From an optimization exercise on the open Yosys and OpenROAD flow, aimed at small area; shortcuts taken in it are not production practice.
RTL that was checked went through simulation tests only; none was proved equivalent to the original.
Not every run is shown, and edits may drop behaviour that the tests do not exercise.
Only the layout flow was run in runs 3, 5 and 6; the RTL was not checked for function there.

### design/flow/config.mk
export PLATFORM = sky130hd
export DESIGN_NAME = synthesizer
export DESIGN_NICKNAME = synthesizer
export VERILOG_FILES = /design/flow/design.v
export SDC_FILE = /design/flow/constraint.sdc
export NUM_CORES = 4
export LEC_CHECK = 0
export CAP_MARGIN = 20
export CORE_MARGIN = 2
export CORE_UTILIZATION = 40
export PLACE_DENSITY = 0.6
export SLEW_MARGIN = 20
### design/flow/run.sh
#!/bin/bash
# synth_recipe.tcl (not shown) runs the flow's synth.tcl, then flattens the netlist and writes it again
# the make line also repeats each setting of config.mk as NAME=value (left out here)
make -C /OpenROAD-flow-scripts/flow DESIGN_CONFIG=/design/flow/config.mk WORK_HOME=/design/flow/orfs CLKGATE_MAP_FILE= SYNTH_SCRIPT=/design/flow/synth_recipe.tcl finish
### design/flow/design.v
`timescale 1ns / 1ps
module display(freq, anode, segOut);
    input [11:0] freq;
    output [3:0] anode;      
    output [6:0] segOut;     
    wire [3:0] anode;
    reg [6:0] segOut;
    assign anode = 4'b1110;
    always @(*) begin
        case (freq)                      
            523 : segOut = 7'b1000110;  
            494 : segOut = 7'b0000011;  
            440 : segOut = 7'b0001000;  
            392 : segOut = 7'b0010000;  
            349 : segOut = 7'b0001110;  
            330 : segOut = 7'b0000110;  
            294 : segOut = 7'b0100001;  
            262 : segOut = 7'b1000110;  
            247 : segOut = 7'b0000011;  
            220 : segOut = 7'b0001000;  
            196 : segOut = 7'b0010000;  
            175 : segOut = 7'b0001110;  
            165 : segOut = 7'b0000110;  
            147 : segOut = 7'b0100001;  
            131 : segOut = 7'b1000110;  
            default : segOut = 7'b0111111;
        endcase
    end
endmodule
`timescale 1ns / 1ps
module osc_square(freq, clk, rst, sig);
    input [11:0] freq;
    input clk;           
    input rst;
    output [15:0] sig;   
    reg [15:0] sig;
    reg [31:0] cycleCount;       
    reg [31:0] sigHalfPeriod;
    always @(posedge clk)
    begin
        if (rst) begin
            sig <= 16'b0000111111111111;
            cycleCount <= 0;
        end
        else if (cycleCount >= sigHalfPeriod) begin
            sig <= ~sig;
            cycleCount <= 0;
        end
        else begin
            cycleCount <= cycleCount + 1;
        end
    end
    always @(*)
    begin
        sigHalfPeriod = 1000000 / (freq * 2);
    end
endmodule
`timescale 1ns / 1ps
module osc_tri_saw(freq, clk, rst, sig_saw, sig_tri);
    input [11:0] freq;
    input clk;   
    input rst;
    output [15:0] sig_saw;
    output [15:0] sig_tri;
    reg [15:0] sig_saw;
    reg [15:0] sig_tri;
    reg [15:0] sig_temp;
    reg [31:0] cycleCount;   
    reg [31:0] sigPeriod;
    wire [15:0] amplitude = 16'b0001111111111111;
    reg [15:0] X;
    reg [35:0] AmulC;
    reg [31:0] cc;
    always @(posedge clk)
    begin
        if (rst) begin
            sig_saw <= 16'b0000000000000000;
            sig_tri <= 16'b0000000000000000;
            cycleCount <= 0;
        end
        else begin
            cc = cycleCount;
            if (cc >= sigPeriod) begin
                cc = 0;
            end
            if ((cc << 1) < sigPeriod) begin
                X = 0;
            end
            else begin
                X = amplitude;
            end
            AmulC = amplitude * cc;
            sig_temp = (AmulC / sigPeriod) - X;
            sig_saw <= sig_temp;
            if (sig_temp[15] == 1) begin
                sig_temp = ~sig_temp + 1;
            end
            sig_temp = sig_temp - (amplitude >> 2);
            sig_tri <= sig_temp << 2;
            cycleCount <= cc + 1;
        end
    end
    always @(*)
    begin
        sigPeriod = 1000000 / freq;
    end
endmodule
`timescale 1ns / 1ps
module osc_sine(freq, clk, rst, sin);
    input [11:0] freq;
    input clk;           
    input rst;
    output [15:0] sin;   
    reg [15:0] sin;
    integer sin_curr;
    integer cos_curr;
    integer sin_last;
    integer cos_last;
    integer denom;
    always @(posedge clk)
    begin
        if (rst) begin
            sin <= 0;
            sin_last <= 0;
            cos_last <= 32'b00111111111111110000000000000000;
            denom <= 159154 / 440;
        end
        else begin
            sin_curr = (cos_last / denom);
            sin_curr = sin_last + sin_curr;
            cos_curr = (sin_last / denom);
            cos_curr = cos_last - cos_curr;
            sin <= sin_curr[31:16];
            if (sin_curr[31] == 0 && sin_last[31] == 1) begin
                sin_last <= 0;
                cos_last <= 32'b00111111111111110000000000000000;
                denom <= 159154 / freq;
            end
            else begin
                sin_last <= sin_curr;
                cos_last <= cos_curr;
            end
        end
    end
endmodule
`timescale 1ns / 1ps
module sig_adder(clk, rst, sw, sig_square, sig_saw, sig_tri, sig_sine, sig);
    input clk;                   
    input rst;
    input [4:0] sw;              
    input [15:0] sig_square;
    input [15:0] sig_saw;
    input [15:0] sig_tri;
    input [15:0] sig_sine;
    output reg [15:0] sig;       
    reg [15:0] sig_temp;
    reg [15:0] sig_noise;
    reg [15:0] noise_next;
    always @(posedge clk)
    begin
        if (rst) begin
            sig <= 0;
            sig_noise <= 773;
        end
        else begin
            sig_temp = 0;
            noise_next = sig_noise;
            if (sw[0] == 1) begin
                sig_temp = sig_temp + sig_square;
            end
            if (sw[1] == 1) begin
                sig_temp = sig_temp + sig_saw;
            end
            if (sw[2] == 1) begin
                sig_temp = sig_temp + sig_tri;
            end
            if (sw[3] == 1) begin
                sig_temp = sig_temp + sig_sine;
            end
            if (sw[4] == 1) begin
                noise_next = { sig_noise[14:0], sig_noise[15] ^ sig_noise[14] ^ sig_noise[12] ^ sig_noise[3] };
                sig_temp = sig_temp + noise_next;
            end
            sig_noise <= noise_next;
            sig <= sig_temp;
        end
    end
endmodule
`timescale 1ns / 1ps
module synthesizer(clk, rst, sw, freq, sig, seg);
    input clk;           
    input rst;           
    input [4:0] sw;      
    input [11:0] freq;   
    output [15:0] sig;   
    output [6:0] seg;    
    wire [15:0] sig_square;  
    wire [15:0] sig_saw;     
    wire [15:0] sig_tri;     
    wire [15:0] sig_sine;    
    display disp_ (
        .freq   (freq),
        .segOut (seg),
        .anode  ()
    );
    osc_square squosc_ (
        .freq   (freq),
        .clk    (clk),
        .rst    (rst),
        .sig    (sig_square)
    );
    osc_tri_saw trisawsc_ (
        .freq   (freq),
        .clk    (clk),
        .rst    (rst),
        .sig_saw    (sig_saw),
        .sig_tri    (sig_tri)
    );
    osc_sine sinesc_ (
        .freq   (freq),
        .clk    (clk),
        .rst    (rst),
        .sin    (sig_sine)
    );
    sig_adder sigadd_ (
        .sw (sw),
        .sig_saw    (sig_saw),
        .sig_tri    (sig_tri),
        .sig_square (sig_square),
        .sig_sine   (sig_sine),
        .clk    (clk),
        .rst    (rst),
        .sig    (sig)
    );
endmodule
### design/flow/constraint.sdc
create_clock -name core_clock -period 500.0 [get_ports {clk}]
set_input_delay 100.0000 -clock core_clock [delete_from_list [all_inputs] [get_ports {clk}]]
set_output_delay 100.0000 -clock core_clock [all_outputs]
set_load 0.01 [all_outputs]
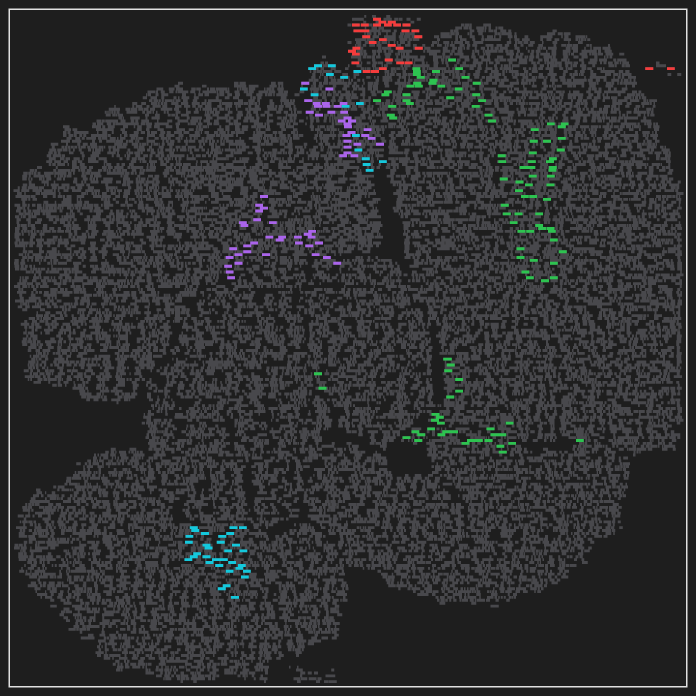
Run 1: sequential cells coloured by instance or generate block
Other cells in grey.
legend:
  `sigadd_`:
    colour: red
    placed_flops: 32
    where: top middle
  `squosc_`:
    colour: cyan
    placed_flops: 48
  `trisawsc_`:
    colour: purple
    placed_flops: 62
    where: top middle
  `sinesc_`:
    colour: green
    placed_flops: 112

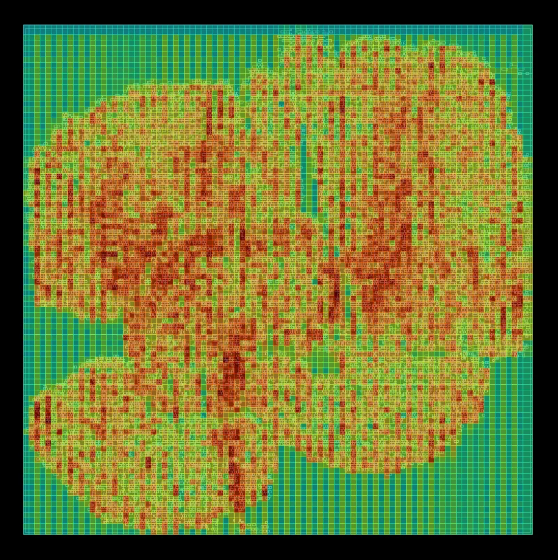
Run 1: routing congestion
Util after Layout: 42.46%
global-route usage over all layers: 24.82%
met2 usage: 41.87%

==> results.tsv, run 1 <==
stage	metric	value	unit
floorplanning	Rows	230	
synth	mux cell area share after synthesis	5.942	%
timing	Final Hold Fails	0	
final_layout	Synth-to-Final Area Change	5.500	%
clock_tree	clk buf depth	3	
critical_path	Crit Path Class	input port to flip-flop	
synth	post-synthesis xor/xnor area fraction	6.219	%
final_layout	Total Nets Final	24830	
timing	final setup fails	0	
critical_path	critical path's slowest cell	o211ai_1	
routing	Iteration-0 DRC Markers	10940	
synth	Synth area leader	ha_1	
timing	unrepaired setup endpoints after global routing	false	
clock_tree	CTS tree	built	
critical_path	CP Depth	943	
routing	via count	161900	
clock_tree	Clk pin slew, worst setup/hold paths	0.06	ns
critical_path	critical path endpoint category	flip-flop	
placed_design	GPL Wtd Cong	0.9455	
flow_run	# Max-Cap Violations	0	
synth	syn_nets	25110	
synth	simple-gate portion of the synthesized area	25.22	%
clock_tree	Inserted Clock Buffers	38	
final_layout	Final Cell Area	0.1669	mm²
synth	Mapped Area	0.1582	mm²
hold_path	hold path depth	1	
timing	Final Cycle Share	69.49	%
clock_tree	clk sinks	254	
timing	Slew HR	24.99	%
synth	area share of the largest cell type after synthesis	22.10	%
final_layout	most common cell after layout, fill and taps aside	ha_1	
critical_path	Reg2Reg Depth	755	
critical_path	CP required	500.49	ns
clock_tree	# resized after CTS	0	
floorplanning	Core ar.	0.3931	mm²
synth	Area contributors post-synth	ha_1 (22%), o21a_1 (7.7%), nor3_1 (5.1%)	
critical_path	worst r2r src	trisawsc_.cycleCount[1]	
synth	Top FF cell, synth	dfxtp_1	
placed_design	post-DP HPWL	418800	µm
critical_path	Worst Path Buf+Inv	67	
run_status	status	complete, no violations	
routing	routed len/inst	19.21	µm
critical_path	CP delay by family, top	compound AO/OA/AOI/OAI gates	
timing	Max Freq	2.878	MHz
placed_design	post-placement cell area	0.1656	mm²
critical_path	crit path max fanout	57	
clock_tree	H-tree levels	2	
timing	Slew Limit Fails	0	
synth	Seq/Total Area, Yosys	3.214	%
final_layout	Layout Cells excl Fill	27050	
synth	Post-synth ARST share	0	%
clock_tree	Post-CTS Setup Bufs	0	
global_routing	pin count of the biggest net entering global routing	64	
placed_design	number of port buffers	41	
hold_path	Hold WC Path Type	flip-flop to flip-flop	
routing	drt drc	0	
synth	FF+latch count, synth	254	
critical_path	CP most frequent cell	o21a_1	
floorplanning	Die H	632.9	µm
final_layout	commonest non-fill, non-tap cells in the layout	ha_1 (2791), nor2_1 (2148), o21a_1 (1624)	
critical_path	Reg2Reg Setup Slack	348.81	ns
critical_path	Setup crit start	freq[11]	
critical_path	RR Endpoint	trisawsc_.sig_tri[15]	
timing	min cycle time layout	347.47	ns
global_routing	total congestion overflow	0	
floorplanning	initial core utilization	40.25	%
synth	mean post-synth cell area	7.168	µm²
timing	slew at the pin with the worst max-slew slack	1.121	ns
clock_tree	Root Driver	clkbuf_16	
critical_path	end of the critical path	trisawsc_.sig_tri[15]	
global_routing	first-pass GRT wire length	821600	µm
synth	EDFF count, synth	0	
floorplanning	Die Footprint	0.4006	mm²
global_routing	vias in the first global route	149800	
synth	Post-Synthesis Cells	22070	
synth	Netlist cell types	167	
clock_tree	CTS Hold Bufs	0	
critical_path	crit path DAT	347.96	ns
critical_path	Crit path largest cell delay	0.85	ns
global_routing	initial antenna violation count	7	
routing	DRT antenna net count	0	
hold_path	hold endpoint	squosc_.cycleCount[0]	
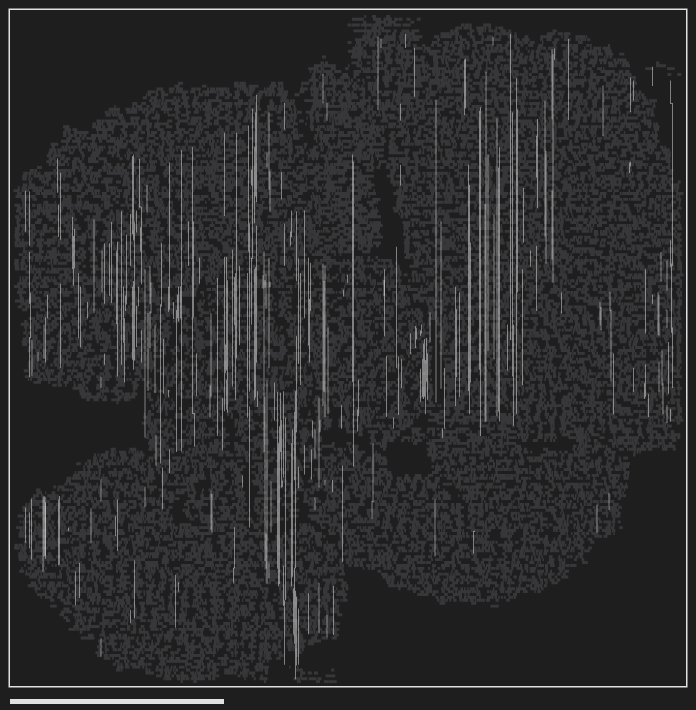
Run 1: signal wires on met4
Scale bar: 200 µm.
longest straight run: 327 µm
share of all routed wire: 4.1%
wire length on this layer: 21.0 mm
nets with wire on the layer: 240

-- run 1: routing by layer --
| layer | up-vias | global-route usage [%] | part of all wire, % |
|---|---|---|---|
| li1 | 81960 | - | - |
| met3 | 671 | 1.560 | 4.0 |
| met5 | - | 0 | 0 |
| met1 | 75780 | 33.29 | 47 |
| met4 | 0 | 8.648 | 4.0 |
| met2 | 3502 | 41.87 | 45 |
-- run 1: sequential cells by signal, indices dropped and copies added (netlist names) --
register	cells
sigadd_.sig	16
sigadd_.sig_noise	16
sinesc_.cos_last	32
sinesc_.denom	32
sinesc_.sin	16
sinesc_.sin_last	32
squosc_.cycleCount	32
squosc_.sig	16
trisawsc_.cycleCount	32
trisawsc_.sig_saw	16
trisawsc_.sig_tri	14
-- run 1: cell usage after synthesis, drive strengths merged (45+ instances only) --
cell type / n
mux2i: 164
buf: 215
nand4: 323
xnor2: 706
inv: 1100
and4: 52
o22ai: 45
o211ai: 120
mux2: 686
ha: 2794
or2: 230
a21oi: 1477
o21bai: 137
nor2b: 254
clkbuf: 434
o31ai: 857
o31a: 49
fa: 224
nand3: 417
or4: 71
nor2: 2157
nand2b: 484
nor4: 127
a21o: 553
a211o: 51
a31oi: 124
and2: 277
and3: 166
xor2: 404
or3: 146
nor3: 1648
dfxtp: 254
o21a: 1627
o21ai: 1109
a21boi: 70
nand2: 1588
a211oi: 183
-- run 1: stage by stage --
step	hold WS, ns	util (%)	worst slack, ns
finish	0.4867	42.46	152.53
floorplan	0.4374	-	162.90
detailed placement	0.4718	42.12	155.81
global route	0.4880	42.46	132.99
global placement	0.4644	42.12	159.77
CTS	0.4818	42.45	155.56
-- run 1: logic make-up (layout without fill, tap and decap cells) --
group           count (synthesis)  after routing
simple gates                 8097           8097
compound gates               6980           6980
fa+ha+maj                    3018           3018
buf+inv                      1759           1508
xor+xnor                     1114           1114
mux                           850            850
flops                         254            254
other cells                     1              5
-- run 1: area by class of cell --
type | instances | area [µm²] | area share, %
Antenna cell | 4 | 10.01 | 0.005997
Clock buffer | 49 | 1042 | 0.6244
Clock inverter | 19 | 244.0 | 0.1462
Inverter | 1110 | 4214 | 2.525
Multi-Input combinational cell | 20060 | 147100 | 88.14
Sequential cell | 254 | 5086 | 3.047
Tap cell | 5220 | 6531 | 3.913
Timing Repair Buffer | 330 | 2660 | 1.594
Run 1, I/O nets highlighted:
Scale bar: 200 µm.
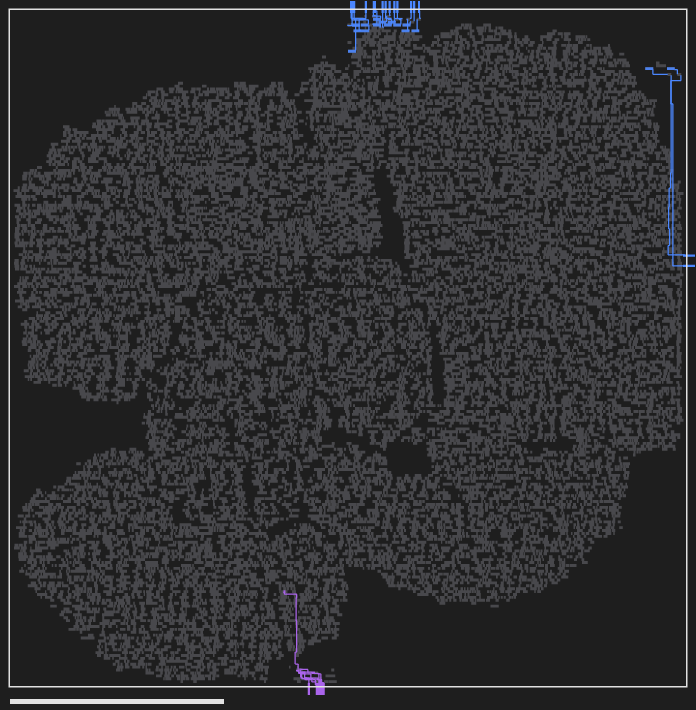

## Run 2: files that changed since run 1, shown whole
==> design/flow/design.v <==
`timescale 1ns / 1ps
module note_key(freq, key);
    input [11:0] freq;
    output [4:0] key;
    assign key = {freq[5:3], freq[1:0]};
endmodule
module display(freq, segOut);
    input [11:0] freq;
    output reg [6:0] segOut;
    wire [4:0] key;
    note_key nk (.freq(freq), .key(key));
    always @(*) begin
        case (key)
            5'b00111, 5'b00011, 5'b00010 : segOut = 7'b1000110;  
            5'b10110, 5'b11011           : segOut = 7'b0000011;  
            5'b11100, 5'b01100           : segOut = 7'b0001000;  
            5'b00100, 5'b00000           : segOut = 7'b0010000;  
            5'b01101, 5'b10111           : segOut = 7'b0001110;  
            5'b00110, 5'b10001           : segOut = 7'b0000110;  
            5'b10010, 5'b01011           : segOut = 7'b0100001;  
            default                      : segOut = 7'b0111111;
        endcase
    end
endmodule
module note_consts(key, period, half, denom, denom_m1);
    input [4:0] key;
    output reg [12:0] period;
    output reg [11:0] half;
    output reg [10:0] denom;
    output [10:0] denom_m1;
    assign denom_m1 = denom - 1'b1;
    always @(*) begin
        case (key)
            5'b00011 : begin period = 7633; half = 3816; denom = 1214; end  
            5'b01011 : begin period = 6802; half = 3401; denom = 1082; end  
            5'b10001 : begin period = 6060; half = 3030; denom =  964; end  
            5'b10111 : begin period = 5714; half = 2857; denom =  909; end  
            5'b00000 : begin period = 5102; half = 2551; denom =  812; end  
            5'b01100 : begin period = 4545; half = 2272; denom =  723; end  
            5'b11011 : begin period = 4048; half = 2024; denom =  644; end  
            5'b00010 : begin period = 3816; half = 1908; denom =  607; end  
            5'b10010 : begin period = 3401; half = 1700; denom =  541; end  
            5'b00110 : begin period = 3030; half = 1515; denom =  482; end  
            5'b01101 : begin period = 2865; half = 1432; denom =  456; end  
            5'b00100 : begin period = 2551; half = 1275; denom =  406; end  
            5'b11100 : begin period = 2272; half = 1136; denom =  361; end  
            5'b10110 : begin period = 2024; half = 1012; denom =  322; end  
            default  : begin period = 1912; half =  956; denom =  304; end  
        endcase
    end
endmodule
`timescale 1ns / 1ps
module osc_square(freq, clk, rst, sq);
    input [11:0] freq;
    input clk;
    input rst;
    output reg sq;           
    reg [11:0] cycleCount;
    wire [4:0] key;
    wire [11:0] half;
    note_key nk (.freq(freq), .key(key));
    note_consts nc (.key(key), .period(), .half(half), .denom(), .denom_m1());
    wire reached;            
    add_rc #(12) cmp (.a(cycleCount), .b(~half), .ci(1'b1), .s(), .co(reached));
    wire [11:0] cnt1;
    inc_rc #(12) inc (.a(cycleCount), .ci(1'b1), .s(cnt1), .co());
    always @(posedge clk) begin
        if (rst) begin
            sq <= 1'b1;
            cycleCount <= 0;
        end else if (reached) begin
            sq <= ~sq;
            cycleCount <= 0;
        end else begin
            cycleCount <= cnt1;
        end
    end
endmodule
`timescale 1ns / 1ps
module osc_tri_saw(freq, clk, rst, sig_saw, sig_tri, valid);
    input [11:0] freq;
    input clk;
    input rst;
    output [15:0] sig_saw;
    output [15:0] sig_tri;
    output valid;
    reg [12:0] cc;
    reg [4:0] ckey;
    wire [4:0] key;
    wire [12:0] pnow, period;
    note_key nk (.freq(freq), .key(key));
    note_consts ncn (.key(key), .period(pnow), .half(), .denom(), .denom_m1());
    note_consts ncc (.key(ckey), .period(period), .half(), .denom(), .denom_m1());
    wire [12:0] cnext;
    wire wrap;
    inc_rc #(13) inc (.a(cc), .ci(1'b1), .s(cnext), .co());
    add_rc #(13) cmp (.a(cnext), .b(~pnow), .ci(1'b1), .s(), .co(wrap));
    always @(posedge clk) begin
        if (rst) begin
            cc <= 13'h1fff;
        end else begin
            cc <= wrap ? 13'd0 : cnext;
        end
        ckey <= key;
    end
    assign valid = ~&cc;
    wire [12:0] cinv = ~cc;
    wire [12:0] hi, lo;
    wire nz;
    inc_rc #(13) neg (.a(cinv), .ci(1'b1), .s(lo), .co());      
    add_rc #(13) dec (.a(cc), .b(13'h1fff), .ci(1'b0), .s(hi), .co(nz));   
    wire [12:0] np = ~period;
    wire [12:0] r [0:13];
    wire [12:0] q;
    assign r[13] = nz ? hi : 13'd0;
    genvar i;
    generate
        for (i = 12; i >= 0; i = i - 1) begin : st_
            div_step #(14, 13) ds (.a({r[i+1], lo[i]}), .nb({1'b1, np}), .q(q[i]), .r(r[i]));
        end
    endgenerate
    wire X;
    add_rc #(14) cmpx (.a({cc, 1'b0}), .b({1'b1, np}), .ci(1'b1), .s(), .co(X));
    wire [12:0] q1;
    inc_rc #(13) incq (.a(q), .ci(1'b1), .s(q1), .co());
    assign sig_saw = X ? {3'b111, q1} : {3'b000, q};
    wire [12:0] mag = q ^ {13{X}};
    wire [13:0] t;
    add_rc #(14) tadd (.a({1'b0, mag}), .b(14'h3801), .ci(1'b0), .s(t), .co());
    assign sig_tri = {t, 2'b00};
endmodule
`timescale 1ns / 1ps
module osc_sine(freq, clk, rst, sin);
    input [11:0] freq;
    input clk;
    input rst;
    output [15:0] sin;
    reg [31:0] s, c;
    reg [4:0] dkey;
    reg restart;
    wire [4:0] key;
    wire [10:0] d, dm1;
    note_key nk (.freq(freq), .key(key));
    note_consts nc (.key(dkey), .period(), .half(), .denom(d), .denom_m1(dm1));
    wire [31:0] se = restart ? 32'd0 : s;
    wire [31:0] ce = restart ? 32'h3FFF0000 : c;
    wire ss = se[31];
    wire cs = ce[31];
    wire [30:0] ys = se[30:0] ^ {31{ss}};
    wire [30:0] yc = ce[30:0] ^ {31{cs}};
    wire [21:0] qs, qc;
    wire es, ec;
    sdiv dvs (.y(ys), .d(d), .dm1(dm1), .q(qs), .e(es));
    sdiv dvc (.y(yc), .d(d), .dm1(dm1), .q(qc), .e(ec));
    wire sci = cs & ~ec;
    wire cci = ~ss | es;
    wire [31:0] sn, cn;
    add_rc #(32) adds (.a(se), .b({{10{cs}}, qc ^ {22{cs}}}), .ci(sci), .s(sn), .co());
    add_rc #(32) addc (.a(ce), .b({{10{~ss}}, qs ^ {22{~ss}}}), .ci(cci), .s(cn), .co());
    wire crossing = ~sn[31] & ss;
    always @(posedge clk) begin
        if (rst) begin
            s[31:16] <= 16'd0;
            restart <= 1'b1;
            dkey <= 5'b11100;    
        end else begin
            s[31:16] <= sn[31:16];
            restart <= crossing;
            if (crossing) dkey <= key;
        end
        s[15:0] <= sn[15:0];
        c <= cn;
    end
    assign sin = s[31:16];
endmodule
module sdiv(y, d, dm1, q, e);
    input [30:0] y;
    input [10:0] d, dm1;
    output [21:0] q;
    output e;
    wire [10:0] r [0:22];
    assign r[22] = {2'b00, y[30:22]};
    genvar i;
    generate
        for (i = 21; i >= 0; i = i - 1) begin : st_
            div_step #(12, 11) ds (.a({r[i+1], y[i]}), .nb({1'b1, ~d}), .q(q[i]), .r(r[i]));
        end
    endgenerate
    assign e = (r[0] == dm1);
endmodule
`timescale 1ns / 1ps
module sig_adder(clk, rst, sw, sq, sig_saw, sig_tri, saw_valid, sig_sine, sig);
    input clk;
    input rst;
    input [4:0] sw;
    input sq;
    input [15:0] sig_saw;
    input [15:0] sig_tri;
    input saw_valid;
    input [15:0] sig_sine;
    output reg [15:0] sig;
    reg [15:0] sig_noise;
    wire [15:0] noise_next = { sig_noise[14:0], sig_noise[15] ^ sig_noise[14] ^ sig_noise[12] ^ sig_noise[3] };
    wire [15:0] a = sw[0] ? (sq ? 16'h0FFF : 16'hF000) : 16'd0;
    wire [15:0] b = (sw[1] & saw_valid) ? sig_saw : 16'd0;
    wire [15:0] c = (sw[2] & saw_valid) ? sig_tri : 16'd0;
    wire [15:0] d = sw[3] ? sig_sine : 16'd0;
    wire [15:0] e = sw[4] ? noise_next : 16'd0;
    wire [15:0] s1 = a ^ b ^ c;
    wire [15:0] c1 = {(a[14:0] & b[14:0]) | (a[14:0] & c[14:0]) | (b[14:0] & c[14:0]), 1'b0};
    wire [15:0] s2 = s1 ^ c1 ^ d;
    wire [15:0] c2 = {(s1[14:0] & c1[14:0]) | (s1[14:0] & d[14:0]) | (c1[14:0] & d[14:0]), 1'b0};
    wire [15:0] s3 = s2 ^ c2 ^ e;
    wire [15:0] c3 = {(s2[14:0] & c2[14:0]) | (s2[14:0] & e[14:0]) | (c2[14:0] & e[14:0]), 1'b0};
    wire [15:0] sum;
    add_rc #(16) fin (.a(s3), .b(c3), .ci(1'b0), .s(sum), .co());
    always @(posedge clk) begin
        if (rst) begin
            sig <= 0;
            sig_noise <= 773;
        end else begin
            sig <= sum;
            if (sw[4]) sig_noise <= noise_next;
        end
    end
endmodule
`timescale 1ns / 1ps
module synthesizer(clk, rst, sw, freq, sig, seg);
    input clk;           
    input rst;           
    input [4:0] sw;      
    input [11:0] freq;   
    output [15:0] sig;   
    output [6:0] seg;    
    wire sq;
    wire [15:0] sig_saw, sig_tri, sig_sine;
    wire saw_valid;
    display disp_ (.freq(freq), .segOut(seg));
    osc_square squosc_ (.freq(freq), .clk(clk), .rst(rst), .sq(sq));
    osc_tri_saw trisawsc_ (.freq(freq), .clk(clk), .rst(rst),
                           .sig_saw(sig_saw), .sig_tri(sig_tri), .valid(saw_valid));
    osc_sine sinesc_ (.freq(freq), .clk(clk), .rst(rst), .sin(sig_sine));
    sig_adder sigadd_ (.clk(clk), .rst(rst), .sw(sw), .sq(sq), .sig_saw(sig_saw),
                       .sig_tri(sig_tri), .saw_valid(saw_valid), .sig_sine(sig_sine), .sig(sig));
endmodule
module add_rc #(parameter W = 8) (a, b, ci, s, co);
    input [W-1:0] a, b;
    input ci;
    output [W-1:0] s;
    output co;
    wire [W:0] c;
    assign c[0] = ci;
    genvar i;
    generate
        for (i = 0; i < W; i = i + 1) begin : bit_
            assign s[i] = a[i] ^ b[i] ^ c[i];
            assign c[i+1] = (a[i] & b[i]) | (c[i] & (a[i] ^ b[i]));
        end
    endgenerate
    assign co = c[W];
endmodule
module inc_rc #(parameter W = 8) (a, ci, s, co);
    input [W-1:0] a;
    input ci;
    output [W-1:0] s;
    output co;
    wire [W:0] c;
    assign c[0] = ci;
    genvar i;
    generate
        for (i = 0; i < W; i = i + 1) begin : bit_
            assign s[i] = a[i] ^ c[i];
            assign c[i+1] = a[i] & c[i];
        end
    endgenerate
    assign co = c[W];
endmodule
module div_step #(parameter W = 8, parameter R = 8) (a, nb, q, r);
    input [W-1:0] a, nb;
    output q;
    output [R-1:0] r;
    wire [W-1:0] d;
    add_rc #(W) sub (.a(a), .b(nb), .ci(1'b1), .s(d), .co(q));
    assign r = q ? d[R-1:0] : a[R-1:0];
endmodule
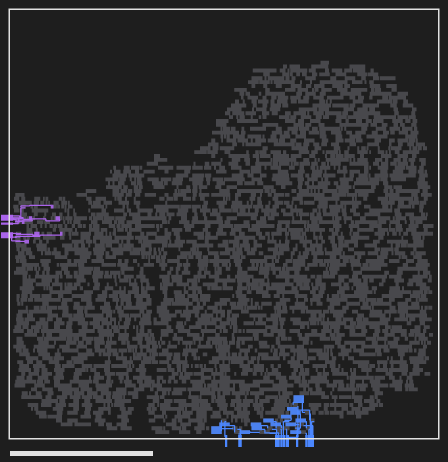
Run 2: I/O nets highlighted
Scale bar: 100 µm.
legend:
  `seg`:
    colour: purple
    bits: 7
    direction: output
    end_cells: 7
    wire: 201 µm
  `sig`:
    colour: blue
    bits: 16
    direction: output
    end_cells: 16
    wire: 290 µm

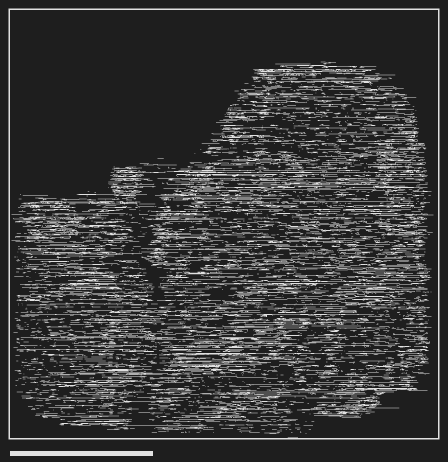
Run 2: M1 wires
Scale bar: 100 µm.
nets with wire on the layer: 3925
wire length on this layer: 36.9 mm
main direction: horizontal
longest straight run: 88.3 µm
share of all routed wire: 47%

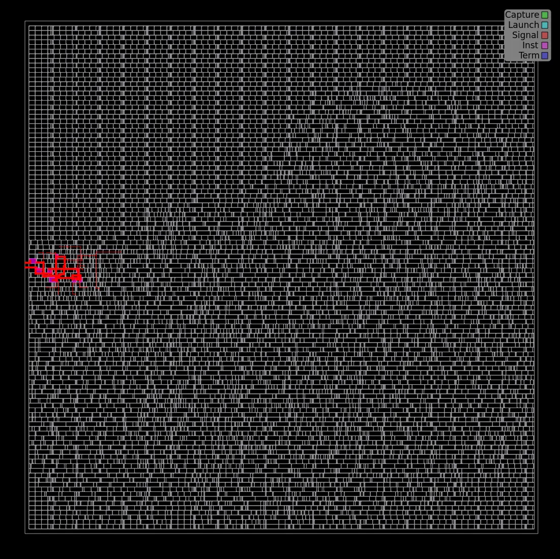
Run 2: critical path on the layout
Layout Cells excl Fill: 4541
setup ws final: 297.56 ns
min cycle time layout: 202.44 ns
TNS Setup: 0 ns

==> run 2 against run 1 <==
Compared with the run above: flip-flop and latch count decreased by 102; non-clock buffer count fell by 217; cell count fell by 83%; hold slack lost 0.021 ns; utilization increased by 0.52 points; critical endpoint is now seg[4]; largest cell class unchanged; die area down 78%; synthesized cell count down 85%.
==> results.tsv, run 2 <==
stage	metric	value	unit	change
flow_run	# Max-Cap Violations	0		unchanged
clock_tree	clk sinks	152		-40%
timing	Final Cycle Share	40.49	%	-29 points
synth	count leader, synth	fa_1		
global_routing	global-route usage over all layers	18.52	%	-6.3 points
synth	Seq/Total Area, Yosys	8.723	%	+5.5 points
critical_path	Worst setup SP type	input port		
clock_tree	Inserted Clock Buffers	17		-55%
final_layout	Total Nets Final	4270		-83%
routing	vias per cell	5.357		
clock_tree	Post-CTS Setup Bufs	0		unchanged
global_routing	GR peak layer	met2		
synth	Yosys Warn Count	7		
critical_path	CP required	400.00	ns	-100.49 ns
global_routing	GR Util met1	25.99	%	-7.3 points
synth	Area contributors post-synth	fa_1 (40%), mux2_2 (12%), dfxtp_1 (8.7%)		
timing	Slew Limit Fails	0		unchanged
timing	Slew HR	33.46	%	+8.5 points
synth	syn_nets	4276		-83%
clock_tree	H-tree levels	4		+2
routing	drt total wl	78470	µm	
global_routing	first-pass GRT wire length	135700	µm	-83%
timing	final setup fails	0		unchanged
clock_tree	Clk pin slew, worst setup/hold paths	0.06	ns	about the same
clock_tree	CTS Hold Bufs	0		unchanged
critical_path	critical path endpoint category	primary output		
placed_design	number of port buffers	34		-17%
global_routing	pin count of the biggest net entering global routing	66		+3.1%
floorplanning	die width	299.3	µm	
hold_path	Hold WC Path Type	flip-flop to flip-flop		
routing	drt pass-1 iters	5		
routing	via count	24330		-85%
routing	drt drc	0		unchanged
clock_tree	Root Driver	clkbuf_16		
clock_tree	CTS tree	built		
routing	routed len/inst	17.28	µm	-10%
synth	Post-Synthesis Cells	3379		-85%
floorplanning	initial core utilization	40.27	%	about the same
timing	clk_skew	0.01456	ns	
placed_design	Placed Cells	4509		
synth	Post-synth ARST share	0	%	unchanged
critical_path	crit path DAT	102.44	ns	-245.52 ns
clock_tree	clk buf depth	2		-1
floorplanning	I/O pins	42		
synth	commonest cells in the netlist	fa_1 (697), mux2_2 (363), nand2_1 (319)		
final_layout	commonest non-fill, non-tap cells in the layout	fa_1 (697), mux2_2 (363), nand2_1 (319)		
placed_design	post-placement cell area	0.03666	mm²	-78%
timing	Final Hold Fails	0		unchanged
placed_design	GPL Wtd Cong	0.8376		-11%
critical_path	Crit Path Class	input port to primary output		
floorplanning	Rows	108		-53%
routing	DRT antenna net count	0		unchanged
final_layout	Filler cells	8331		
clock_tree	# resized after CTS	0		unchanged
synth	Netlist cell types	107		-36%
floorplanning	Die H	299.3	µm	-53%
synth	EDFF count, synth	0		unchanged
final_layout	fraction of layout cells with a size suffix above 1	16.98	%	
synth	Synth area leader	fa_1		
placed_design	post-DP HPWL	64410	µm	-85%
global_routing	total congestion overflow	0		unchanged
synth	area share of the largest cell type after synthesis	40.00	%	+18 points
routing	Iteration-0 DRC Markers	1145		-90%
clock_tree	Clock Latency Late Sink	0.48	ns	
final_layout	Final Cell Area	0.03723	mm²	-78%
final_layout	Largest regs	sinesc_.c x32, sinesc_.s x32		
run_status	status	complete, no violations		
global_routing	vias in the first global route	25690		-83%
final_layout	# diodes	0		-4
timing	Max Freq	4.940	MHz	+72%
global_routing	met3 Resource Use GR	1.660	%	+0.099 points
critical_path	crit path max fanout	8		-86%
final_layout	Synth-to-Final Area Change	6.718	%	
final_layout	most common cell after layout, fill and taps aside	fa_1		
synth	Mapped Area	0.03488	mm²	-78%
timing	slew at the pin with the worst max-slew slack	0.9981	ns	-0.1232 ns
final_layout	Util after Layout	42.98	%	+0.52 points
floorplanning	Core ar.	0.08662	mm²	-78%
global_routing	met2 usage	31.08	%	-11 points
timing	unrepaired setup endpoints after global routing	false		
global_routing	initial antenna violation count	0		-7
floorplanning	Die Footprint	0.08959	mm²	-78%
synth	Top FF cell, synth	dfxtp_1		
synth	FF+latch count, synth	152		-40%
synth	mean post-synth cell area	10.32	µm²	+44%
[run 2: final timing paths]
check        cells after the start             startpoint                    end  slack, ns
min                              1  squosc_.cycleCount[0]  squosc_.cycleCount[0]       0.47
max reg2reg                    353          sinesc_.c[31]       sinesc_.dvc.d[9]     369.54
max                              8                freq[1]                 seg[4]     297.56
min reg2reg                      1  squosc_.cycleCount[0]  squosc_.cycleCount[0]       0.47
[run 2: logic make-up (layout without fill, tap and decap cells)]
group | after synthesis | in the layout | synth area share (%)
flip-flops | 152 | 152 | 8.723
AO/OA/AOI/OAI | 508 | 508 | 10.80
XOR/XNOR | 159 | 159 | 4.014
AND/OR/NAND/NOR | 816 | 816 | 11.13
multiplexers | 430 | 430 | 13.83
adder cells (fa/ha/maj) | 878 | 878 | 46.49
buffers and inverters | 436 | 443 | 5.018
[run 2: layer usage]
metal,vias to the layer above,share of wire [%]
met4,0,1.8
met2,315,49
met1,12470,47
met5,-,0
met3,73,2.4
li1,11470,-
[run 2: area by class of cell]
type / count / area [µm²] / share of cell area, %
sequential: 152 / 3060 / 8.221
tap: 1155 / 1445 / 3.882
multi-input combinational: 2791 / 30110 / 80.88
timing repair buffer: 113 / 928.4 / 2.494
inverter: 298 / 1120 / 3.008
clock buffer: 18 / 439.2 / 1.180
clock inverter: 14 / 126.4 / 0.3395
[run 2: worst max-delay path: stages]
cell,delay (ns)
clkdlybuf4s50_1,0.62
inv_1,0.23
ha_1,0.35
nand2_1,0.14
and2_1,0.20
nand2_1,0.11
a31oi_1,0.22
clkdlybuf4s50_1,0.57
[run 2: through the flow]
stage                     setup slack (ns)  hold WS (ns)
after floorplan                     298.51        0.4277
after global placement              297.57        0.4412
after detailed placement            297.61        0.4486
after CTS                           297.59        0.4632
after global routing                297.43        0.4756
final                               297.56        0.4661
Run 2, sequential cells coloured by instance or generate block:
Other cells in grey.
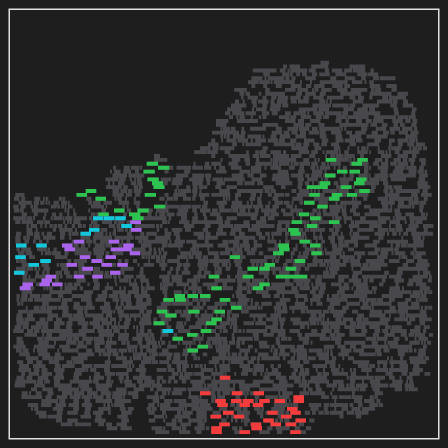

## Run 3: files that changed since run 2, shown whole
==> design/flow/design.v <==
`timescale 1ns / 1ps
module note_key(freq, key);
    input [11:0] freq;
    output [4:0] key;
    assign key = {freq[5:3], freq[1:0]};
endmodule
module display(freq, segOut);
    input [11:0] freq;
    output [6:0] segOut;
    wire [4:0] key;
    note_key nk (.freq(freq), .key(key));
    seg_table st (.key(key), .seg(segOut));
endmodule
module seg_table(key, seg);
    input [4:0] key;
    output [6:0] seg;
    assign seg[0] = (key[1] & key[3]) | (~key[0] & ~key[3] & key[4]);
    assign seg[1] = (key[0] & ~key[1]) | (key[1] & key[2]) | (key[1] & ~key[3] & ~key[4]) | (key[0] & key[4]);
    assign seg[2] = (key[0] & ~key[1]) | (key[0] & key[2]) | (key[1] & ~key[3] & ~key[4]);
    assign seg[3] = (key[0] & key[2] & key[4]) | (key[2] & key[3]);
    assign seg[4] = (~key[0] & ~key[1] & ~key[3]);
    assign seg[5] = (key[1] & key[3] & ~key[4]) | (~key[0] & ~key[2] & key[4]);
    assign seg[6] = (key[1] & ~key[2] & ~key[3] & ~key[4]) | (key[0] & ~key[3] & ~key[4]);
endmodule
module half_table(key, half);
    input [4:0] key;
    output [11:0] half;
    assign half[0] = (key[1] & key[3] & ~key[4]) | (key[0] & key[2] & key[4]) | (~key[1] & ~key[3] & ~key[4]) | (~key[0] & key[1] & key[2] & ~key[4]);
    assign half[1] = (~key[0] & key[1] & key[2] & ~key[4]) | (~key[1] & ~key[3]);
    assign half[2] = (~key[0] & ~key[2]) | (~key[0] & ~key[3] & key[4]) | (~key[1] & ~key[2]) | (key[0] & key[1] & key[2] & ~key[4]);
    assign half[3] = (key[2] & ~key[3] & ~key[4]) | (key[0] & key[3]) | (key[0] & key[1]);
    assign half[4] = (~key[0] & ~key[2] & ~key[4]) | (~key[0] & key[2] & key[4]) | (key[0] & key[2] & ~key[4]) | (~key[1] & ~key[3]);
    assign half[5] = (~key[3] & ~key[4]) | (~key[0]) | (key[1] & key[4]);
    assign half[6] = (~key[0] & key[2]) | (key[0] & ~key[2]) | (~key[0] & ~key[4]);
    assign half[7] = (~key[0] & key[1] & key[2]) | (~key[1] & ~key[4]) | (key[0] & ~key[3] & ~key[4]) | (~key[2] & key[4]);
    assign half[8] = (key[0] & ~key[1]) | (key[1] & key[3]) | (~key[0] & ~key[2] & ~key[4]) | (key[1] & key[2]);
    assign half[9] = (key[1] & ~key[2] & ~key[3]) | (key[1] & key[4]) | (key[0] & ~key[3]);
    assign half[10] = (key[3] & key[4]) | (key[0] & key[3]) | (~key[0] & key[2] & ~key[3] & ~key[4]) | (key[1] & ~key[2]);
    assign half[11] = (key[0] & key[2] & key[4]) | (~key[1] & ~key[2]) | (~key[0] & key[3] & ~key[4]) | (key[0] & ~key[2] & ~key[4]);
endmodule
module period_table(key, period);
    input [4:0] key;
    output [12:0] period;
    assign period[0] = (key[0] & ~key[2] & ~key[3] & ~key[4]) | (~key[1] & key[2] & ~key[4]) | (~key[0] & ~key[2] & key[4]);
    assign period[1] = (key[1] & key[3] & ~key[4]) | (key[0] & key[2] & key[4]) | (~key[1] & ~key[3] & ~key[4]) | (~key[0] & key[1] & key[2] & ~key[4]);
    assign period[2] = (~key[0] & key[1] & key[2] & ~key[4]) | (~key[1] & ~key[3]);
    assign period[3] = (~key[0] & ~key[2]) | (~key[0] & ~key[3] & key[4]) | (~key[1] & ~key[2]) | (key[0] & key[1] & key[2] & ~key[4]);
    assign period[4] = (key[2] & ~key[3] & ~key[4]) | (key[0] & key[3]) | (key[0] & key[1]);
    assign period[5] = (~key[0] & ~key[2] & ~key[4]) | (~key[0] & key[2] & key[4]) | (key[0] & key[2] & ~key[4]) | (~key[1] & ~key[3]);
    assign period[6] = (~key[3] & ~key[4]) | (~key[0]) | (key[1] & key[4]);
    assign period[7] = (~key[0] & key[2]) | (key[0] & ~key[2]) | (~key[0] & ~key[4]);
    assign period[8] = (~key[0] & key[1] & key[2]) | (~key[1] & ~key[4]) | (key[0] & ~key[3] & ~key[4]) | (~key[2] & key[4]);
    assign period[9] = (key[0] & ~key[1]) | (key[1] & key[3]) | (~key[0] & ~key[2] & ~key[4]) | (key[1] & key[2]);
    assign period[10] = (key[1] & ~key[2] & ~key[3]) | (key[1] & key[4]) | (key[0] & ~key[3]);
    assign period[11] = (key[3] & key[4]) | (key[0] & key[3]) | (~key[0] & key[2] & ~key[3] & ~key[4]) | (key[1] & ~key[2]);
    assign period[12] = (key[0] & key[2] & key[4]) | (~key[1] & ~key[2]) | (~key[0] & key[3] & ~key[4]) | (key[0] & ~key[2] & ~key[4]);
endmodule
module sine_consts(key, d, c1, c3, t1, t2, t3);
    input [4:0] key;
    output [10:0] d;
    output [22:0] c1;
    output [6:0] c3;
    output [10:0] t1;
    output [10:0] t2;
    output [10:0] t3;
    assign d[0] = (key[0] & key[2] & key[4]) | (~key[0] & key[3]) | (~key[0] & key[1] & ~key[2]);
    assign d[1] = (~key[0] & key[1] & key[2]) | (~key[0] & key[2] & ~key[4]) | (key[1] & ~key[2] & ~key[4]);
    assign d[2] = (~key[2] & ~key[3]) | (~key[1] & ~key[3]) | (key[0] & key[4]);
    assign d[3] = (key[0] & key[2] & key[4]) | (key[0] & ~key[1] & key[2]) | (key[2] & key[3] & key[4]) | (~key[2] & ~key[4]) | (~key[0] & ~key[2]);
    assign d[4] = (~key[0] & key[1] & ~key[2]) | (~key[0] & ~key[1] & key[2] & ~key[4]) | (key[0] & key[1] & ~key[4]);
    assign d[5] = (key[2] & key[3] & key[4]) | (~key[1] & ~key[2] & ~key[4]) | (key[0] & ~key[2] & ~key[4]) | (key[1] & key[2] & ~key[4]);
    assign d[6] = (key[0] & ~key[1]) | (~key[0] & key[1] & key[2]) | (key[2] & key[3]) | (~key[0] & key[1] & ~key[4]);
    assign d[7] = (key[0] & ~key[1]) | (key[0] & key[4]) | (key[0] & ~key[2] & ~key[3]) | (~key[0] & key[2] & ~key[4]);
    assign d[8] = (key[0] & ~key[1]) | (key[2] & key[4]) | (key[2] & ~key[3]) | (~key[1] & ~key[2]);
    assign d[9] = (key[0] & key[4]) | (~key[0] & ~key[2]) | (~key[0] & key[3] & ~key[4]);
    assign d[10] = (key[0] & ~key[2] & ~key[4]);
    assign c1[0] = (key[1] & key[3]) | (key[3] & ~key[4]) | (~key[1] & ~key[2] & ~key[4]) | (key[0] & key[2] & ~key[4]);
    assign c1[1] = (key[1] & key[3]) | (key[1] & key[4]) | (~key[1] & key[2] & ~key[3]);
    assign c1[2] = (key[3] & key[4]) | (~key[1] & ~key[2]) | (~key[0] & key[3]) | (key[0] & ~key[3] & ~key[4]) | (~key[0] & key[4]);
    assign c1[3] = (key[0] & ~key[1]) | (key[2] & key[4]) | (key[1] & ~key[2] & ~key[3] & ~key[4]) | (key[3] & key[4]) | (~key[0] & key[2] & ~key[3]);
    assign c1[4] = (key[3] & key[4]) | (~key[0] & key[1] & key[2]) | (key[0] & ~key[4]) | (~key[2] & ~key[4]);
    assign c1[5] = (~key[3] & key[4]) | (~key[1] & key[2] & ~key[4]) | (key[0]) | (key[1] & ~key[2]);
    assign c1[6] = (key[2] & key[3]) | (key[1] & key[4]) | (~key[0] & key[1]);
    assign c1[7] = (key[2] & key[4]) | (key[0] & ~key[2] & ~key[3]) | (~key[0] & key[3]);
    assign c1[8] = (key[0] & key[2] & key[4]) | (~key[0] & ~key[2] & ~key[4]) | (key[0] & ~key[1] & key[2]) | (key[2] & key[3] & key[4]) | (~key[0] & key[1] & ~key[4]);
    assign c1[9] = (key[0] & ~key[2] & ~key[3]) | (~key[1] & key[2] & ~key[3]);
    assign c1[10] = (key[1] & ~key[4]) | (key[0] & key[2]) | (~key[1] & ~key[2]);
    assign c1[11] = (key[0] & ~key[1]) | (~key[2] & ~key[3]) | (~key[0] & ~key[4]);
    assign c1[12] = (key[1] & ~key[2] & ~key[3] & ~key[4]) | (key[0] & ~key[2] & key[4]) | (~key[0] & key[2] & ~key[3] & ~key[4]);
    assign c1[13] = (key[3]) | (~key[0] & key[1] & key[2]) | (key[1] & ~key[4]) | (~key[1] & ~key[2]);
    assign c1[14] = (key[0] & ~key[1]) | (key[2] & ~key[3] & ~key[4]) | (key[3] & key[4]) | (~key[0] & key[1]) | (key[0] & ~key[3] & ~key[4]);
    assign c1[15] = (key[0] & ~key[1]) | (~key[0] & key[1] & key[2]) | (key[0] & key[2] & ~key[4]) | (~key[0] & key[3] & ~key[4]) | (~key[0] & key[1] & ~key[4]);
    assign c1[16] = (key[3] & key[4]) | (key[0] & ~key[4]) | (key[1] & key[2] & ~key[4]);
    assign c1[17] = (key[2] & ~key[3] & key[4]) | (key[3] & ~key[4]) | (~key[0] & key[1] & ~key[2]);
    assign c1[18] = (~key[0] & ~key[2] & key[4]) | (~key[1] & ~key[2] & ~key[4]) | (~key[0] & key[3]) | (key[0] & key[1] & ~key[4]);
    assign c1[19] = (key[3] & key[4]) | (key[1] & ~key[2]) | (~key[1] & key[2] & ~key[3]);
    assign c1[20] = (~key[3] & key[4]) | (~key[2] & key[4]) | (~key[0] & ~key[2]) | (~key[0] & key[3] & ~key[4]) | (key[0] & key[1] & key[2]);
    assign c1[21] = (key[0] & ~key[1] & key[2]) | (key[2] & ~key[3] & ~key[4]) | (~key[0] & key[2] & key[4]);
    assign c1[22] = 1'b0;
    assign c3[0] = (key[0] & ~key[1]) | (key[0] & key[2] & key[4]) | (~key[0] & key[1] & key[2] & ~key[4]);
    assign c3[1] = (~key[0] & ~key[2] & key[4]) | (~key[1] & ~key[2] & ~key[4]) | (key[2] & key[3]) | (key[0] & key[2] & ~key[4]);
    assign c3[2] = (~key[0] & key[1] & ~key[2]) | (key[3] & key[4]) | (key[0] & key[1] & key[2] & ~key[4]);
    assign c3[3] = (key[0] & ~key[1] & ~key[4]) | (~key[0] & key[1] & key[2] & ~key[4]);
    assign c3[4] = (key[2] & key[3] & key[4]) | (~key[1] & key[2] & ~key[3]);
    assign c3[5] = (~key[0] & key[1] & key[2] & key[4]) | (key[0] & key[1] & key[2] & ~key[4]);
    assign c3[6] = 1'b0;
    assign t1[0] = (~key[0] & key[3] & ~key[4]);
    assign t1[1] = (key[1] & key[3] & ~key[4]) | (key[0] & key[2] & key[4]) | (~key[0] & ~key[2] & key[4]);
    assign t1[2] = (key[2] & key[4]) | (~key[0] & ~key[1] & ~key[3]) | (key[3] & key[4]);
    assign t1[3] = (key[0] & ~key[1] & ~key[4]) | (key[1] & ~key[2] & ~key[3] & ~key[4]) | (key[0] & key[2] & key[4]);
    assign t1[4] = (~key[2] & ~key[3] & key[4]) | (key[1] & ~key[4]) | (key[0] & key[2]);
    assign t1[5] = (~key[0] & ~key[1] & ~key[3]) | (key[1] & ~key[2] & ~key[3]) | (key[0] & key[3] & ~key[4]);
    assign t1[6] = (~key[1]) | (~key[0] & ~key[2]) | (~key[0] & ~key[4]) | (~key[2] & ~key[4]);
    assign t1[7] = (key[3] & key[4]) | (~key[0] & key[2] & key[4]);
    assign t1[8] = (key[0] & key[2] & ~key[3] & ~key[4]) | (~key[0] & ~key[1] & ~key[4]);
    assign t1[9] = 1'b0;
    assign t1[10] = 1'b0;
    assign t2[0] = (key[1] & key[3]) | (~key[1] & ~key[2] & ~key[4]) | (key[0] & key[2]);
    assign t2[1] = (key[0] & key[2] & key[4]) | (key[1] & ~key[2] & key[4]) | (~key[0] & key[1] & ~key[4]) | (~key[0] & key[3]);
    assign t2[2] = (~key[0] & key[2] & ~key[4]) | (key[3] & key[4]) | (~key[0] & ~key[1]) | (key[0] & ~key[3] & ~key[4]);
    assign t2[3] = (key[1] & ~key[2] & ~key[3] & ~key[4]) | (key[3] & key[4]) | (~key[0] & key[1] & key[2]);
    assign t2[4] = (key[2] & key[4]) | (key[1] & key[3] & ~key[4]) | (~key[0] & key[2] & ~key[3]) | (~key[0] & key[1] & ~key[4]);
    assign t2[5] = (key[0] & ~key[1]) | (key[0] & key[2] & key[4]) | (~key[2] & ~key[3] & key[4]) | (~key[1] & key[4]) | (key[0] & ~key[2] & ~key[4]) | (~key[1] & key[2] & ~key[3]);
    assign t2[6] = (~key[0] & key[2]) | (~key[3] & key[4]) | (~key[1]) | (key[0] & ~key[2] & ~key[4]);
    assign t2[7] = (~key[0] & key[2] & ~key[4]) | (~key[0] & ~key[2] & key[4]) | (key[2] & key[3]);
    assign t2[8] = (~key[1] & ~key[2]) | (key[0] & key[1] & key[2]);
    assign t2[9] = (key[1] & key[3] & key[4]) | (key[0] & ~key[2] & ~key[3] & ~key[4]) | (~key[0] & key[3] & ~key[4]);
    assign t2[10] = 1'b0;
    assign t3[0] = (key[0] & ~key[1]) | (key[3] & ~key[4]) | (~key[0] & key[1] & key[2]) | (key[2] & ~key[4]);
    assign t3[1] = (~key[3] & key[4]) | (key[2] & key[3] & ~key[4]) | (~key[0] & key[1]);
    assign t3[2] = (key[1] & key[3]) | (~key[0] & ~key[2]) | (~key[0] & key[3] & ~key[4]) | (key[0] & key[4]);
    assign t3[3] = (key[0] & ~key[2] & ~key[3]) | (~key[0] & key[1] & key[2] & ~key[4]) | (key[3] & key[4]) | (~key[0] & key[3]);
    assign t3[4] = (key[0] & ~key[2] & ~key[3]) | (key[3] & ~key[4]) | (~key[0] & key[2] & ~key[3]);
    assign t3[5] = (~key[1] & key[4]) | (~key[0] & key[4]) | (~key[0] & key[1] & ~key[2]);
    assign t3[6] = (key[1] & ~key[2] & ~key[3] & ~key[4]) | (key[0] & ~key[3] & ~key[4]) | (~key[0] & key[3] & ~key[4]);
    assign t3[7] = (key[0] & ~key[3] & key[4]) | (key[1] & ~key[2] & ~key[3]) | (key[0] & key[3] & ~key[4]);
    assign t3[8] = (key[1] & key[3] & ~key[4]) | (key[0] & key[2] & key[4]) | (key[2] & key[3] & key[4]) | (~key[0] & ~key[2] & key[4]) | (~key[0] & key[1] & ~key[4]);
    assign t3[9] = (key[0] & ~key[2] & ~key[4]) | (~key[0] & key[3] & ~key[4]);
    assign t3[10] = 1'b0;
endmodule
`timescale 1ns / 1ps
module osc_square(freq, clk, rst, sq);
    input [11:0] freq;
    input clk;
    input rst;
    output reg sq;           
    reg [11:0] cycleCount;
    wire [4:0] key;
    wire [11:0] half;
    note_key nk (.freq(freq), .key(key));
    half_table ht (.key(key), .half(half));
    wire reached;            
    add_rc #(12) cmp (.a(cycleCount), .b(~half), .ci(1'b1), .s(), .co(reached));
    wire [11:0] cnt1;
    inc_rc #(12) inc (.a(cycleCount), .ci(1'b1), .s(cnt1), .co());
    always @(posedge clk) begin
        if (rst) begin
            sq <= 1'b1;
            cycleCount <= 0;
        end else if (reached) begin
            sq <= ~sq;
            cycleCount <= 0;
        end else begin
            cycleCount <= cnt1;
        end
    end
endmodule
`timescale 1ns / 1ps
module osc_tri_saw(freq, clk, rst, q, X, valid);
    input [11:0] freq;
    input clk;
    input rst;
    output [12:0] q;
    output X;
    output valid;
    reg [12:0] cc;
    reg [4:0] ckey;
    wire [4:0] key;
    wire [12:0] pnow, period;
    note_key nk (.freq(freq), .key(key));
    period_table ptn (.key(key), .period(pnow));
    period_table ptc (.key(ckey), .period(period));
    wire [12:0] cnext;
    wire wrap;
    inc_rc #(13) inc (.a(cc), .ci(1'b1), .s(cnext), .co());
    add_rc #(13) cmp (.a(cnext), .b(~pnow), .ci(1'b1), .s(), .co(wrap));
    always @(posedge clk) begin
        if (rst) begin
            cc <= 13'h1fff;
        end else begin
            cc <= wrap ? 13'd0 : cnext;
        end
        ckey <= key;
    end
    assign valid = ~&cc;
    wire [12:0] lo;
    wire z;
    inc_rc #(13) neg (.a(~cc), .ci(1'b1), .s(lo), .co(z));
    wire [12:0] np = ~period;
    wire [12:0] r [0:13];
    assign r[13] = ~lo & {13{~z}};
    genvar i;
    generate
        for (i = 12; i >= 0; i = i - 1) begin : st_
            div_step #(14, 13) ds (.a({r[i+1], lo[i]}), .nb({1'b1, np}), .q(q[i]), .r(r[i]));
        end
    endgenerate
    add_rc #(14) cmpx (.a({cc, 1'b0}), .b({1'b1, np}), .ci(1'b1), .s(), .co(X));
endmodule
`timescale 1ns / 1ps
module osc_sine(freq, clk, rst, sin);
    input [11:0] freq;
    input clk;
    input rst;
    output [15:0] sin;
    reg [31:0] s;
    reg [22:0] C1;
    reg [14:0] S2;
    reg [6:0] S3, C3;
    reg [10:0] r1, r2, r3, t1, t2, t3;
    reg [4:0] dkey;
    reg restart;
    wire [4:0] key;
    note_key nk (.freq(freq), .key(key));
    wire [10:0] d;
    wire [22:0] C1_0;
    wire [6:0] C3_0;
    wire [10:0] t1_0, t2_0, t3_0;
    sine_consts sc (.key(dkey), .d(d), .c1(C1_0), .c3(C3_0), .t1(t1_0), .t2(t2_0), .t3(t3_0));
    wire [31:0] se  = restart ? 32'd0 : s;
    wire [14:0] S2e = restart ? 15'd0 : S2;
    wire [6:0]  S3e = restart ? 7'd0  : S3;
    wire [10:0] r1e = restart ? 11'd0 : r1;
    wire [10:0] r2e = restart ? 11'd0 : r2;
    wire [10:0] r3e = restart ? 11'd0 : r3;
    wire [22:0] C1e = restart ? C1_0 : C1;
    wire [6:0]  C3e = restart ? C3_0 : C3;
    wire [10:0] t1e = restart ? t1_0 : t1;
    wire [10:0] t2e = restart ? t2_0 : t2;
    wire [10:0] t3e = restart ? t3_0 : t3;
    wire [11:0] d12 = {1'b0, d};
    wire sneg = se[31];
    wire cneg = C3e[6];
    wire S3neg = S3e[6];
    wire dc = cneg & (|t1e);
    wire ds = sneg & (|r1e);
    wire [31:0] Sn;
    add_rc #(32) a_s (.a(se), .b({{9{C1e[22]}}, C1e}), .ci(dc), .s(Sn), .co());
    wire [11:0] U1, M1;
    wire g1, g2;
    add_rc #(11) a_u1 (.a(r1e), .b(t2e), .ci(dc), .s(U1[10:0]), .co(U1[11]));
    add_rc #(12) a_m1 (.a(U1), .b(~d12), .ci(1'b1), .s(M1), .co(g1));
    wire [10:0] r1n = g1 ? M1[10:0] : U1[10:0];
    wire [11:0] U2, M2;
    add_rc #(11) a_u2 (.a(r2e), .b(t3e), .ci(g1), .s(U2[10:0]), .co(U2[11]));
    add_rc #(12) a_m2 (.a(U2), .b(~d12), .ci(1'b1), .s(M2), .co(g2));
    wire [10:0] r2n = g2 ? M2[10:0] : U2[10:0];
    wire [14:0] S2n;
    add_rc #(15) a_s2 (.a(S2e), .b({{8{C3e[6]}}, C3e}), .ci(g2), .s(S2n), .co());
    wire [11:0] V, AV;
    add_rc #(12) a_v (.a({1'b0, r3e}), .b({{5{C3e[6]}}, C3e}), .ci(g2), .s(V), .co());
    add_rc #(12) a_av (.a(V), .b(d12 ^ {12{~cneg}}), .ci(~cneg), .s(AV), .co());
    wire uv = cneg ? V[11] : ~AV[11];
    wire [10:0] r3n = uv ? AV[10:0] : V[10:0];
    wire [6:0] S3n;
    add_rc #(7) a_s3 (.a(S3e), .b({7{uv & cneg}}), .ci(uv & ~cneg), .s(S3n), .co());
    wire [11:0] B1;
    wire nb1, nb2;
    add_rc #(12) a_b1 (.a({1'b0, t1e}), .b(~{1'b0, r2e}), .ci(~ds), .s(B1), .co(nb1));
    wire [10:0] B1d;
    add_rc #(11) a_b1d (.a(B1[10:0]), .b(d), .ci(1'b0), .s(B1d), .co());
    wire [10:0] t1n = nb1 ? B1[10:0] : B1d;
    wire [22:0] C1n;
    add_rc #(23) a_c1 (.a(C1e), .b(~{{8{S2e[14]}}, S2e}), .ci(nb1), .s(C1n), .co());
    wire [11:0] B2;
    add_rc #(12) a_b2 (.a({1'b0, t2e}), .b(~{1'b0, r3e}), .ci(nb1), .s(B2), .co(nb2));
    wire [10:0] B2d;
    add_rc #(11) a_b2d (.a(B2[10:0]), .b(d), .ci(1'b0), .s(B2d), .co());
    wire [10:0] t2n = nb2 ? B2[10:0] : B2d;
    wire [11:0] W, AW;
    add_rc #(12) a_w (.a({1'b0, t3e}), .b(~{{5{S3e[6]}}, S3e}), .ci(nb2), .s(W), .co());
    add_rc #(12) a_aw (.a(W), .b(d12 ^ {12{S3neg}}), .ci(S3neg), .s(AW), .co());
    wire uw = S3neg ? ~AW[11] : W[11];
    wire [10:0] t3n = uw ? AW[10:0] : W[10:0];
    wire [6:0] C3n;
    add_rc #(7) a_c3 (.a(C3e), .b({7{uw & ~S3neg}}), .ci(uw & S3neg), .s(C3n), .co());
    wire crossing = ~Sn[31] & sneg;
    always @(posedge clk) begin
        if (rst) begin
            s[31:16] <= 16'd0;
            restart <= 1'b1;
            dkey <= 5'b11100;    
        end else begin
            s[31:16] <= Sn[31:16];
            restart <= crossing;
            if (crossing) dkey <= key;
        end
        s[15:0] <= Sn[15:0];
        C1 <= C1n; S2 <= S2n; S3 <= S3n; C3 <= C3n;
        r1 <= r1n; r2 <= r2n; r3 <= r3n;
        t1 <= t1n; t2 <= t2n; t3 <= t3n;
    end
    assign sin = s[31:16];
endmodule
`timescale 1ns / 1ps
module sig_adder(clk, rst, sw, sq, q, X, saw_valid, sig_sine, sig);
    input clk;
    input rst;
    input [4:0] sw;
    input sq;
    input [12:0] q;
    input X;
    input saw_valid;
    input [15:0] sig_sine;
    output reg [15:0] sig;
    reg [15:0] sig_noise;
    wire [15:0] noise_next = { sig_noise[14:0], sig_noise[15] ^ sig_noise[14] ^ sig_noise[12] ^ sig_noise[3] };
    wire v1 = sw[1] & saw_valid;
    wire v2 = sw[2] & saw_valid;
    wire xb = X & v1;
    wire [15:0] a = {{3{xb}}, q & {13{v1}}};
    wire [15:0] b = {1'b0, (q ^ {13{X}}) & {13{v2}}, 2'b00};
    wire [15:0] c = v2 ? (sw[0] ? (sq ? 16'hF003 : 16'hD004) : 16'hE004)
                       : (sw[0] ? (sq ? 16'h0FFF : 16'hF000) : 16'h0000);
    wire [15:0] d = sw[3] ? sig_sine : 16'd0;
    wire [15:0] e = sw[4] ? noise_next : 16'd0;
    wire [15:0] s1 = a ^ b ^ c;
    wire [15:0] c1 = {(a[14:0] & b[14:0]) | (a[14:0] & c[14:0]) | (b[14:0] & c[14:0]), 1'b0};
    wire [15:0] s2 = s1 ^ c1 ^ d;
    wire [15:0] c2 = {(s1[14:0] & c1[14:0]) | (s1[14:0] & d[14:0]) | (c1[14:0] & d[14:0]), 1'b0};
    wire [15:0] s3 = s2 ^ c2 ^ e;
    wire [15:0] c3 = {(s2[14:0] & c2[14:0]) | (s2[14:0] & e[14:0]) | (c2[14:0] & e[14:0]), 1'b0};
    wire [15:0] sum;
    add_rc #(16) fin (.a(s3), .b(c3), .ci(xb), .s(sum), .co());
    always @(posedge clk) begin
        if (rst) begin
            sig <= 0;
            sig_noise <= 773;
        end else begin
            sig <= sum;
            if (sw[4]) sig_noise <= noise_next;
        end
    end
endmodule
`timescale 1ns / 1ps
module synthesizer(clk, rst, sw, freq, sig, seg);
    input clk;           
    input rst;           
    input [4:0] sw;      
    input [11:0] freq;   
    output [15:0] sig;   
    output [6:0] seg;    
    wire sq;
    wire [12:0] saw_q;
    wire saw_x, saw_valid;
    wire [15:0] sig_sine;
    display disp_ (.freq(freq), .segOut(seg));
    osc_square squosc_ (.freq(freq), .clk(clk), .rst(rst), .sq(sq));
    osc_tri_saw trisawsc_ (.freq(freq), .clk(clk), .rst(rst),
                           .q(saw_q), .X(saw_x), .valid(saw_valid));
    osc_sine sinesc_ (.freq(freq), .clk(clk), .rst(rst), .sin(sig_sine));
    sig_adder sigadd_ (.clk(clk), .rst(rst), .sw(sw), .sq(sq), .q(saw_q),
                       .X(saw_x), .saw_valid(saw_valid), .sig_sine(sig_sine), .sig(sig));
endmodule
module add_rc #(parameter W = 8) (a, b, ci, s, co);
    input [W-1:0] a, b;
    input ci;
    output [W-1:0] s;
    output co;
    wire [W:0] c;
    assign c[0] = ci;
    genvar i;
    generate
        for (i = 0; i < W; i = i + 1) begin : bit_
            assign s[i] = a[i] ^ b[i] ^ c[i];
            assign c[i+1] = (a[i] & b[i]) | (c[i] & (a[i] ^ b[i]));
        end
    endgenerate
    assign co = c[W];
endmodule
module inc_rc #(parameter W = 8) (a, ci, s, co);
    input [W-1:0] a;
    input ci;
    output [W-1:0] s;
    output co;
    wire [W:0] c;
    assign c[0] = ci;
    genvar i;
    generate
        for (i = 0; i < W; i = i + 1) begin : bit_
            assign s[i] = a[i] ^ c[i];
            assign c[i+1] = a[i] & c[i];
        end
    endgenerate
    assign co = c[W];
endmodule
module div_step #(parameter W = 8, parameter R = 8) (a, nb, q, r);
    input [W-1:0] a, nb;
    output q;
    output [R-1:0] r;
    wire [W-1:0] d;
    add_rc #(W) sub (.a(a), .b(nb), .ci(1'b1), .s(d), .co(q));
    assign r = q ? d[R-1:0] : a[R-1:0];
endmodule
==> design/flow/config.mk <==
export PLATFORM = sky130hd
export DESIGN_NAME = synthesizer
export DESIGN_NICKNAME = synthesizer
export VERILOG_FILES = /design/flow/design.v
export SDC_FILE = /design/flow/constraint.sdc
export NUM_CORES = 4
export LEC_CHECK = 0
export CAP_MARGIN = 5
export CORE_MARGIN = 2
export CORE_UTILIZATION = 60
export CTS_BUF_LIST = sky130_fd_sc_hd__clkbuf_4 sky130_fd_sc_hd__clkbuf_8
export PLACE_DENSITY = 0.75
export SLEW_MARGIN = 5
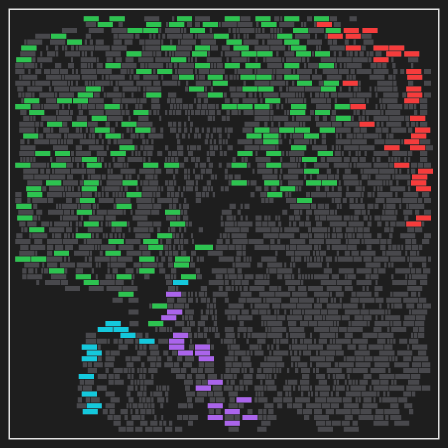
Run 3: sequential cells coloured by instance or generate block
Other cells in grey.
legend:
  `squosc_`:
    colour: cyan
    placed_flops: 13
    where: bottom left
  `sinesc_`:
    colour: green
    placed_flops: 156
  `sigadd_`:
    colour: red
    placed_flops: 32
    where: top right
  `trisawsc_`:
    colour: purple
    placed_flops: 18
    where: bottom middle

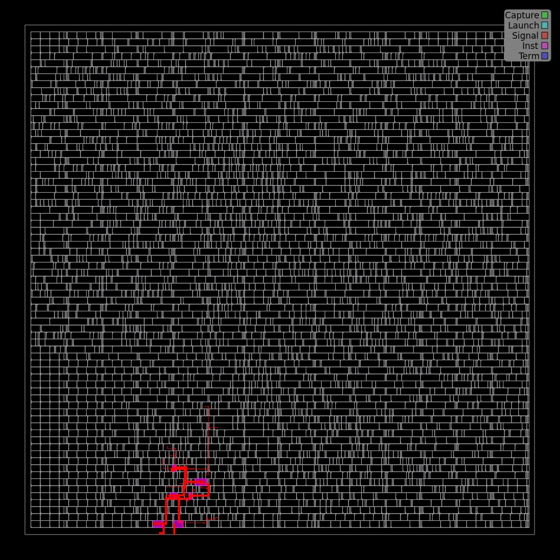
Run 3: critical path on the layout
min cycle time layout: 202.27 ns
Layout Cells excl Fill: 2855
Util after Layout: 65.05%

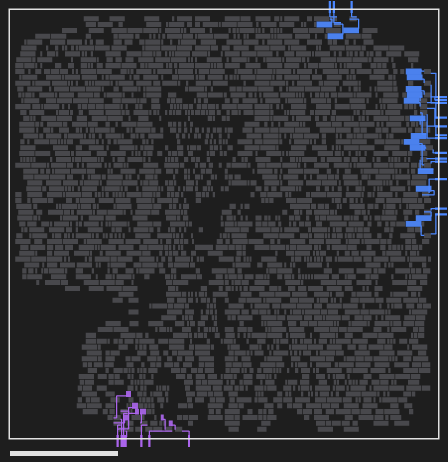
Run 3: I/O nets highlighted
Scale bar: 50 µm.
legend:
  `sig`:
    colour: blue
    bits: 16
    direction: output
    end_cells: 16
    wire: 232 µm
  `seg`:
    colour: purple
    bits: 7
    direction: output
    end_cells: 7
    wire: 129 µm

==> run 3 against run 2 <==
Compared with the run above: synthesized cell count down 32%; non-clock buffer count down 48; wire length down 35%; critical endpoint is now seg[5].
==> results.tsv, run 3 <==
stage	metric	value	unit	change
clock_tree	CTS Hold Bufs	0		unchanged
synth	mux cell area share after synthesis	7.265	%	-6.6 points
final_layout	Largest regs	sinesc_.s x32, sinesc_.C1 x23		
synth	simple-gate portion of the synthesized area	11.62	%	+0.49 points
routing	vias per cell	5.595		+4.5%
global_routing	vias in the first global route	17100		-33%
global_routing	initial antenna violation count	0		unchanged
routing	DRT antenna net count	0		unchanged
floorplanning	Die H	198.5	µm	-34%
synth	Synth area leader	fa_1		
synth	syn_nets	2840		-34%
timing	Final Hold Fails	0		unchanged
global_routing	first-pass GRT wire length	87390	µm	-36%
critical_path	worst r2r src	trisawsc_.cc[0]		
final_layout	most common cell after layout, fill and taps aside	fa_1		
clock_tree	# resized after CTS	0		unchanged
synth	Top FF cell, synth	dfxtp_1		
clock_tree	Root Driver	clkbuf_8		
timing	Hold WS	0.4657	ns	-0.0004050 ns
clock_tree	Post-CTS Setup Bufs	0		unchanged
routing	drt drc	0		unchanged
critical_path	Setup crit start	freq[0]		
critical_path	critical path's slowest cell	clkdlybuf4s50_1		
placed_design	post-DP HPWL	40340	µm	-37%
clock_tree	H-tree levels	2		-2
placed_design	GPL Wtd Cong	0.9159		+9.3%
routing	via count	15980		-34%
critical_path	worst-path cell chain	clkdlybuf4s50_1, clkinv_1, ha_1, nand2_1, o31ai_1, clkdlybuf4s50_1		
timing	unrepaired setup endpoints after global routing	false		
floorplanning	initial core utilization	60.55	%	+20 points
hold_path	Hold Crit Start	sigadd_.sig_noise[9]		
timing	Slew HR	19.93	%	-14 points
flow_run	# Max-Cap Violations	0		unchanged
timing	Max Freq	4.944	MHz	about the same
floorplanning	Die Footprint	0.03940	mm²	-56%
routing	Iteration-0 DRC Markers	920		-20%
clock_tree	Inserted Clock Buffers	41		+24
timing	slew at the pin with the worst max-slew slack	1.189	ns	+0.1905 ns
clock_tree	Clock Latency Late Sink	0.62	ns	+0.14 ns
critical_path	crit path DAT	102.27	ns	-0.17 ns
critical_path	CP required	400.00	ns	about the same
final_layout	Filler cells	3064		-63%
final_layout	# diodes	0		unchanged
timing	TNS Setup	0	ns	unchanged
critical_path	Crit path largest cell delay	0.77	ns	+0.15 ns
synth	adder-cell area share of the yosys netlist	41.72	%	-4.8 points
routing	routed len/inst	17.92	µm	+3.7%
final_layout	Total Nets Final	2847		-33%
critical_path	CP most frequent cell	clkdlybuf4s50_1		
synth	Area contributors post-synth	fa_1 (36%), dfxtp_1 (19%), ha_1 (6.2%)		
synth	Compound-Gate Fraction of Synth Area	10.40	%	-0.39 points
routing	drt total wl	51160	µm	-35%
critical_path	Reg2Reg Setup Slack	419.84	ns	+50.30 ns
final_layout	commonest non-fill, non-tap cells in the layout	fa_1 (403), inv_1 (323), dfxtp_1 (218)		
placed_design	worst slack, placed	297.81	ns	+0.2000 ns
global_routing	global-route usage over all layers	28.25	%	+9.7 points
critical_path	Reg2Reg Depth	266		-25%
synth	Seq/Total Area, Yosys	19.31	%	+11 points
critical_path	critical path endpoint category	primary output		
run_status	status	complete, no violations		
global_routing	total congestion overflow	0		unchanged
synth	Yosys Warn Count	4		-3
critical_path	RR Endpoint	sigadd_.sig[15]		
synth	post-synthesis xor/xnor area fraction	2.431	%	-1.6 points
timing	clk_skew	0.05343	ns	+0.03886 ns
synth	mean post-synth cell area	9.844	µm²	-4.6%
critical_path	crit path max fanout	12		+4
timing	setup ws final	297.73	ns	+0.1720 ns
clock_tree	CTS tree	built		
clock_tree	Clk pin slew, worst setup/hold paths	0.06	ns	about the same
synth	Mapped Area	0.02270	mm²	-35%
## run 3: final cells by class
| class | count | area (µm²) | share of cell area [%] |
|---|---|---|---|
| sequential | 219 | 4388 | 17.99 |
| timing repair buffer | 65 | 568.0 | 2.329 |
| clock buffer | 66 | 827.0 | 3.391 |
| multi-input combinational | 1656 | 16680 | 68.38 |
| clock inverter | 8 | 50.05 | 0.2052 |
| inverter | 330 | 1239 | 5.079 |
| tap | 511 | 639.4 | 2.622 |
## run 3: worst max-delay path: cells and delay by family
kind	cells	cell delay, ns
AO/OA/AOI/OAI	1	0.11
adder cells (fa/ha/maj)	1	0.37
buffers and inverters	3	1.68
AND/OR/NAND/NOR	1	0.11
## run 3: worst min path at each step
stage                     slack (ns)                   end
final                           0.47  sigadd_.sig_noise[9]
after global routing            0.49  sigadd_.sig_noise[8]
after CTS                       0.47  sigadd_.sig_noise[9]
after detailed placement        0.45  sigadd_.sig_noise[8]
after global placement          0.44  sigadd_.sig_noise[8]
after floorplan                 0.43  sigadd_.sig_noise[8]
## run 3: kinds of logic after synthesis
group	after synthesis
simple gates	569
fa+ha+maj	515
buf+inv	431
compound gates	363
flops	219
mux	146
xor+xnor	63
## run 3: per-stage QoR
step / cells / cell area (µm²) / utilization, %
3_5_place_dp: 2781 / 23510 / 62.71
6_report: 2855 / 24390 / 65.05
5_1_grt: 2855 / 24390 / 65.05
4_1_cts: 2855 / 24390 / 65.05
2_1_floorplan: 2306 / 22700 / -
3_3_place_gp: 2781 / 23510 / 62.71
## run 3: per-layer routing
metal | wire length [µm] | track usage, % | up-vias
li1 | - | - | 7423
met1 | 21620 | 37.34 | 7990
met2 | 25050 | 47.63 | 444
met3 | 2591 | 3.696 | 118
met4 | 1893 | 10.95 | 0
met5 | 0 | 0 | -
Run 3, routing congestion:
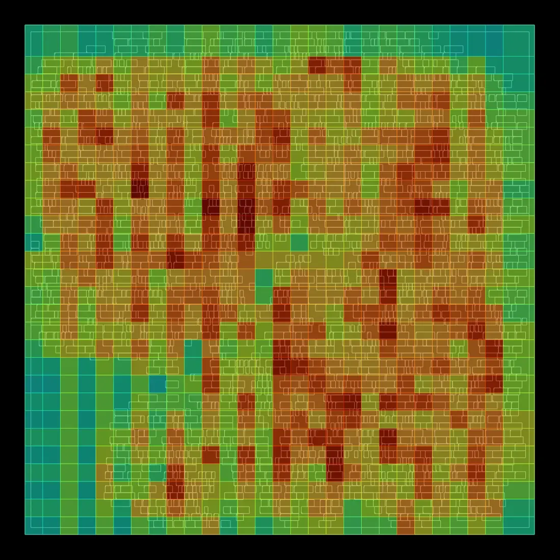

==> inputs of run 4 (changes only) <==
--- a/design/flow/design.v
+++ b/design/flow/design.v
@@ -166,12 +166,12 @@
     end
 endmodule
 `timescale 1ns / 1ps
-module osc_tri_saw(freq, clk, rst, q, X, valid);
+module osc_tri_saw(freq, clk, rst, sig_saw, sig_tri, valid);
     input [11:0] freq;
     input clk;
     input rst;
-    output [12:0] q;
-    output X;
+    output [15:0] sig_saw;
+    output [15:0] sig_tri;
     output valid;
     reg [12:0] cc;
     reg [4:0] ckey;
@@ -193,19 +193,30 @@
         ckey <= key;
     end
     assign valid = ~&cc;
-    wire [12:0] lo;
-    wire z;
-    inc_rc #(13) neg (.a(~cc), .ci(1'b1), .s(lo), .co(z));
+    wire [12:0] cinv = ~cc;
+    wire [12:0] hi, lo;
+    wire nz;
+    inc_rc #(13) neg (.a(cinv), .ci(1'b1), .s(lo), .co());      
+    add_rc #(13) dec (.a(cc), .b(13'h1fff), .ci(1'b0), .s(hi), .co(nz));   
     wire [12:0] np = ~period;
     wire [12:0] r [0:13];
-    assign r[13] = ~lo & {13{~z}};
+    wire [12:0] q;
+    assign r[13] = nz ? hi : 13'd0;
     genvar i;
     generate
         for (i = 12; i >= 0; i = i - 1) begin : st_
             div_step #(14, 13) ds (.a({r[i+1], lo[i]}), .nb({1'b1, np}), .q(q[i]), .r(r[i]));
         end
     endgenerate
+    wire X;
     add_rc #(14) cmpx (.a({cc, 1'b0}), .b({1'b1, np}), .ci(1'b1), .s(), .co(X));
+    wire [12:0] q1;
+    inc_rc #(13) incq (.a(q), .ci(1'b1), .s(q1), .co());
+    assign sig_saw = X ? {3'b111, q1} : {3'b000, q};
+    wire [12:0] mag = q ^ {13{X}};
+    wire [13:0] t;
+    add_rc #(14) tadd (.a({1'b0, mag}), .b(14'h3801), .ci(1'b0), .s(t), .co());
+    assign sig_tri = {t, 2'b00};
 endmodule
 `timescale 1ns / 1ps
 module osc_sine(freq, clk, rst, sin);
@@ -303,25 +314,21 @@
     assign sin = s[31:16];
 endmodule
 `timescale 1ns / 1ps
-module sig_adder(clk, rst, sw, sq, q, X, saw_valid, sig_sine, sig);
+module sig_adder(clk, rst, sw, sq, sig_saw, sig_tri, saw_valid, sig_sine, sig);
     input clk;
     input rst;
     input [4:0] sw;
     input sq;
-    input [12:0] q;
-    input X;
+    input [15:0] sig_saw;
+    input [15:0] sig_tri;
     input saw_valid;
     input [15:0] sig_sine;
     output reg [15:0] sig;
     reg [15:0] sig_noise;
     wire [15:0] noise_next = { sig_noise[14:0], sig_noise[15] ^ sig_noise[14] ^ sig_noise[12] ^ sig_noise[3] };
-    wire v1 = sw[1] & saw_valid;
-    wire v2 = sw[2] & saw_valid;
-    wire xb = X & v1;
-    wire [15:0] a = {{3{xb}}, q & {13{v1}}};
-    wire [15:0] b = {1'b0, (q ^ {13{X}}) & {13{v2}}, 2'b00};
-    wire [15:0] c = v2 ? (sw[0] ? (sq ? 16'hF003 : 16'hD004) : 16'hE004)
-                       : (sw[0] ? (sq ? 16'h0FFF : 16'hF000) : 16'h0000);
+    wire [15:0] a = sw[0] ? (sq ? 16'h0FFF : 16'hF000) : 16'd0;
+    wire [15:0] b = (sw[1] & saw_valid) ? sig_saw : 16'd0;
+    wire [15:0] c = (sw[2] & saw_valid) ? sig_tri : 16'd0;
     wire [15:0] d = sw[3] ? sig_sine : 16'd0;
     wire [15:0] e = sw[4] ? noise_next : 16'd0;
     wire [15:0] s1 = a ^ b ^ c;
@@ -331,7 +338,7 @@
     wire [15:0] s3 = s2 ^ c2 ^ e;
     wire [15:0] c3 = {(s2[14:0] & c2[14:0]) | (s2[14:0] & e[14:0]) | (c2[14:0] & e[14:0]), 1'b0};
     wire [15:0] sum;
-    add_rc #(16) fin (.a(s3), .b(c3), .ci(xb), .s(sum), .co());
+    add_rc #(16) fin (.a(s3), .b(c3), .ci(1'b0), .s(sum), .co());
     always @(posedge clk) begin
         if (rst) begin
             sig <= 0;
@@ -351,16 +358,15 @@
     output [15:0] sig;   
     output [6:0] seg;    
     wire sq;
-    wire [12:0] saw_q;
-    wire saw_x, saw_valid;
-    wire [15:0] sig_sine;
+    wire [15:0] sig_saw, sig_tri, sig_sine;
+    wire saw_valid;
     display disp_ (.freq(freq), .segOut(seg));
     osc_square squosc_ (.freq(freq), .clk(clk), .rst(rst), .sq(sq));
     osc_tri_saw trisawsc_ (.freq(freq), .clk(clk), .rst(rst),
-                           .q(saw_q), .X(saw_x), .valid(saw_valid));
+                           .sig_saw(sig_saw), .sig_tri(sig_tri), .valid(saw_valid));
     osc_sine sinesc_ (.freq(freq), .clk(clk), .rst(rst), .sin(sig_sine));
-    sig_adder sigadd_ (.clk(clk), .rst(rst), .sw(sw), .sq(sq), .q(saw_q),
-                       .X(saw_x), .saw_valid(saw_valid), .sig_sine(sig_sine), .sig(sig));
+    sig_adder sigadd_ (.clk(clk), .rst(rst), .sw(sw), .sq(sq), .sig_saw(sig_saw),
+                       .sig_tri(sig_tri), .saw_valid(saw_valid), .sig_sine(sig_sine), .sig(sig));
 endmodule
 module add_rc #(parameter W = 8) (a, b, ci, s, co);
     input [W-1:0] a, b;
==> design/flow/config.mk (replaced) <==
export PLATFORM = sky130hd
export DESIGN_NAME = synthesizer
export DESIGN_NICKNAME = synthesizer
export VERILOG_FILES = /design/flow/design.v
export SDC_FILE = /design/flow/constraint.sdc
export NUM_CORES = 4
export LEC_CHECK = 0
export CAP_MARGIN = 20
export CORE_MARGIN = 2
export CORE_UTILIZATION = 40
export PLACE_DENSITY = 0.6
export SLEW_MARGIN = 20
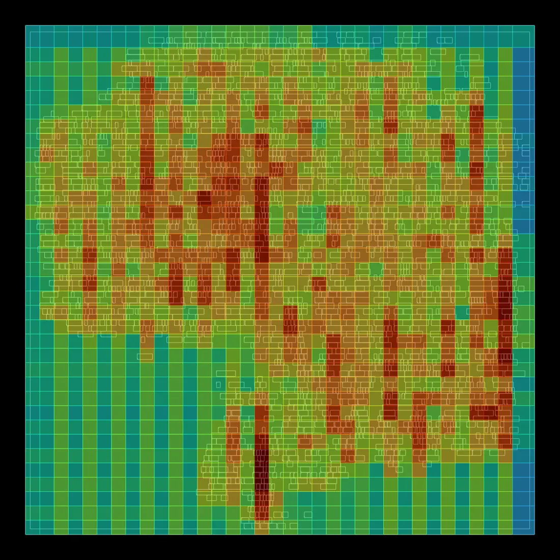
Run 4: routing congestion
global-route usage over all layers: 19.39%
met2 usage: 33.09%
Util after Layout: 44.12%
GR peak layer: met2

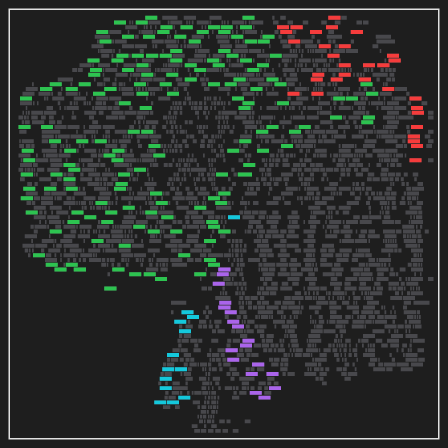
Run 4: sequential cells coloured by instance or generate block
Other cells in grey.
legend:
  `squosc_`:
    colour: cyan
    placed_flops: 13
    where: bottom middle
  `trisawsc_`:
    colour: purple
    placed_flops: 18
    where: bottom middle
  `sigadd_`:
    colour: red
    placed_flops: 32
    where: top right
  `sinesc_`:
    colour: green
    placed_flops: 156

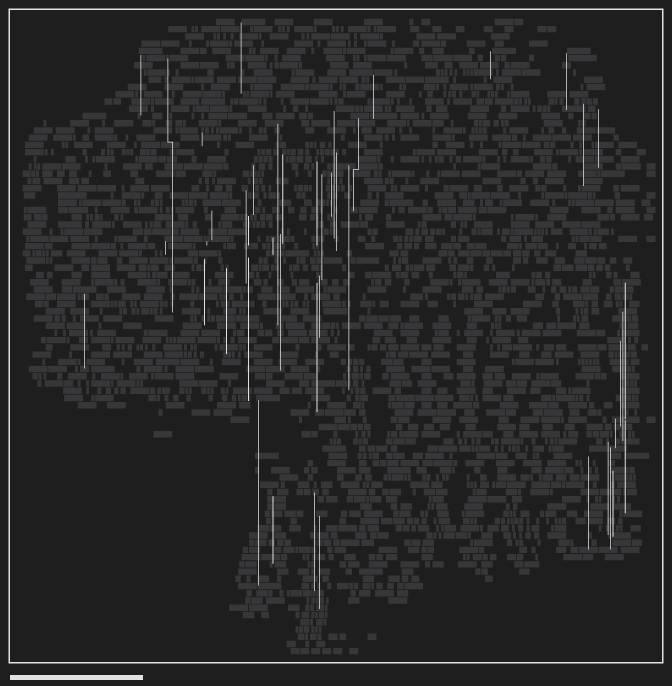
Run 4: signal wires on met4
Scale bar: 50 µm.
share of all routed wire: 2.7%
longest straight run: 84.3 µm

==> run 4 against run 3 <==
Compared with the run above: wire length increased by 7.4%; maximum frequency is essentially flat; critical path depth did not move; sequential share of layout area is 0.72 points lower; flip-flop and latch count stayed put; register-to-register slack better by 0.31 ns.
==> results.tsv, run 4 <==
stage	metric	value	unit	change
timing	Final Cycle Share	40.42	%	
synth	mean post-synth cell area	9.782	µm²	-0.63%
synth	Netlist cell types	93		
final_layout	Total Nets Final	2934		+3.1%
final_layout	multi-input combinational cell area	0.01721	mm²	+3.2%
hold_path	Hold Crit Start	sigadd_.sig_noise[5]		
placed_design	worst slack, placed	297.92	ns	+0.1170 ns
timing	Max Freq	4.948	MHz	about the same
timing	Final Hold Fails	0		unchanged
clock_tree	# resized after CTS	0		unchanged
synth	Post-synth ARST share	0	%	
final_layout	Final Cell Area	0.02541	mm²	+4.2%
global_routing	total congestion overflow	0		unchanged
routing	DRT antenna net count	0		unchanged
synth	Compound-Gate Fraction of Synth Area	10.89	%	+0.49 points
floorplanning	Die H	245.2	µm	+24%
clock_tree	Inserted Clock Buffers	29		-29%
synth	Post-Synthesis Cells	2379		
clock_tree	Clk pin slew, worst setup/hold paths	0.06	ns	about the same
critical_path	Reg2Reg Depth	271		+1.9%
timing	Hold WS	0.4621	ns	-0.003587 ns
routing	Iteration-0 DRC Markers	1102		+20%
global_routing	pin count of the biggest net entering global routing	77		
timing	Slew Limit Fails	0		
critical_path	worst-path cell chain	clkdlybuf4s50_1, inv_1, ha_1, nand2_1, o31ai_1, clkdlybuf4s50_1		
critical_path	CP required	400.00	ns	about the same
final_layout	most common cell after layout, fill and taps aside	fa_1		
timing	Slew HR	30.52	%	+11 points
final_layout	# diodes	0		unchanged
synth	FF+latch count, synth	219		
routing	routed len/inst	17.35	µm	-3.2%
critical_path	worst r2r src	trisawsc_.cc[0]		
synth	adder-cell area share of the yosys netlist	41.70	%	about the same
clock_tree	H-tree levels	1		-1
clock_tree	Root Driver	clkbuf_16		
global_routing	first-pass GRT wire length	93540	µm	+7.0%
final_layout	Largest regs	sinesc_.s x32, sinesc_.C1 x23		
timing	final setup fails	0		
final_layout	fraction of layout cells with a size suffix above 1	10.12	%	
timing	unrepaired setup endpoints after global routing	false		
routing	via count	16320		+2.2%
final_layout	Reg with most FFs	sinesc_.s		
final_layout	max FFs per register	32		
floorplanning	initial core utilization	40.41	%	-20 points
synth	count leader, synth	fa_1		
synth	EDFF count, synth	0		
floorplanning	Die Footprint	0.06012	mm²	+53%
synth	largest family of logic cells by synthesized area	adder cells		
floorplanning	Core ar.	0.05759	mm²	
final_layout	commonest non-fill, non-tap cells in the layout	fa_1 (401), inv_1 (325), nand2_1 (222)		
placed_design	post-placement cell area	0.02445	mm²	+4.0%
synth	Area contributors post-synth	fa_1 (34%), dfxtp_1 (19%), ha_1 (7.2%)		
run_status	status	complete, no violations		
synth	Mapped Area	0.02327	mm²	+2.5%
hold_path	Hold WC Path Type	flip-flop to flip-flop		
timing	clk_skew	0.02944	ns	-0.02399 ns
critical_path	Crit Path Class	input port to primary output		
critical_path	CP delay by family, top	buffers and inverters		
final_layout	Layout Cells excl Fill	3166		+11%
global_routing	initial antenna violation count	2		+2
clock_tree	CTS tree	built		
timing	slew at the pin with the worst max-slew slack	1.016	ns	-0.1727 ns
final_layout	Synth-to-Final Area Change	9.189	%	
placed_design	post-DP HPWL	43480	µm	+7.8%
critical_path	RR Endpoint	sigadd_.sig[15]		
critical_path	Crit path largest cell delay	0.69	ns	-0.08 ns
floorplanning	I/O pins	42		
floorplanning	die width	245.2	µm	
flow_run	# Max-Cap Violations	0		unchanged
critical_path	critical path's slowest cell	clkdlybuf4s50_1		
critical_path	crit path DAT	102.11	ns	-0.16 ns
timing	setup ws final	297.89	ns	+0.1510 ns
synth	Yosys Warn Count	4		unchanged
synth	commonest cells in the netlist	fa_1 (401), inv_1 (325), nand2_1 (222)		
global_routing	vias in the first global route	17440		+2.0%
placed_design	Placed Cells	3114		+12%
critical_path	CP most frequent cell	clkdlybuf4s50_1		
floorplanning	Rows	88		
synth	mux cell area share after synthesis	6.635	%	-0.63 points
clock_tree	Clock Latency Late Sink	0.58	ns	-0.04 ns
hold_path	hold endpoint	sigadd_.sig_noise[5]		
clock_tree	Post-CTS Setup Bufs	0		unchanged
final_layout	register area	0.004388	mm²	unchanged
routing	drt drc	0		unchanged
timing	TNS Setup	0	ns	unchanged
clock_tree	CTS Hold Bufs	0		unchanged
placed_design	GPL Wtd Cong	0.8711		-4.9%
routing	vias per cell	5.156		-7.9%
critical_path	critical path endpoint category	primary output		
placed_design	number of port buffers	34		
synth	Seq/Total Area, Yosys	18.84	%	-0.47 points
synth	syn_nets	2933		+3.3%
synth	Top FF cell, synth	dfxtp_1		
routing	drt pass-1 iters	5		
synth	area share of the largest cell type after synthesis	34.50	%	
critical_path	crit path max fanout	13		+1
final_layout	Filler cells	5494		+79%
critical_path	Worst Path Buf+Inv	3		unchanged
clock_tree	clk sinks	219		
hold_path	hold path depth	2		
synth	Synth area leader	fa_1		
routing	drt total wl	54930	µm	+7.4%
synth	post-synthesis xor/xnor area fraction	2.446	%	+0.016 points
critical_path	Reg2Reg Setup Slack	420.15	ns	+0.31 ns
timing	min cycle time layout	202.12	ns	-0.1510 ns
synth	simple-gate portion of the synthesized area	12.26	%	+0.64 points
-- run 4: cell types whose count changed after synthesis, sizes merged, moves of 8 or more --
cell,before,now
ha,112,134
nor2,157,178
a21o,24,41
o21ai,72,59
o21a,29,17
nand2,213,223
a211oi,7,15
nor2b,67,75
nor3,25,17
-- run 4: cell families after synthesis --
| logic type | after synthesis |
|---|---|
| and+or+nand+nor | 607 |
| DFF | 219 |
| AOI/OAI and AO/OA | 375 |
| xor gates and xnor gates | 65 |
| muxes | 139 |
| buffers and inverters | 439 |
| adders and majority gates | 535 |
-- run 4: worst max path at each step --
stage | start | endpoint | cells after the start
finish | freq[0] | seg[5] | 6
global placement | freq[0] | seg[4] | 3
CTS | freq[0] | seg[5] | 6
floorplan | freq[0] | seg[5] | 5
global route | freq[0] | seg[5] | 6
detailed placement | freq[0] | seg[5] | 6
-- run 4: final cells by class --
cell class                      count  share of cell area, %
Timing Repair Buffer               74                  2.501
Tap cell                          765                  3.767
Sequential cell                   219                  17.27
Clock inverter                     12                 0.5121
Clock buffer                       40                  3.255
Inverter                          335                  4.968
Multi-Input combinational cell   1721                  67.73
-- run 4: metal layers --
layer	GRT usage [%]	share of wire, %
met1	25.75	44
met2	33.09	49
met5	0	0.046
met3	2.537	4.2
met4	5.434	2.7
-- run 4: worst reg2reg max path, delay by kind of cell (launching register included) --
kind	cells	cell delay, ns
and+or+nand+nor	24	5.94
DFF	1	0.46
AOI/OAI and AO/OA	31	5.44
adders and majority gates	175	63.02
xor gates and xnor gates	4	0.77
muxes	1	0.38
buffers and inverters	36	3.63
Run 4, I/O nets highlighted:
Scale bar: 50 µm.
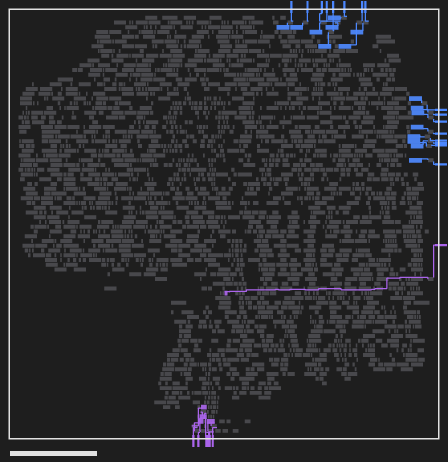

--- run 5: outline of the changes from run 4 ---
design/flow/design.v: 410 -> 460 lines; modules unchanged: 7
  negperiod_table: new, 17 lines
  sine_consts: edited, 83 -> 95 lines
  osc_square: edited, 26 -> 26 lines
  osc_tri_saw: edited, 52 -> 40 lines
  osc_sine: edited, 94 -> 95 lines
  sig_adder: edited, 35 -> 39 lines
  synthesizer: edited, 18 -> 19 lines
  carry_rc: new, 14 lines
  ge_rc: new, 13 lines
  div_step: edited, 8 -> 8 lines
==> module osc_tri_saw as of run 5 <==
module osc_tri_saw(freq, clk, rst, q, X, valid);
    input [11:0] freq;
    input clk;
    input rst;
    output [12:0] q;
    output X;
    output valid;
    reg [12:0] cc;
    reg [4:0] ckey;
    wire [4:0] key;
    wire [12:0] pnow, np;
    note_key nk (.freq(freq), .key(key));
    period_table ptn (.key(key), .period(pnow));
    negperiod_table ptc (.key(ckey), .negperiod(np));    
    wire [12:0] cnext;
    wire wrap;
    inc_rc #(13) inc (.a(cc), .ci(1'b1), .s(cnext), .co());
    ge_rc #(13) cmp (.a(cnext), .b(pnow), .ge(wrap));
    always @(posedge clk) begin
        if (rst) begin
            cc <= 13'h1fff;
        end else begin
            cc <= wrap ? 13'd0 : cnext;
        end
        ckey <= key;
    end
    assign valid = ~&cc;
    wire [12:0] lo;
    wire z;
    inc_rc #(13) neg (.a(~cc), .ci(1'b1), .s(lo), .co(z));
    wire [12:0] r [0:13];
    assign r[13] = ~lo & {13{~z}};
    genvar i;
    generate
        for (i = 12; i >= 0; i = i - 1) begin : st_
            div_step #(14, 13) ds (.a({r[i+1], lo[i]}), .nb({1'b1, np}), .q(q[i]), .r(r[i]));
        end
    endgenerate
    carry_rc #(14) cmpx (.a({cc, 1'b0}), .b({1'b1, np}), .ci(1'b0), .co(X));
endmodule
==> module osc_sine as of run 5 <==
module osc_sine(freq, clk, rst, sin);
    input [11:0] freq;
    input clk;
    input rst;
    output [15:0] sin;
    reg [31:0] s;
    reg [22:0] C1;
    reg [14:0] nS2;
    reg [6:0] nS3, nC3;
    reg [10:0] r1, r2, nr3, nt1, t2, t3;
    reg [4:0] dkey;
    reg restart;
    wire [4:0] key;
    note_key nk (.freq(freq), .key(key));
    wire [10:0] d, negd;
    wire [22:0] C1_0;
    wire [6:0] nC3_0;
    wire [10:0] nt1_0, t2_0, t3_0;
    sine_consts sc (.key(dkey), .d(d), .negd(negd), .c1(C1_0), .nc3(nC3_0),
                    .nt1(nt1_0), .t2(t2_0), .t3(t3_0));
    wire [31:0] se   = restart ? 32'd0 : s;
    wire [14:0] nS2e = restart ? 15'h7fff : nS2;
    wire [6:0]  nS3e = restart ? 7'h7f : nS3;
    wire [10:0] r1e  = restart ? 11'd0 : r1;
    wire [10:0] r2e  = restart ? 11'd0 : r2;
    wire [10:0] nr3e = restart ? 11'h7ff : nr3;
    wire [22:0] C1e  = restart ? C1_0 : C1;
    wire [6:0]  nC3e = restart ? nC3_0 : nC3;
    wire [10:0] nt1e = restart ? nt1_0 : nt1;
    wire [10:0] t2e  = restart ? t2_0 : t2;
    wire [10:0] t3e  = restart ? t3_0 : t3;
    wire [11:0] d12 = {1'b0, d};
    wire [11:0] negd12 = {1'b1, negd};       
    wire sneg = se[31];
    wire cneg = ~nC3e[6];
    wire S3neg = ~nS3e[6];
    wire dc = cneg & ~(&nt1e);
    wire ds = sneg & (|r1e);
    wire [31:0] Sn;
    add_rc #(32) a_s (.a(se), .b({{9{C1e[22]}}, C1e}), .ci(dc), .s(Sn), .co());
    wire [11:0] U1, M1, U2, M2;
    wire g1, g2;
    add_rc #(11) a_u1 (.a(r1e), .b(t2e), .ci(dc), .s(U1[10:0]), .co(U1[11]));
    add_rc #(12) a_m1 (.a(U1), .b(negd12), .ci(1'b0), .s(M1), .co(g1));
    wire [10:0] r1n = g1 ? M1[10:0] : U1[10:0];
    add_rc #(11) a_u2 (.a(r2e), .b(t3e), .ci(g1), .s(U2[10:0]), .co(U2[11]));
    add_rc #(12) a_m2 (.a(U2), .b(negd12), .ci(1'b0), .s(M2), .co(g2));
    wire [10:0] r2n = g2 ? M2[10:0] : U2[10:0];
    wire [14:0] nS2n;
    add_rc #(15) a_s2 (.a(nS2e), .b({{8{nC3e[6]}}, nC3e}), .ci(~g2), .s(nS2n), .co());
    wire [11:0] nV, AV;
    add_rc #(12) a_v (.a({1'b1, nr3e}), .b({{5{nC3e[6]}}, nC3e}), .ci(~g2), .s(nV), .co());
    add_rc #(12) a_av (.a(nV), .b(d12 ^ {12{cneg}}), .ci(cneg), .s(AV), .co());
    wire uv = cneg ? ~nV[11] : AV[11];
    wire [10:0] nr3n = uv ? AV[10:0] : nV[10:0];
    wire [6:0] nS3n;
    add_rc #(7) a_s3 (.a(nS3e), .b({7{uv & ~cneg}}), .ci(uv & cneg), .s(nS3n), .co());
    wire [11:0] X1, B2;
    add_rc #(12) a_b1 (.a({1'b1, nt1e}), .b({1'b0, r2e}), .ci(ds), .s(X1), .co());
    wire b1 = ~X1[11];
    wire [10:0] X1d;
    add_rc #(11) a_b1d (.a(X1[10:0]), .b(negd), .ci(1'b0), .s(X1d), .co());
    wire [10:0] nt1n = b1 ? X1d : X1[10:0];
    wire [22:0] C1n;
    add_rc #(23) a_c1 (.a(C1e), .b({{8{nS2e[14]}}, nS2e}), .ci(~b1), .s(C1n), .co());
    add_rc #(12) a_b2 (.a({1'b0, t2e}), .b({1'b1, nr3e}), .ci(~b1), .s(B2), .co());
    wire b2 = B2[11];
    wire [10:0] B2d;
    add_rc #(11) a_b2d (.a(B2[10:0]), .b(d), .ci(1'b0), .s(B2d), .co());
    wire [10:0] t2n = b2 ? B2d : B2[10:0];
    wire [11:0] W, AW;
    add_rc #(12) a_w (.a({1'b0, t3e}), .b({{5{nS3e[6]}}, nS3e}), .ci(~b2), .s(W), .co());
    add_rc #(12) a_aw (.a(W), .b(d12 ^ {12{S3neg}}), .ci(S3neg), .s(AW), .co());
    wire uw = S3neg ? ~AW[11] : W[11];
    wire [10:0] t3n = uw ? AW[10:0] : W[10:0];
    wire [6:0] nC3n;
    add_rc #(7) a_c3 (.a(nC3e), .b({7{uw & S3neg}}), .ci(uw & ~S3neg), .s(nC3n), .co());
    wire crossing = ~Sn[31] & sneg;
    always @(posedge clk) begin
        if (rst) begin
            s[31:16] <= 16'd0;
            restart <= 1'b1;
            dkey <= 5'b11100;    
        end else begin
            s[31:16] <= Sn[31:16];
            restart <= crossing;
            if (crossing) dkey <= key;
        end
        s[15:0] <= Sn[15:0];
        C1 <= C1n; nS2 <= nS2n; nS3 <= nS3n; nC3 <= nC3n;
        r1 <= r1n; r2 <= r2n; nr3 <= nr3n;
        nt1 <= nt1n; t2 <= t2n; t3 <= t3n;
    end
    assign sin = s[31:16];
endmodule
==> module synthesizer as of run 5 <==
module synthesizer(clk, rst, sw, freq, sig, seg);
    input clk;           
    input rst;           
    input [4:0] sw;      
    input [11:0] freq;   
    output [15:0] sig;   
    output [6:0] seg;    
    wire sq;
    wire [12:0] saw_q;
    wire saw_x, saw_valid;
    wire [15:0] sig_sine;
    display disp_ (.freq(freq), .segOut(seg));
    osc_square squosc_ (.freq(freq), .clk(clk), .rst(rst), .sq(sq));
    osc_tri_saw trisawsc_ (.freq(freq), .clk(clk), .rst(rst),
                           .q(saw_q), .X(saw_x), .valid(saw_valid));
    osc_sine sinesc_ (.freq(freq), .clk(clk), .rst(rst), .sin(sig_sine));
    sig_adder sigadd_ (.clk(clk), .rst(rst), .sw(sw), .sq(sq), .q(saw_q),
                       .X(saw_x), .saw_valid(saw_valid), .sig_sine(sig_sine), .sig(sig));
endmodule
==> module div_step as of run 5 <==
module div_step #(parameter W = 8, parameter R = 8) (a, nb, q, r);
    input [W-1:0] a, nb;
    output q;
    output [R-1:0] r;
    wire [W-1:0] d;
    add_rc #(W) sub (.a(a), .b(nb), .ci(1'b0), .s(d), .co(q));
    assign r = q ? d[R-1:0] : a[R-1:0];
endmodule
==> module ge_rc as of run 5 <==
module ge_rc #(parameter W = 8) (a, b, ge);
    input [W-1:0] a, b;
    output ge;
    wire [W:0] c;
    assign c[0] = 1'b1;
    genvar i;
    generate
        for (i = 0; i < W; i = i + 1) begin : bit_
            assign c[i+1] = (a[i] & ~b[i]) | (a[i] & c[i]) | (~b[i] & c[i]);
        end
    endgenerate
    assign ge = c[W];
endmodule
==> design/flow/config.mk (replaced) <==
export PLATFORM = sky130hd
export DESIGN_NAME = synthesizer
export DESIGN_NICKNAME = synthesizer
export VERILOG_FILES = /design/flow/design.v
export SDC_FILE = /design/flow/constraint.sdc
export NUM_CORES = 4
export LEC_CHECK = 0
export CAP_MARGIN = 5
export CORE_MARGIN = 2
export CORE_UTILIZATION = 60
export CTS_BUF_LIST = sky130_fd_sc_hd__clkbuf_16
export CTS_CLUSTER_DIAMETER = 60
export CTS_CLUSTER_SIZE = 35
export PLACE_DENSITY = 0.75
export SLEW_MARGIN = 5
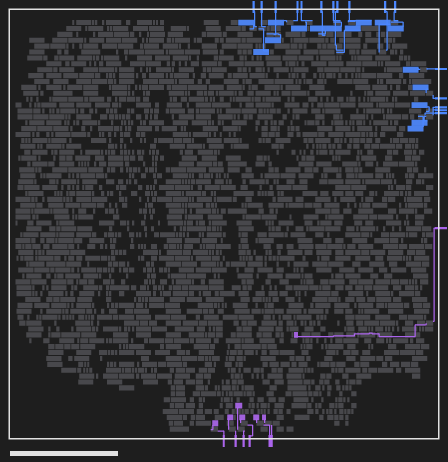
Run 5: I/O nets highlighted
Scale bar: 50 µm.
legend:
  `seg`:
    colour: purple
    bits: 7
    direction: output
    end_cells: 7
    wire: 176 µm
  `sig`:
    colour: blue
    bits: 16
    direction: output
    end_cells: 16
    wire: 269 µm

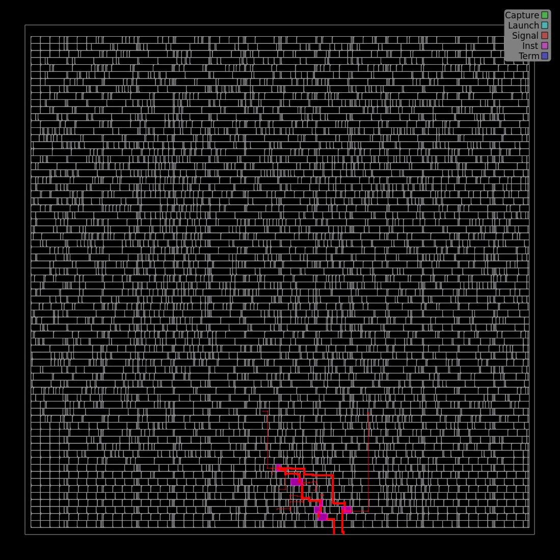
Run 5: critical path on the layout
min cycle time layout: 202.08 ns
setup ws final: 297.92 ns
Util after Layout: 65.17%
Layout Cells excl Fill: 2769

==> run 5 against run 4 <==
Compared with the run above: still clean on timing, DRC and antenna; wire length down 5.2%; flip-flop and latch count unchanged; global-route usage up 8.9 points; critical path type unchanged; largest cell class unchanged.
==> results.tsv, run 5 <==
stage	metric	value	unit	change
run_status	status	complete, no violations		
global_routing	initial antenna violation count	0		-2
placed_design	worst slack, placed	297.93	ns	+0.008000 ns
routing	DRT antenna net count	0		unchanged
synth	syn_nets	2792		-4.8%
hold_path	Hold WC Path Type	flip-flop to flip-flop		
clock_tree	Clock Latency Late Sink	0.55	ns	-0.03 ns
placed_design	post-DP HPWL	41140	µm	-5.4%
placed_design	GPL Wtd Cong	0.9577		+9.9%
timing	Final Hold Fails	0		unchanged
floorplanning	die width	197.6	µm	-19%
global_routing	pin count of the biggest net entering global routing	71		-7.8%
critical_path	CP delay by family, top	buffers and inverters		
synth	Netlist cell types	86		-7.5%
synth	count leader, synth	fa_1		
critical_path	Crit path largest cell delay	0.82	ns	+0.13 ns
critical_path	crit path max fanout	15		+2
clock_tree	Root Driver	clkbuf_16		
critical_path	crit path DAT	102.08	ns	-0.03 ns
final_layout	fraction of layout cells with a size suffix above 1	10.34	%	+0.22 points
synth	Top FF cell, synth	dfxtp_1		
critical_path	Worst setup SP type	input port		
timing	final setup fails	0		unchanged
floorplanning	Die Footprint	0.03903	mm²	-35%
global_routing	vias in the first global route	16860		-3.3%
synth	FF+latch count, synth	219		unchanged
final_layout	Filler cells	2960		-46%
critical_path	worst-path cell chain	clkdlybuf4s50_1, inv_1, ha_1, nand2_1, o31ai_1, clkdlybuf4s50_1		
clock_tree	CTS Hold Bufs	0		unchanged
clock_tree	clk sinks	219		unchanged
timing	clk_skew	0.04226	ns	+0.01282 ns
routing	drt pass-1 iters	5		unchanged
global_routing	first-pass GRT wire length	86550	µm	-7.5%
placed_design	number of port buffers	34		unchanged
timing	Max Freq	4.949	MHz	about the same
clock_tree	Post-CTS Setup Bufs	0		unchanged
critical_path	critical path endpoint category	primary output		
final_layout	Total Nets Final	2779		-5.3%
timing	Slew Limit Fails	0		unchanged
clock_tree	clk buf depth	3		
critical_path	CP Depth	6		unchanged
routing	Iteration-0 DRC Markers	1035		-6.1%
final_layout	Reg with most FFs	sinesc_.s		
clock_tree	Clk pin slew, worst setup/hold paths	0.06	ns	about the same
timing	TNS Setup	0	ns	unchanged
timing	slew at the pin with the worst max-slew slack	1.168	ns	+0.1525 ns
floorplanning	Rows	70		-20%
floorplanning	Core ar.	0.03679	mm²	-36%
critical_path	Worst Path Buf+Inv	3		unchanged
hold_path	hold path depth	1		-1
global_routing	total congestion overflow	0		unchanged
timing	Final Cycle Share	40.42	%	about the same
timing	Slew HR	20.10	%	-10 points
synth	Synth area leader	fa_1		
routing	vias per cell	5.751		+12%
synth	EDFF count, synth	0		unchanged
final_layout	max FFs per register	32		unchanged
synth	Area contributors post-synth	fa_1 (36%), dfxtp_1 (20%), mux2_2 (5.5%)		
final_layout	commonest non-fill, non-tap cells in the layout	fa_1 (403), inv_1 (282), nand2_1 (247)		
routing	drt total wl	52070	µm	-5.2%
synth	Mapped Area	0.02248	mm²	-3.4%
floorplanning	initial core utilization	61.11	%	+21 points
synth	Seq/Total Area, Yosys	19.50	%	+0.66 points
routing	drt drc	0		unchanged
synth	Post-Synthesis Cells	2297		-3.4%
routing	via count	15930		-2.4%
critical_path	critical path's slowest cell	clkdlybuf4s50_1		
synth	mean post-synth cell area	9.787	µm²	about the same
final_layout	most common cell after layout, fill and taps aside	fa_1		
synth	Post-synth ARST share	0	%	unchanged
timing	unrepaired setup endpoints after global routing	false		
critical_path	Crit Path Class	input port to primary output		
clock_tree	H-tree levels	1		unchanged
floorplanning	Die H	197.6	µm	-19%
final_layout	Largest regs	sinesc_.s x32, sinesc_.C1 x23		
critical_path	CP most frequent cell	clkdlybuf4s50_1		
final_layout	Synth-to-Final Area Change	6.640	%	
synth	area share of the largest cell type after synthesis	35.89	%	+1.4 points
flow_run	# Max-Cap Violations	0		unchanged
clock_tree	Inserted Clock Buffers	23		-21%
critical_path	Reg2Reg Depth	255		-5.9%
floorplanning	I/O pins	42		unchanged
synth	Yosys Warn Count	4		unchanged
clock_tree	CTS tree	built		
final_layout	# diodes	0		unchanged
routing	routed len/inst	18.80	µm	+8.4%
critical_path	CP required	400.00	ns	about the same
clock_tree	# resized after CTS	0		unchanged
synth	commonest cells in the netlist	fa_1 (403), inv_1 (281), nand2_1 (247)		
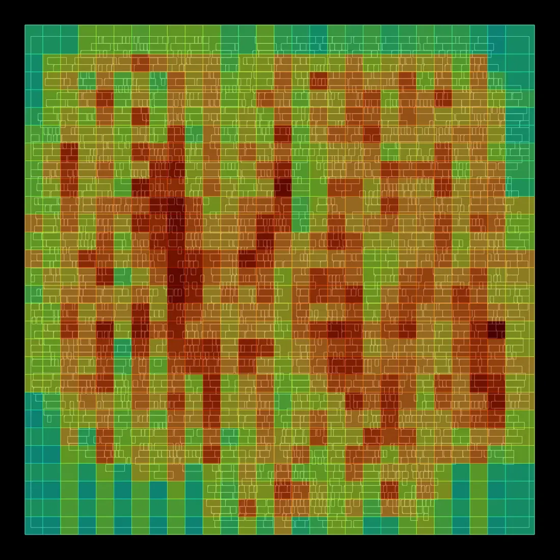
Run 5: routing congestion
global-route usage over all layers: 28.25%
met3 Resource Use GR: 3.654%

## run 5: cell count changes in the layout (fill, tap and decap cells not counted), sizes merged, moves of 8 or more
cell,before,now
a21o,41,23
a21oi,125,103
buf,41,32
clkbuf,40,23
ha,134,73
inv,333,290
maj3,0,20
mux2i,20,36
nand2,223,247
nor3,17,26
o21ai,59,69
or2,9,31
or4,8,0
## run 5: area by class of cell
class | count | area [µm²] | share of cell area, %
Clock buffer | 23 | 575.6 | 2.401
Clock inverter | 19 | 190.2 | 0.7933
Inverter | 286 | 1074 | 4.478
Multi-Input combinational cell | 1689 | 16590 | 69.21
Sequential cell | 219 | 4388 | 18.30
Tap cell | 468 | 585.6 | 2.443
Timing Repair Buffer | 65 | 568.0 | 2.370
## run 5: per-stage QoR
step           area, µm²  hold WS, ns  instances  util [%]
2_1_floorplan      22480       0.4210       2297         -
3_3_place_gp       23210       0.4441       2727     63.09
3_5_place_dp       23210       0.4492       2727     63.09
4_1_cts            23970       0.4684       2769     65.17
5_1_grt            23970       0.4928       2769     65.17
6_report           23970       0.4620       2769     65.17
## run 5: per-layer routing
| layer | global-route usage, % | routed length, µm |
|---|---|---|
| met5 | 0 | 0 |
| met1 | 35.71 | 20930 |
| met3 | 3.654 | 2702 |
| met2 | 48.96 | 26050 |
| met4 | 12.17 | 2383 |
## run 5: cells by family (layout without fill, tap and decap cells)
logic type | after synthesis | count (layout) | synth area share (%)
XOR/XNOR | 63 | 63 | 2.455
multiplexers | 149 | 149 | 7.330
adder cells (fa/ha/maj) | 496 | 496 | 40.85
flip-flops | 219 | 219 | 19.50
AO/OA/AOI/OAI | 338 | 338 | 9.968
AND/OR/NAND/NOR | 643 | 643 | 13.20
buffers and inverters | 389 | 393 | 6.690
## run 5: final timing paths
kind         slack [ns]                  start                     to
max              297.92                freq[0]                 seg[5]
min                0.46  squosc_.cycleCount[0]  squosc_.cycleCount[0]
max reg2reg      419.30        trisawsc_.cc[0]        sigadd_.sig[15]
min reg2reg        0.46  squosc_.cycleCount[0]  squosc_.cycleCount[0]
Run 5, signal wires on met4:
Scale bar: 50 µm.
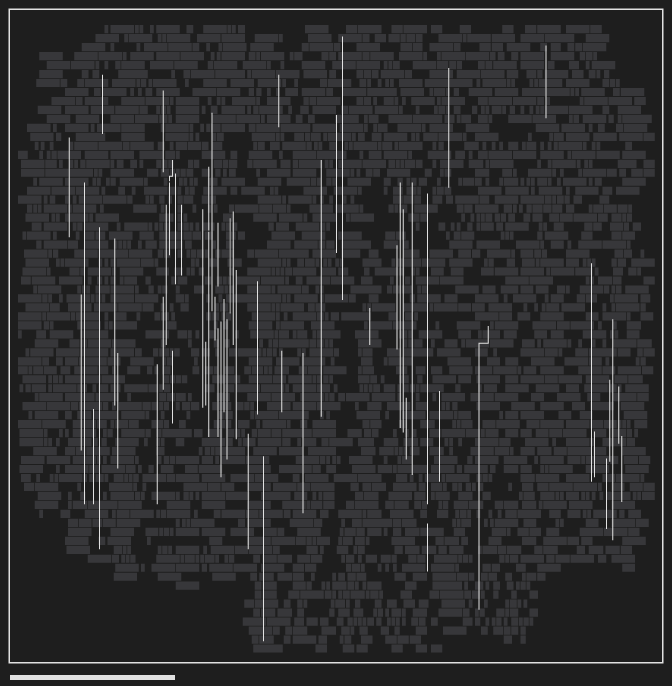

==> inputs of run 6 (changes only) <==
--- a/design/flow/config.mk
+++ b/design/flow/config.mk
@@ -9,7 +9,7 @@
 export CORE_MARGIN = 2
 export CORE_UTILIZATION = 60
 export CTS_BUF_LIST = sky130_fd_sc_hd__clkbuf_16
-export CTS_CLUSTER_DIAMETER = 60
-export CTS_CLUSTER_SIZE = 35
+export CTS_CLUSTER_DIAMETER = 100
+export CTS_CLUSTER_SIZE = 28
 export PLACE_DENSITY = 0.75
 export SLEW_MARGIN = 5
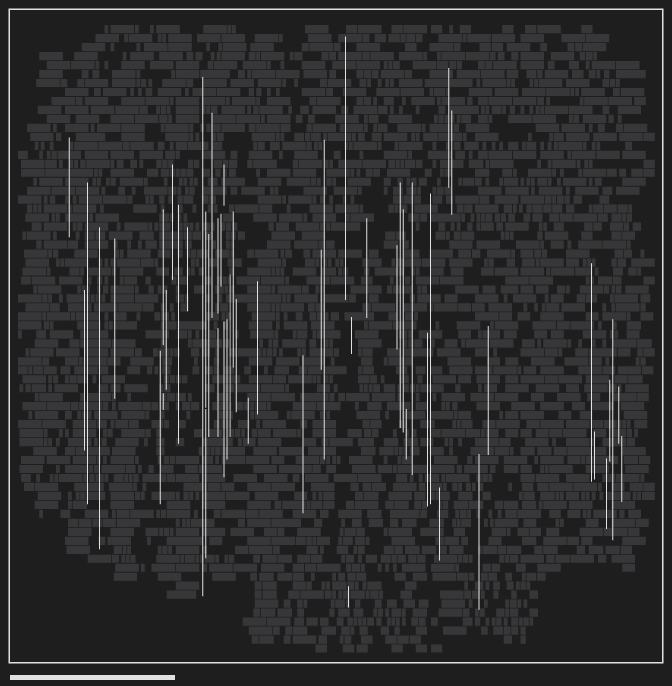
Run 6: signal wires on met4
Scale bar: 50 µm.
main direction: vertical
longest straight run: 157 µm
nets with wire on the layer: 49
share of all routed wire: 4.8%
wire length on this layer: 2460 µm

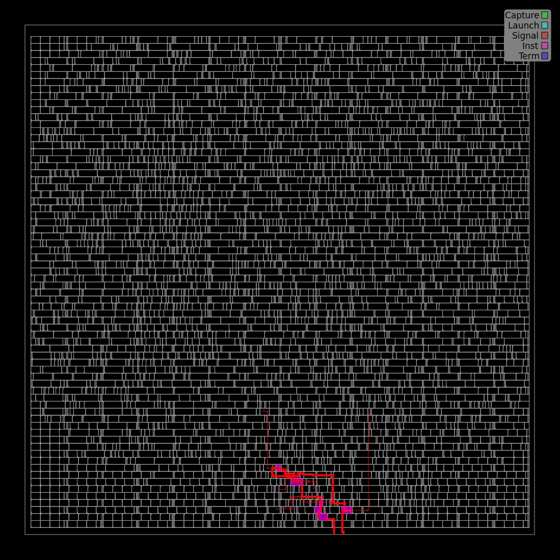
Run 6: critical path on the layout
Layout Cells excl Fill: 2747
min cycle time layout: 202.11 ns
Util after Layout: 64.22%
setup ws final: 297.90 ns

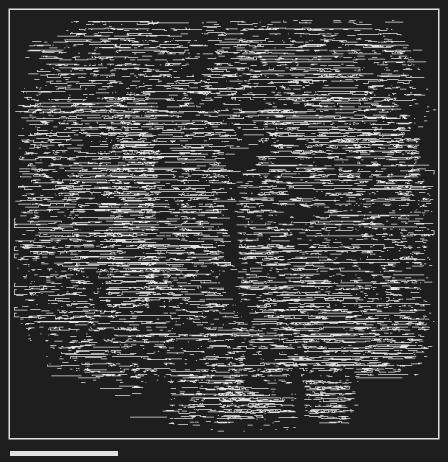
Run 6: M1 wires
Scale bar: 50 µm.
wire length on this layer: 20.8 mm
share of all routed wire: 40%
main direction: horizontal
longest straight run: 57.5 µm
nets with wire on the layer: 2601

==> run 6 against run 5 <==
Compared with the run above: flip-flop and latch count did not move; first-iteration DRC count rose by 0.87%; global-route usage fell by 0.22 points; critical path depth did not move; sequential share of layout area rose by 0.27 points; cell count fell by 0.79%; design area fell by 1.5%; critical endpoint unchanged; utilization fell by 0.95 points; setup slack got worse by 0.025 ns; via count fell by 0.85%.
==> results.tsv, run 6 <==
stage	metric	value	unit	change
clock_tree	clk buf depth	3		unchanged
routing	routed len/inst	18.71	µm	-0.47%
flow_run	# Max-Cap Violations	0		unchanged
critical_path	worst r2r src	trisawsc_.cc[0]		
timing	Final Hold Fails	0		unchanged
floorplanning	Core ar.	0.03679	mm²	unchanged
clock_tree	CTS Hold Bufs	0		unchanged
synth	mean post-synth cell area	9.787	µm²	unchanged
final_layout	fraction of layout cells with a size suffix above 1	9.522	%	-0.82 points
synth	FF+latch count, synth	219		unchanged
critical_path	crit path DAT	102.11	ns	+0.03 ns
floorplanning	I/O pins	42		unchanged
synth	commonest cells in the netlist	fa_1 (403), inv_1 (281), nand2_1 (247)		
clock_tree	Inserted Clock Buffers	13		-43%
final_layout	max FFs per register	32		unchanged
final_layout	most common cell after layout, fill and taps aside	fa_1		
clock_tree	Post-CTS Setup Bufs	0		unchanged
global_routing	vias in the first global route	16570		-1.7%
timing	unrepaired setup endpoints after global routing	false		
synth	EDFF count, synth	0		unchanged
clock_tree	Clk pin slew, worst setup/hold paths	0.12	ns	+0.06 ns
critical_path	worst-path cell chain	clkdlybuf4s50_1, inv_1, ha_1, nand2_1, o31ai_1, clkdlybuf4s50_1		
final_layout	Final Cell Area	0.02362	mm²	-1.5%
critical_path	Crit path largest cell delay	0.84	ns	+0.02 ns
timing	Final Cycle Share	40.42	%	about the same
synth	Mapped Area	0.02248	mm²	unchanged
clock_tree	Root Driver	clkbuf_16		
global_routing	first-pass GRT wire length	85830	µm	-0.84%
clock_tree	clk sinks	219		unchanged
routing	Iteration-0 DRC Markers	1044		+0.87%
final_layout	commonest non-fill, non-tap cells in the layout	fa_1 (403), inv_1 (283), nand2_1 (247)		
timing	Max Freq	4.948	MHz	about the same
critical_path	critical path's slowest cell	clkdlybuf4s50_1		
placed_design	GPL Wtd Cong	0.9577		unchanged
synth	Top FF cell, synth	dfxtp_1		
clock_tree	Clock Latency Late Sink	0.54	ns	about the same
synth	area share of the largest cell type after synthesis	35.89	%	unchanged
floorplanning	Rows	70		unchanged
synth	Synth area leader	fa_1		
synth	Netlist cell types	86		unchanged
critical_path	CP most frequent cell	clkdlybuf4s50_1		
timing	TNS Setup	0	ns	unchanged
placed_design	Placed Cells	2727		unchanged
global_routing	initial antenna violation count	0		unchanged
synth	Yosys Warn Count	4		unchanged
timing	Slew HR	12.21	%	-7.9 points
critical_path	CP required	400.00	ns	about the same
clock_tree	# resized after CTS	0		unchanged
run_status	status	complete, no violations		
routing	via count	15790		-0.85%
global_routing	pin count of the biggest net entering global routing	71		unchanged
final_layout	Total Nets Final	2769		-0.36%
synth	Area contributors post-synth	fa_1 (36%), dfxtp_1 (20%), mux2_2 (5.5%)		
final_layout	# diodes	0		unchanged
routing	drt total wl	51410	µm	-1.3%
routing	vias per cell	5.748		about the same
floorplanning	Die H	197.6	µm	unchanged
floorplanning	die width	197.6	µm	unchanged
synth	syn_nets	2792		unchanged
global_routing	global-route usage over all layers	28.03	%	-0.22 points
final_layout	Synth-to-Final Area Change	5.087	%	
hold_path	Hold Crit Start	squosc_.cycleCount[0]		
critical_path	Crit Path Class	input port to primary output		
critical_path	Reg2Reg Depth	255		unchanged
critical_path	RR Endpoint	sigadd_.sig[15]		
routing	drt drc	0		unchanged
routing	drt pass-1 iters	5		unchanged
synth	Seq/Total Area, Yosys	19.50	%	unchanged
synth	Post-synth ARST share	0	%	unchanged
timing	final setup fails	0		unchanged
timing	slew at the pin with the worst max-slew slack	1.284	ns	+0.1153 ns
timing	clk_skew	0.03629	ns	-0.005968 ns
clock_tree	CTS tree	built		
final_layout	Reg with most FFs	sinesc_.s		
hold_path	hold endpoint	squosc_.cycleCount[0]		
floorplanning	Die Footprint	0.03903	mm²	unchanged
critical_path	CP delay by family, top	buffers and inverters		
critical_path	Reg2Reg Setup Slack	419.30	ns	about the same
critical_path	Worst setup SP type	input port		
final_layout	Largest regs	sinesc_.s x32, sinesc_.C1 x23		
critical_path	critical path endpoint category	primary output		
critical_path	crit path max fanout	15		unchanged
routing	DRT antenna net count	0		unchanged
hold_path	Hold WC Path Type	flip-flop to flip-flop		
placed_design	number of port buffers	34		unchanged
synth	Post-Synthesis Cells	2297		unchanged
clock_tree	H-tree levels	1		unchanged
timing	Slew Limit Fails	0		unchanged
synth	count leader, synth	fa_1		
hold_path	hold path depth	1		unchanged
critical_path	Worst Path Buf+Inv	3		unchanged
placed_design	post-DP HPWL	41140	µm	unchanged
placed_design	post-placement cell area	0.02321	mm²	unchanged
floorplanning	initial core utilization	61.11	%	unchanged
global_routing	total congestion overflow	0		unchanged
## run 6: cell count changes in the layout (fill, tap and decap cells not counted), sizes merged
cell      before  now
clkinvlp       1    0
bufinv         1    0
inv          290  287
clkinv        13    6
clkbuf        23   13
## run 6: cell families (layout without fill, tap and decap cells)
family          after synthesis  count (layout)  synth area share (%)
simple gates                643             643                 13.20
flops                       219             219                 19.50
mux                         149             149                 7.330
compound gates              338             338                 9.968
fa+ha+maj                   496             496                 40.85
buf+inv                     389             371                 6.690
xor+xnor                     63              63                 2.455
## run 6: how the worst max path moves through the flow
| stage | end | depth (start not counted) | slack [ns] | from |
|---|---|---|---|---|
| CTS | seg[5] | 6 | 297.93 | freq[0] |
| global placement | seg[5] | 6 | 297.92 | freq[0] |
| global route | seg[5] | 6 | 297.81 | freq[0] |
| finish | seg[5] | 6 | 297.90 | freq[0] |
| detailed placement | seg[5] | 6 | 297.93 | freq[0] |
| floorplan | seg[1] | 4 | 299.23 | freq[5] |
## run 6: cell type report
| class | instances | area (µm²) |
|---|---|---|
| fillers | 3035 | 13160 |
| multi-input cells | 1689 | 16590 |
| well taps | 468 | 585.6 |
| flip-flops and latches | 219 | 4388 |
| clock inverters | 7 | 91.34 |
| repair buffers | 65 | 568.0 |
| inverters | 286 | 1074 |
| clock buffers | 13 | 325.3 |
## run 6: metal layers
layer,global-route usage (%),share of wire [%],vias to the layer above
met5,0,0,-
li1,-,-,7350
met4,11.56,4.8,0
met2,48.32,50,445
met1,35.93,40,7875
met3,3.517,5.0,120
## run 6: stage by stage
stage / setup slack, ns / utilization, % / hold slack [ns]
2_1_floorplan: 299.23 / - / 0.4210
3_3_place_gp: 297.92 / 63.09 / 0.4441
3_5_place_dp: 297.93 / 63.09 / 0.4492
4_1_cts: 297.93 / 64.22 / 0.4736
5_1_grt: 297.81 / 64.22 / 0.5033
6_report: 297.90 / 64.22 / 0.4714

==> notes/layouts.md <==
Pictures saved along the way, in no particular order.

M1 wires.
shot_01.png
Scale bar: 50 µm.
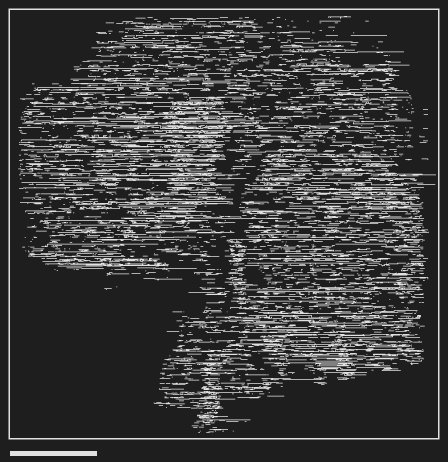
shot_02.png
Scale bar: 200 µm.
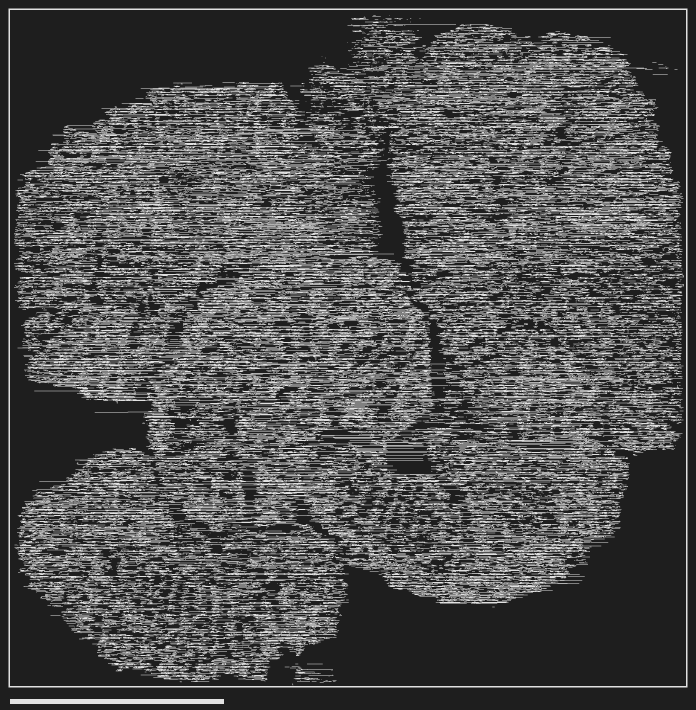
- largest die: shot_02.png
For run 1, see shot_02.png.
For run 4, see shot_01.png.

Key to shot_01.png:
share of all routed wire: 44%
wire length on this layer: 24.2 mm
main direction: horizontal
nets with wire on the layer: 2794
longest straight run: 69.0 µm

what the ideal ports hide:
No port has a modelled driver above. Below, the same layouts with a new extraction and two added sets of constraints. Step 1, drivers: a clkbuf_16 drives clk and a buf_2 each remaining input, both assumed. Step 2, shift: input delay + t, output delay - t, t = (earliest + latest rising clock arrival at the registers) / 2. This alone moves slack from input paths to output paths. Slacks: ideal / step 1 / step 2; pairs: ideal / step 1.
run | shift t [ns] | setup WS [ns] | worst setup path at the end | clock arrival spread, ns | worst data-port slew with drivers (ns)
run 1 | 0.728 | 152.531 / 152.575 / 151.847 | input to register | 0.040 / 0.040 | 0.08
run 2 | 0.521 | 297.562 / 297.540 / 297.540 | input to output | 0.014 / 0.014 | 0.05
run 3 | 0.643 | 297.734 / 297.713 / 297.713 | input to output | 0.054 / 0.053 | 0.04
run 4 | 0.628 | 297.885 / 297.865 / 297.865 | input to output | 0.030 / 0.030 | 0.04
run 5 | 0.579 | 297.920 / 297.894 / 297.894 | input to output | 0.042 / 0.042 | 0.04
run 6 | 0.567 | 297.895 / 297.869 / 297.869 | input to output | 0.046 / 0.046 | 0.04
After both steps setup and hold are still met in every run listed. The setup slack of run 1, which loses most, moves by +0.044 ns with the drivers and by -0.684 ns with both steps.
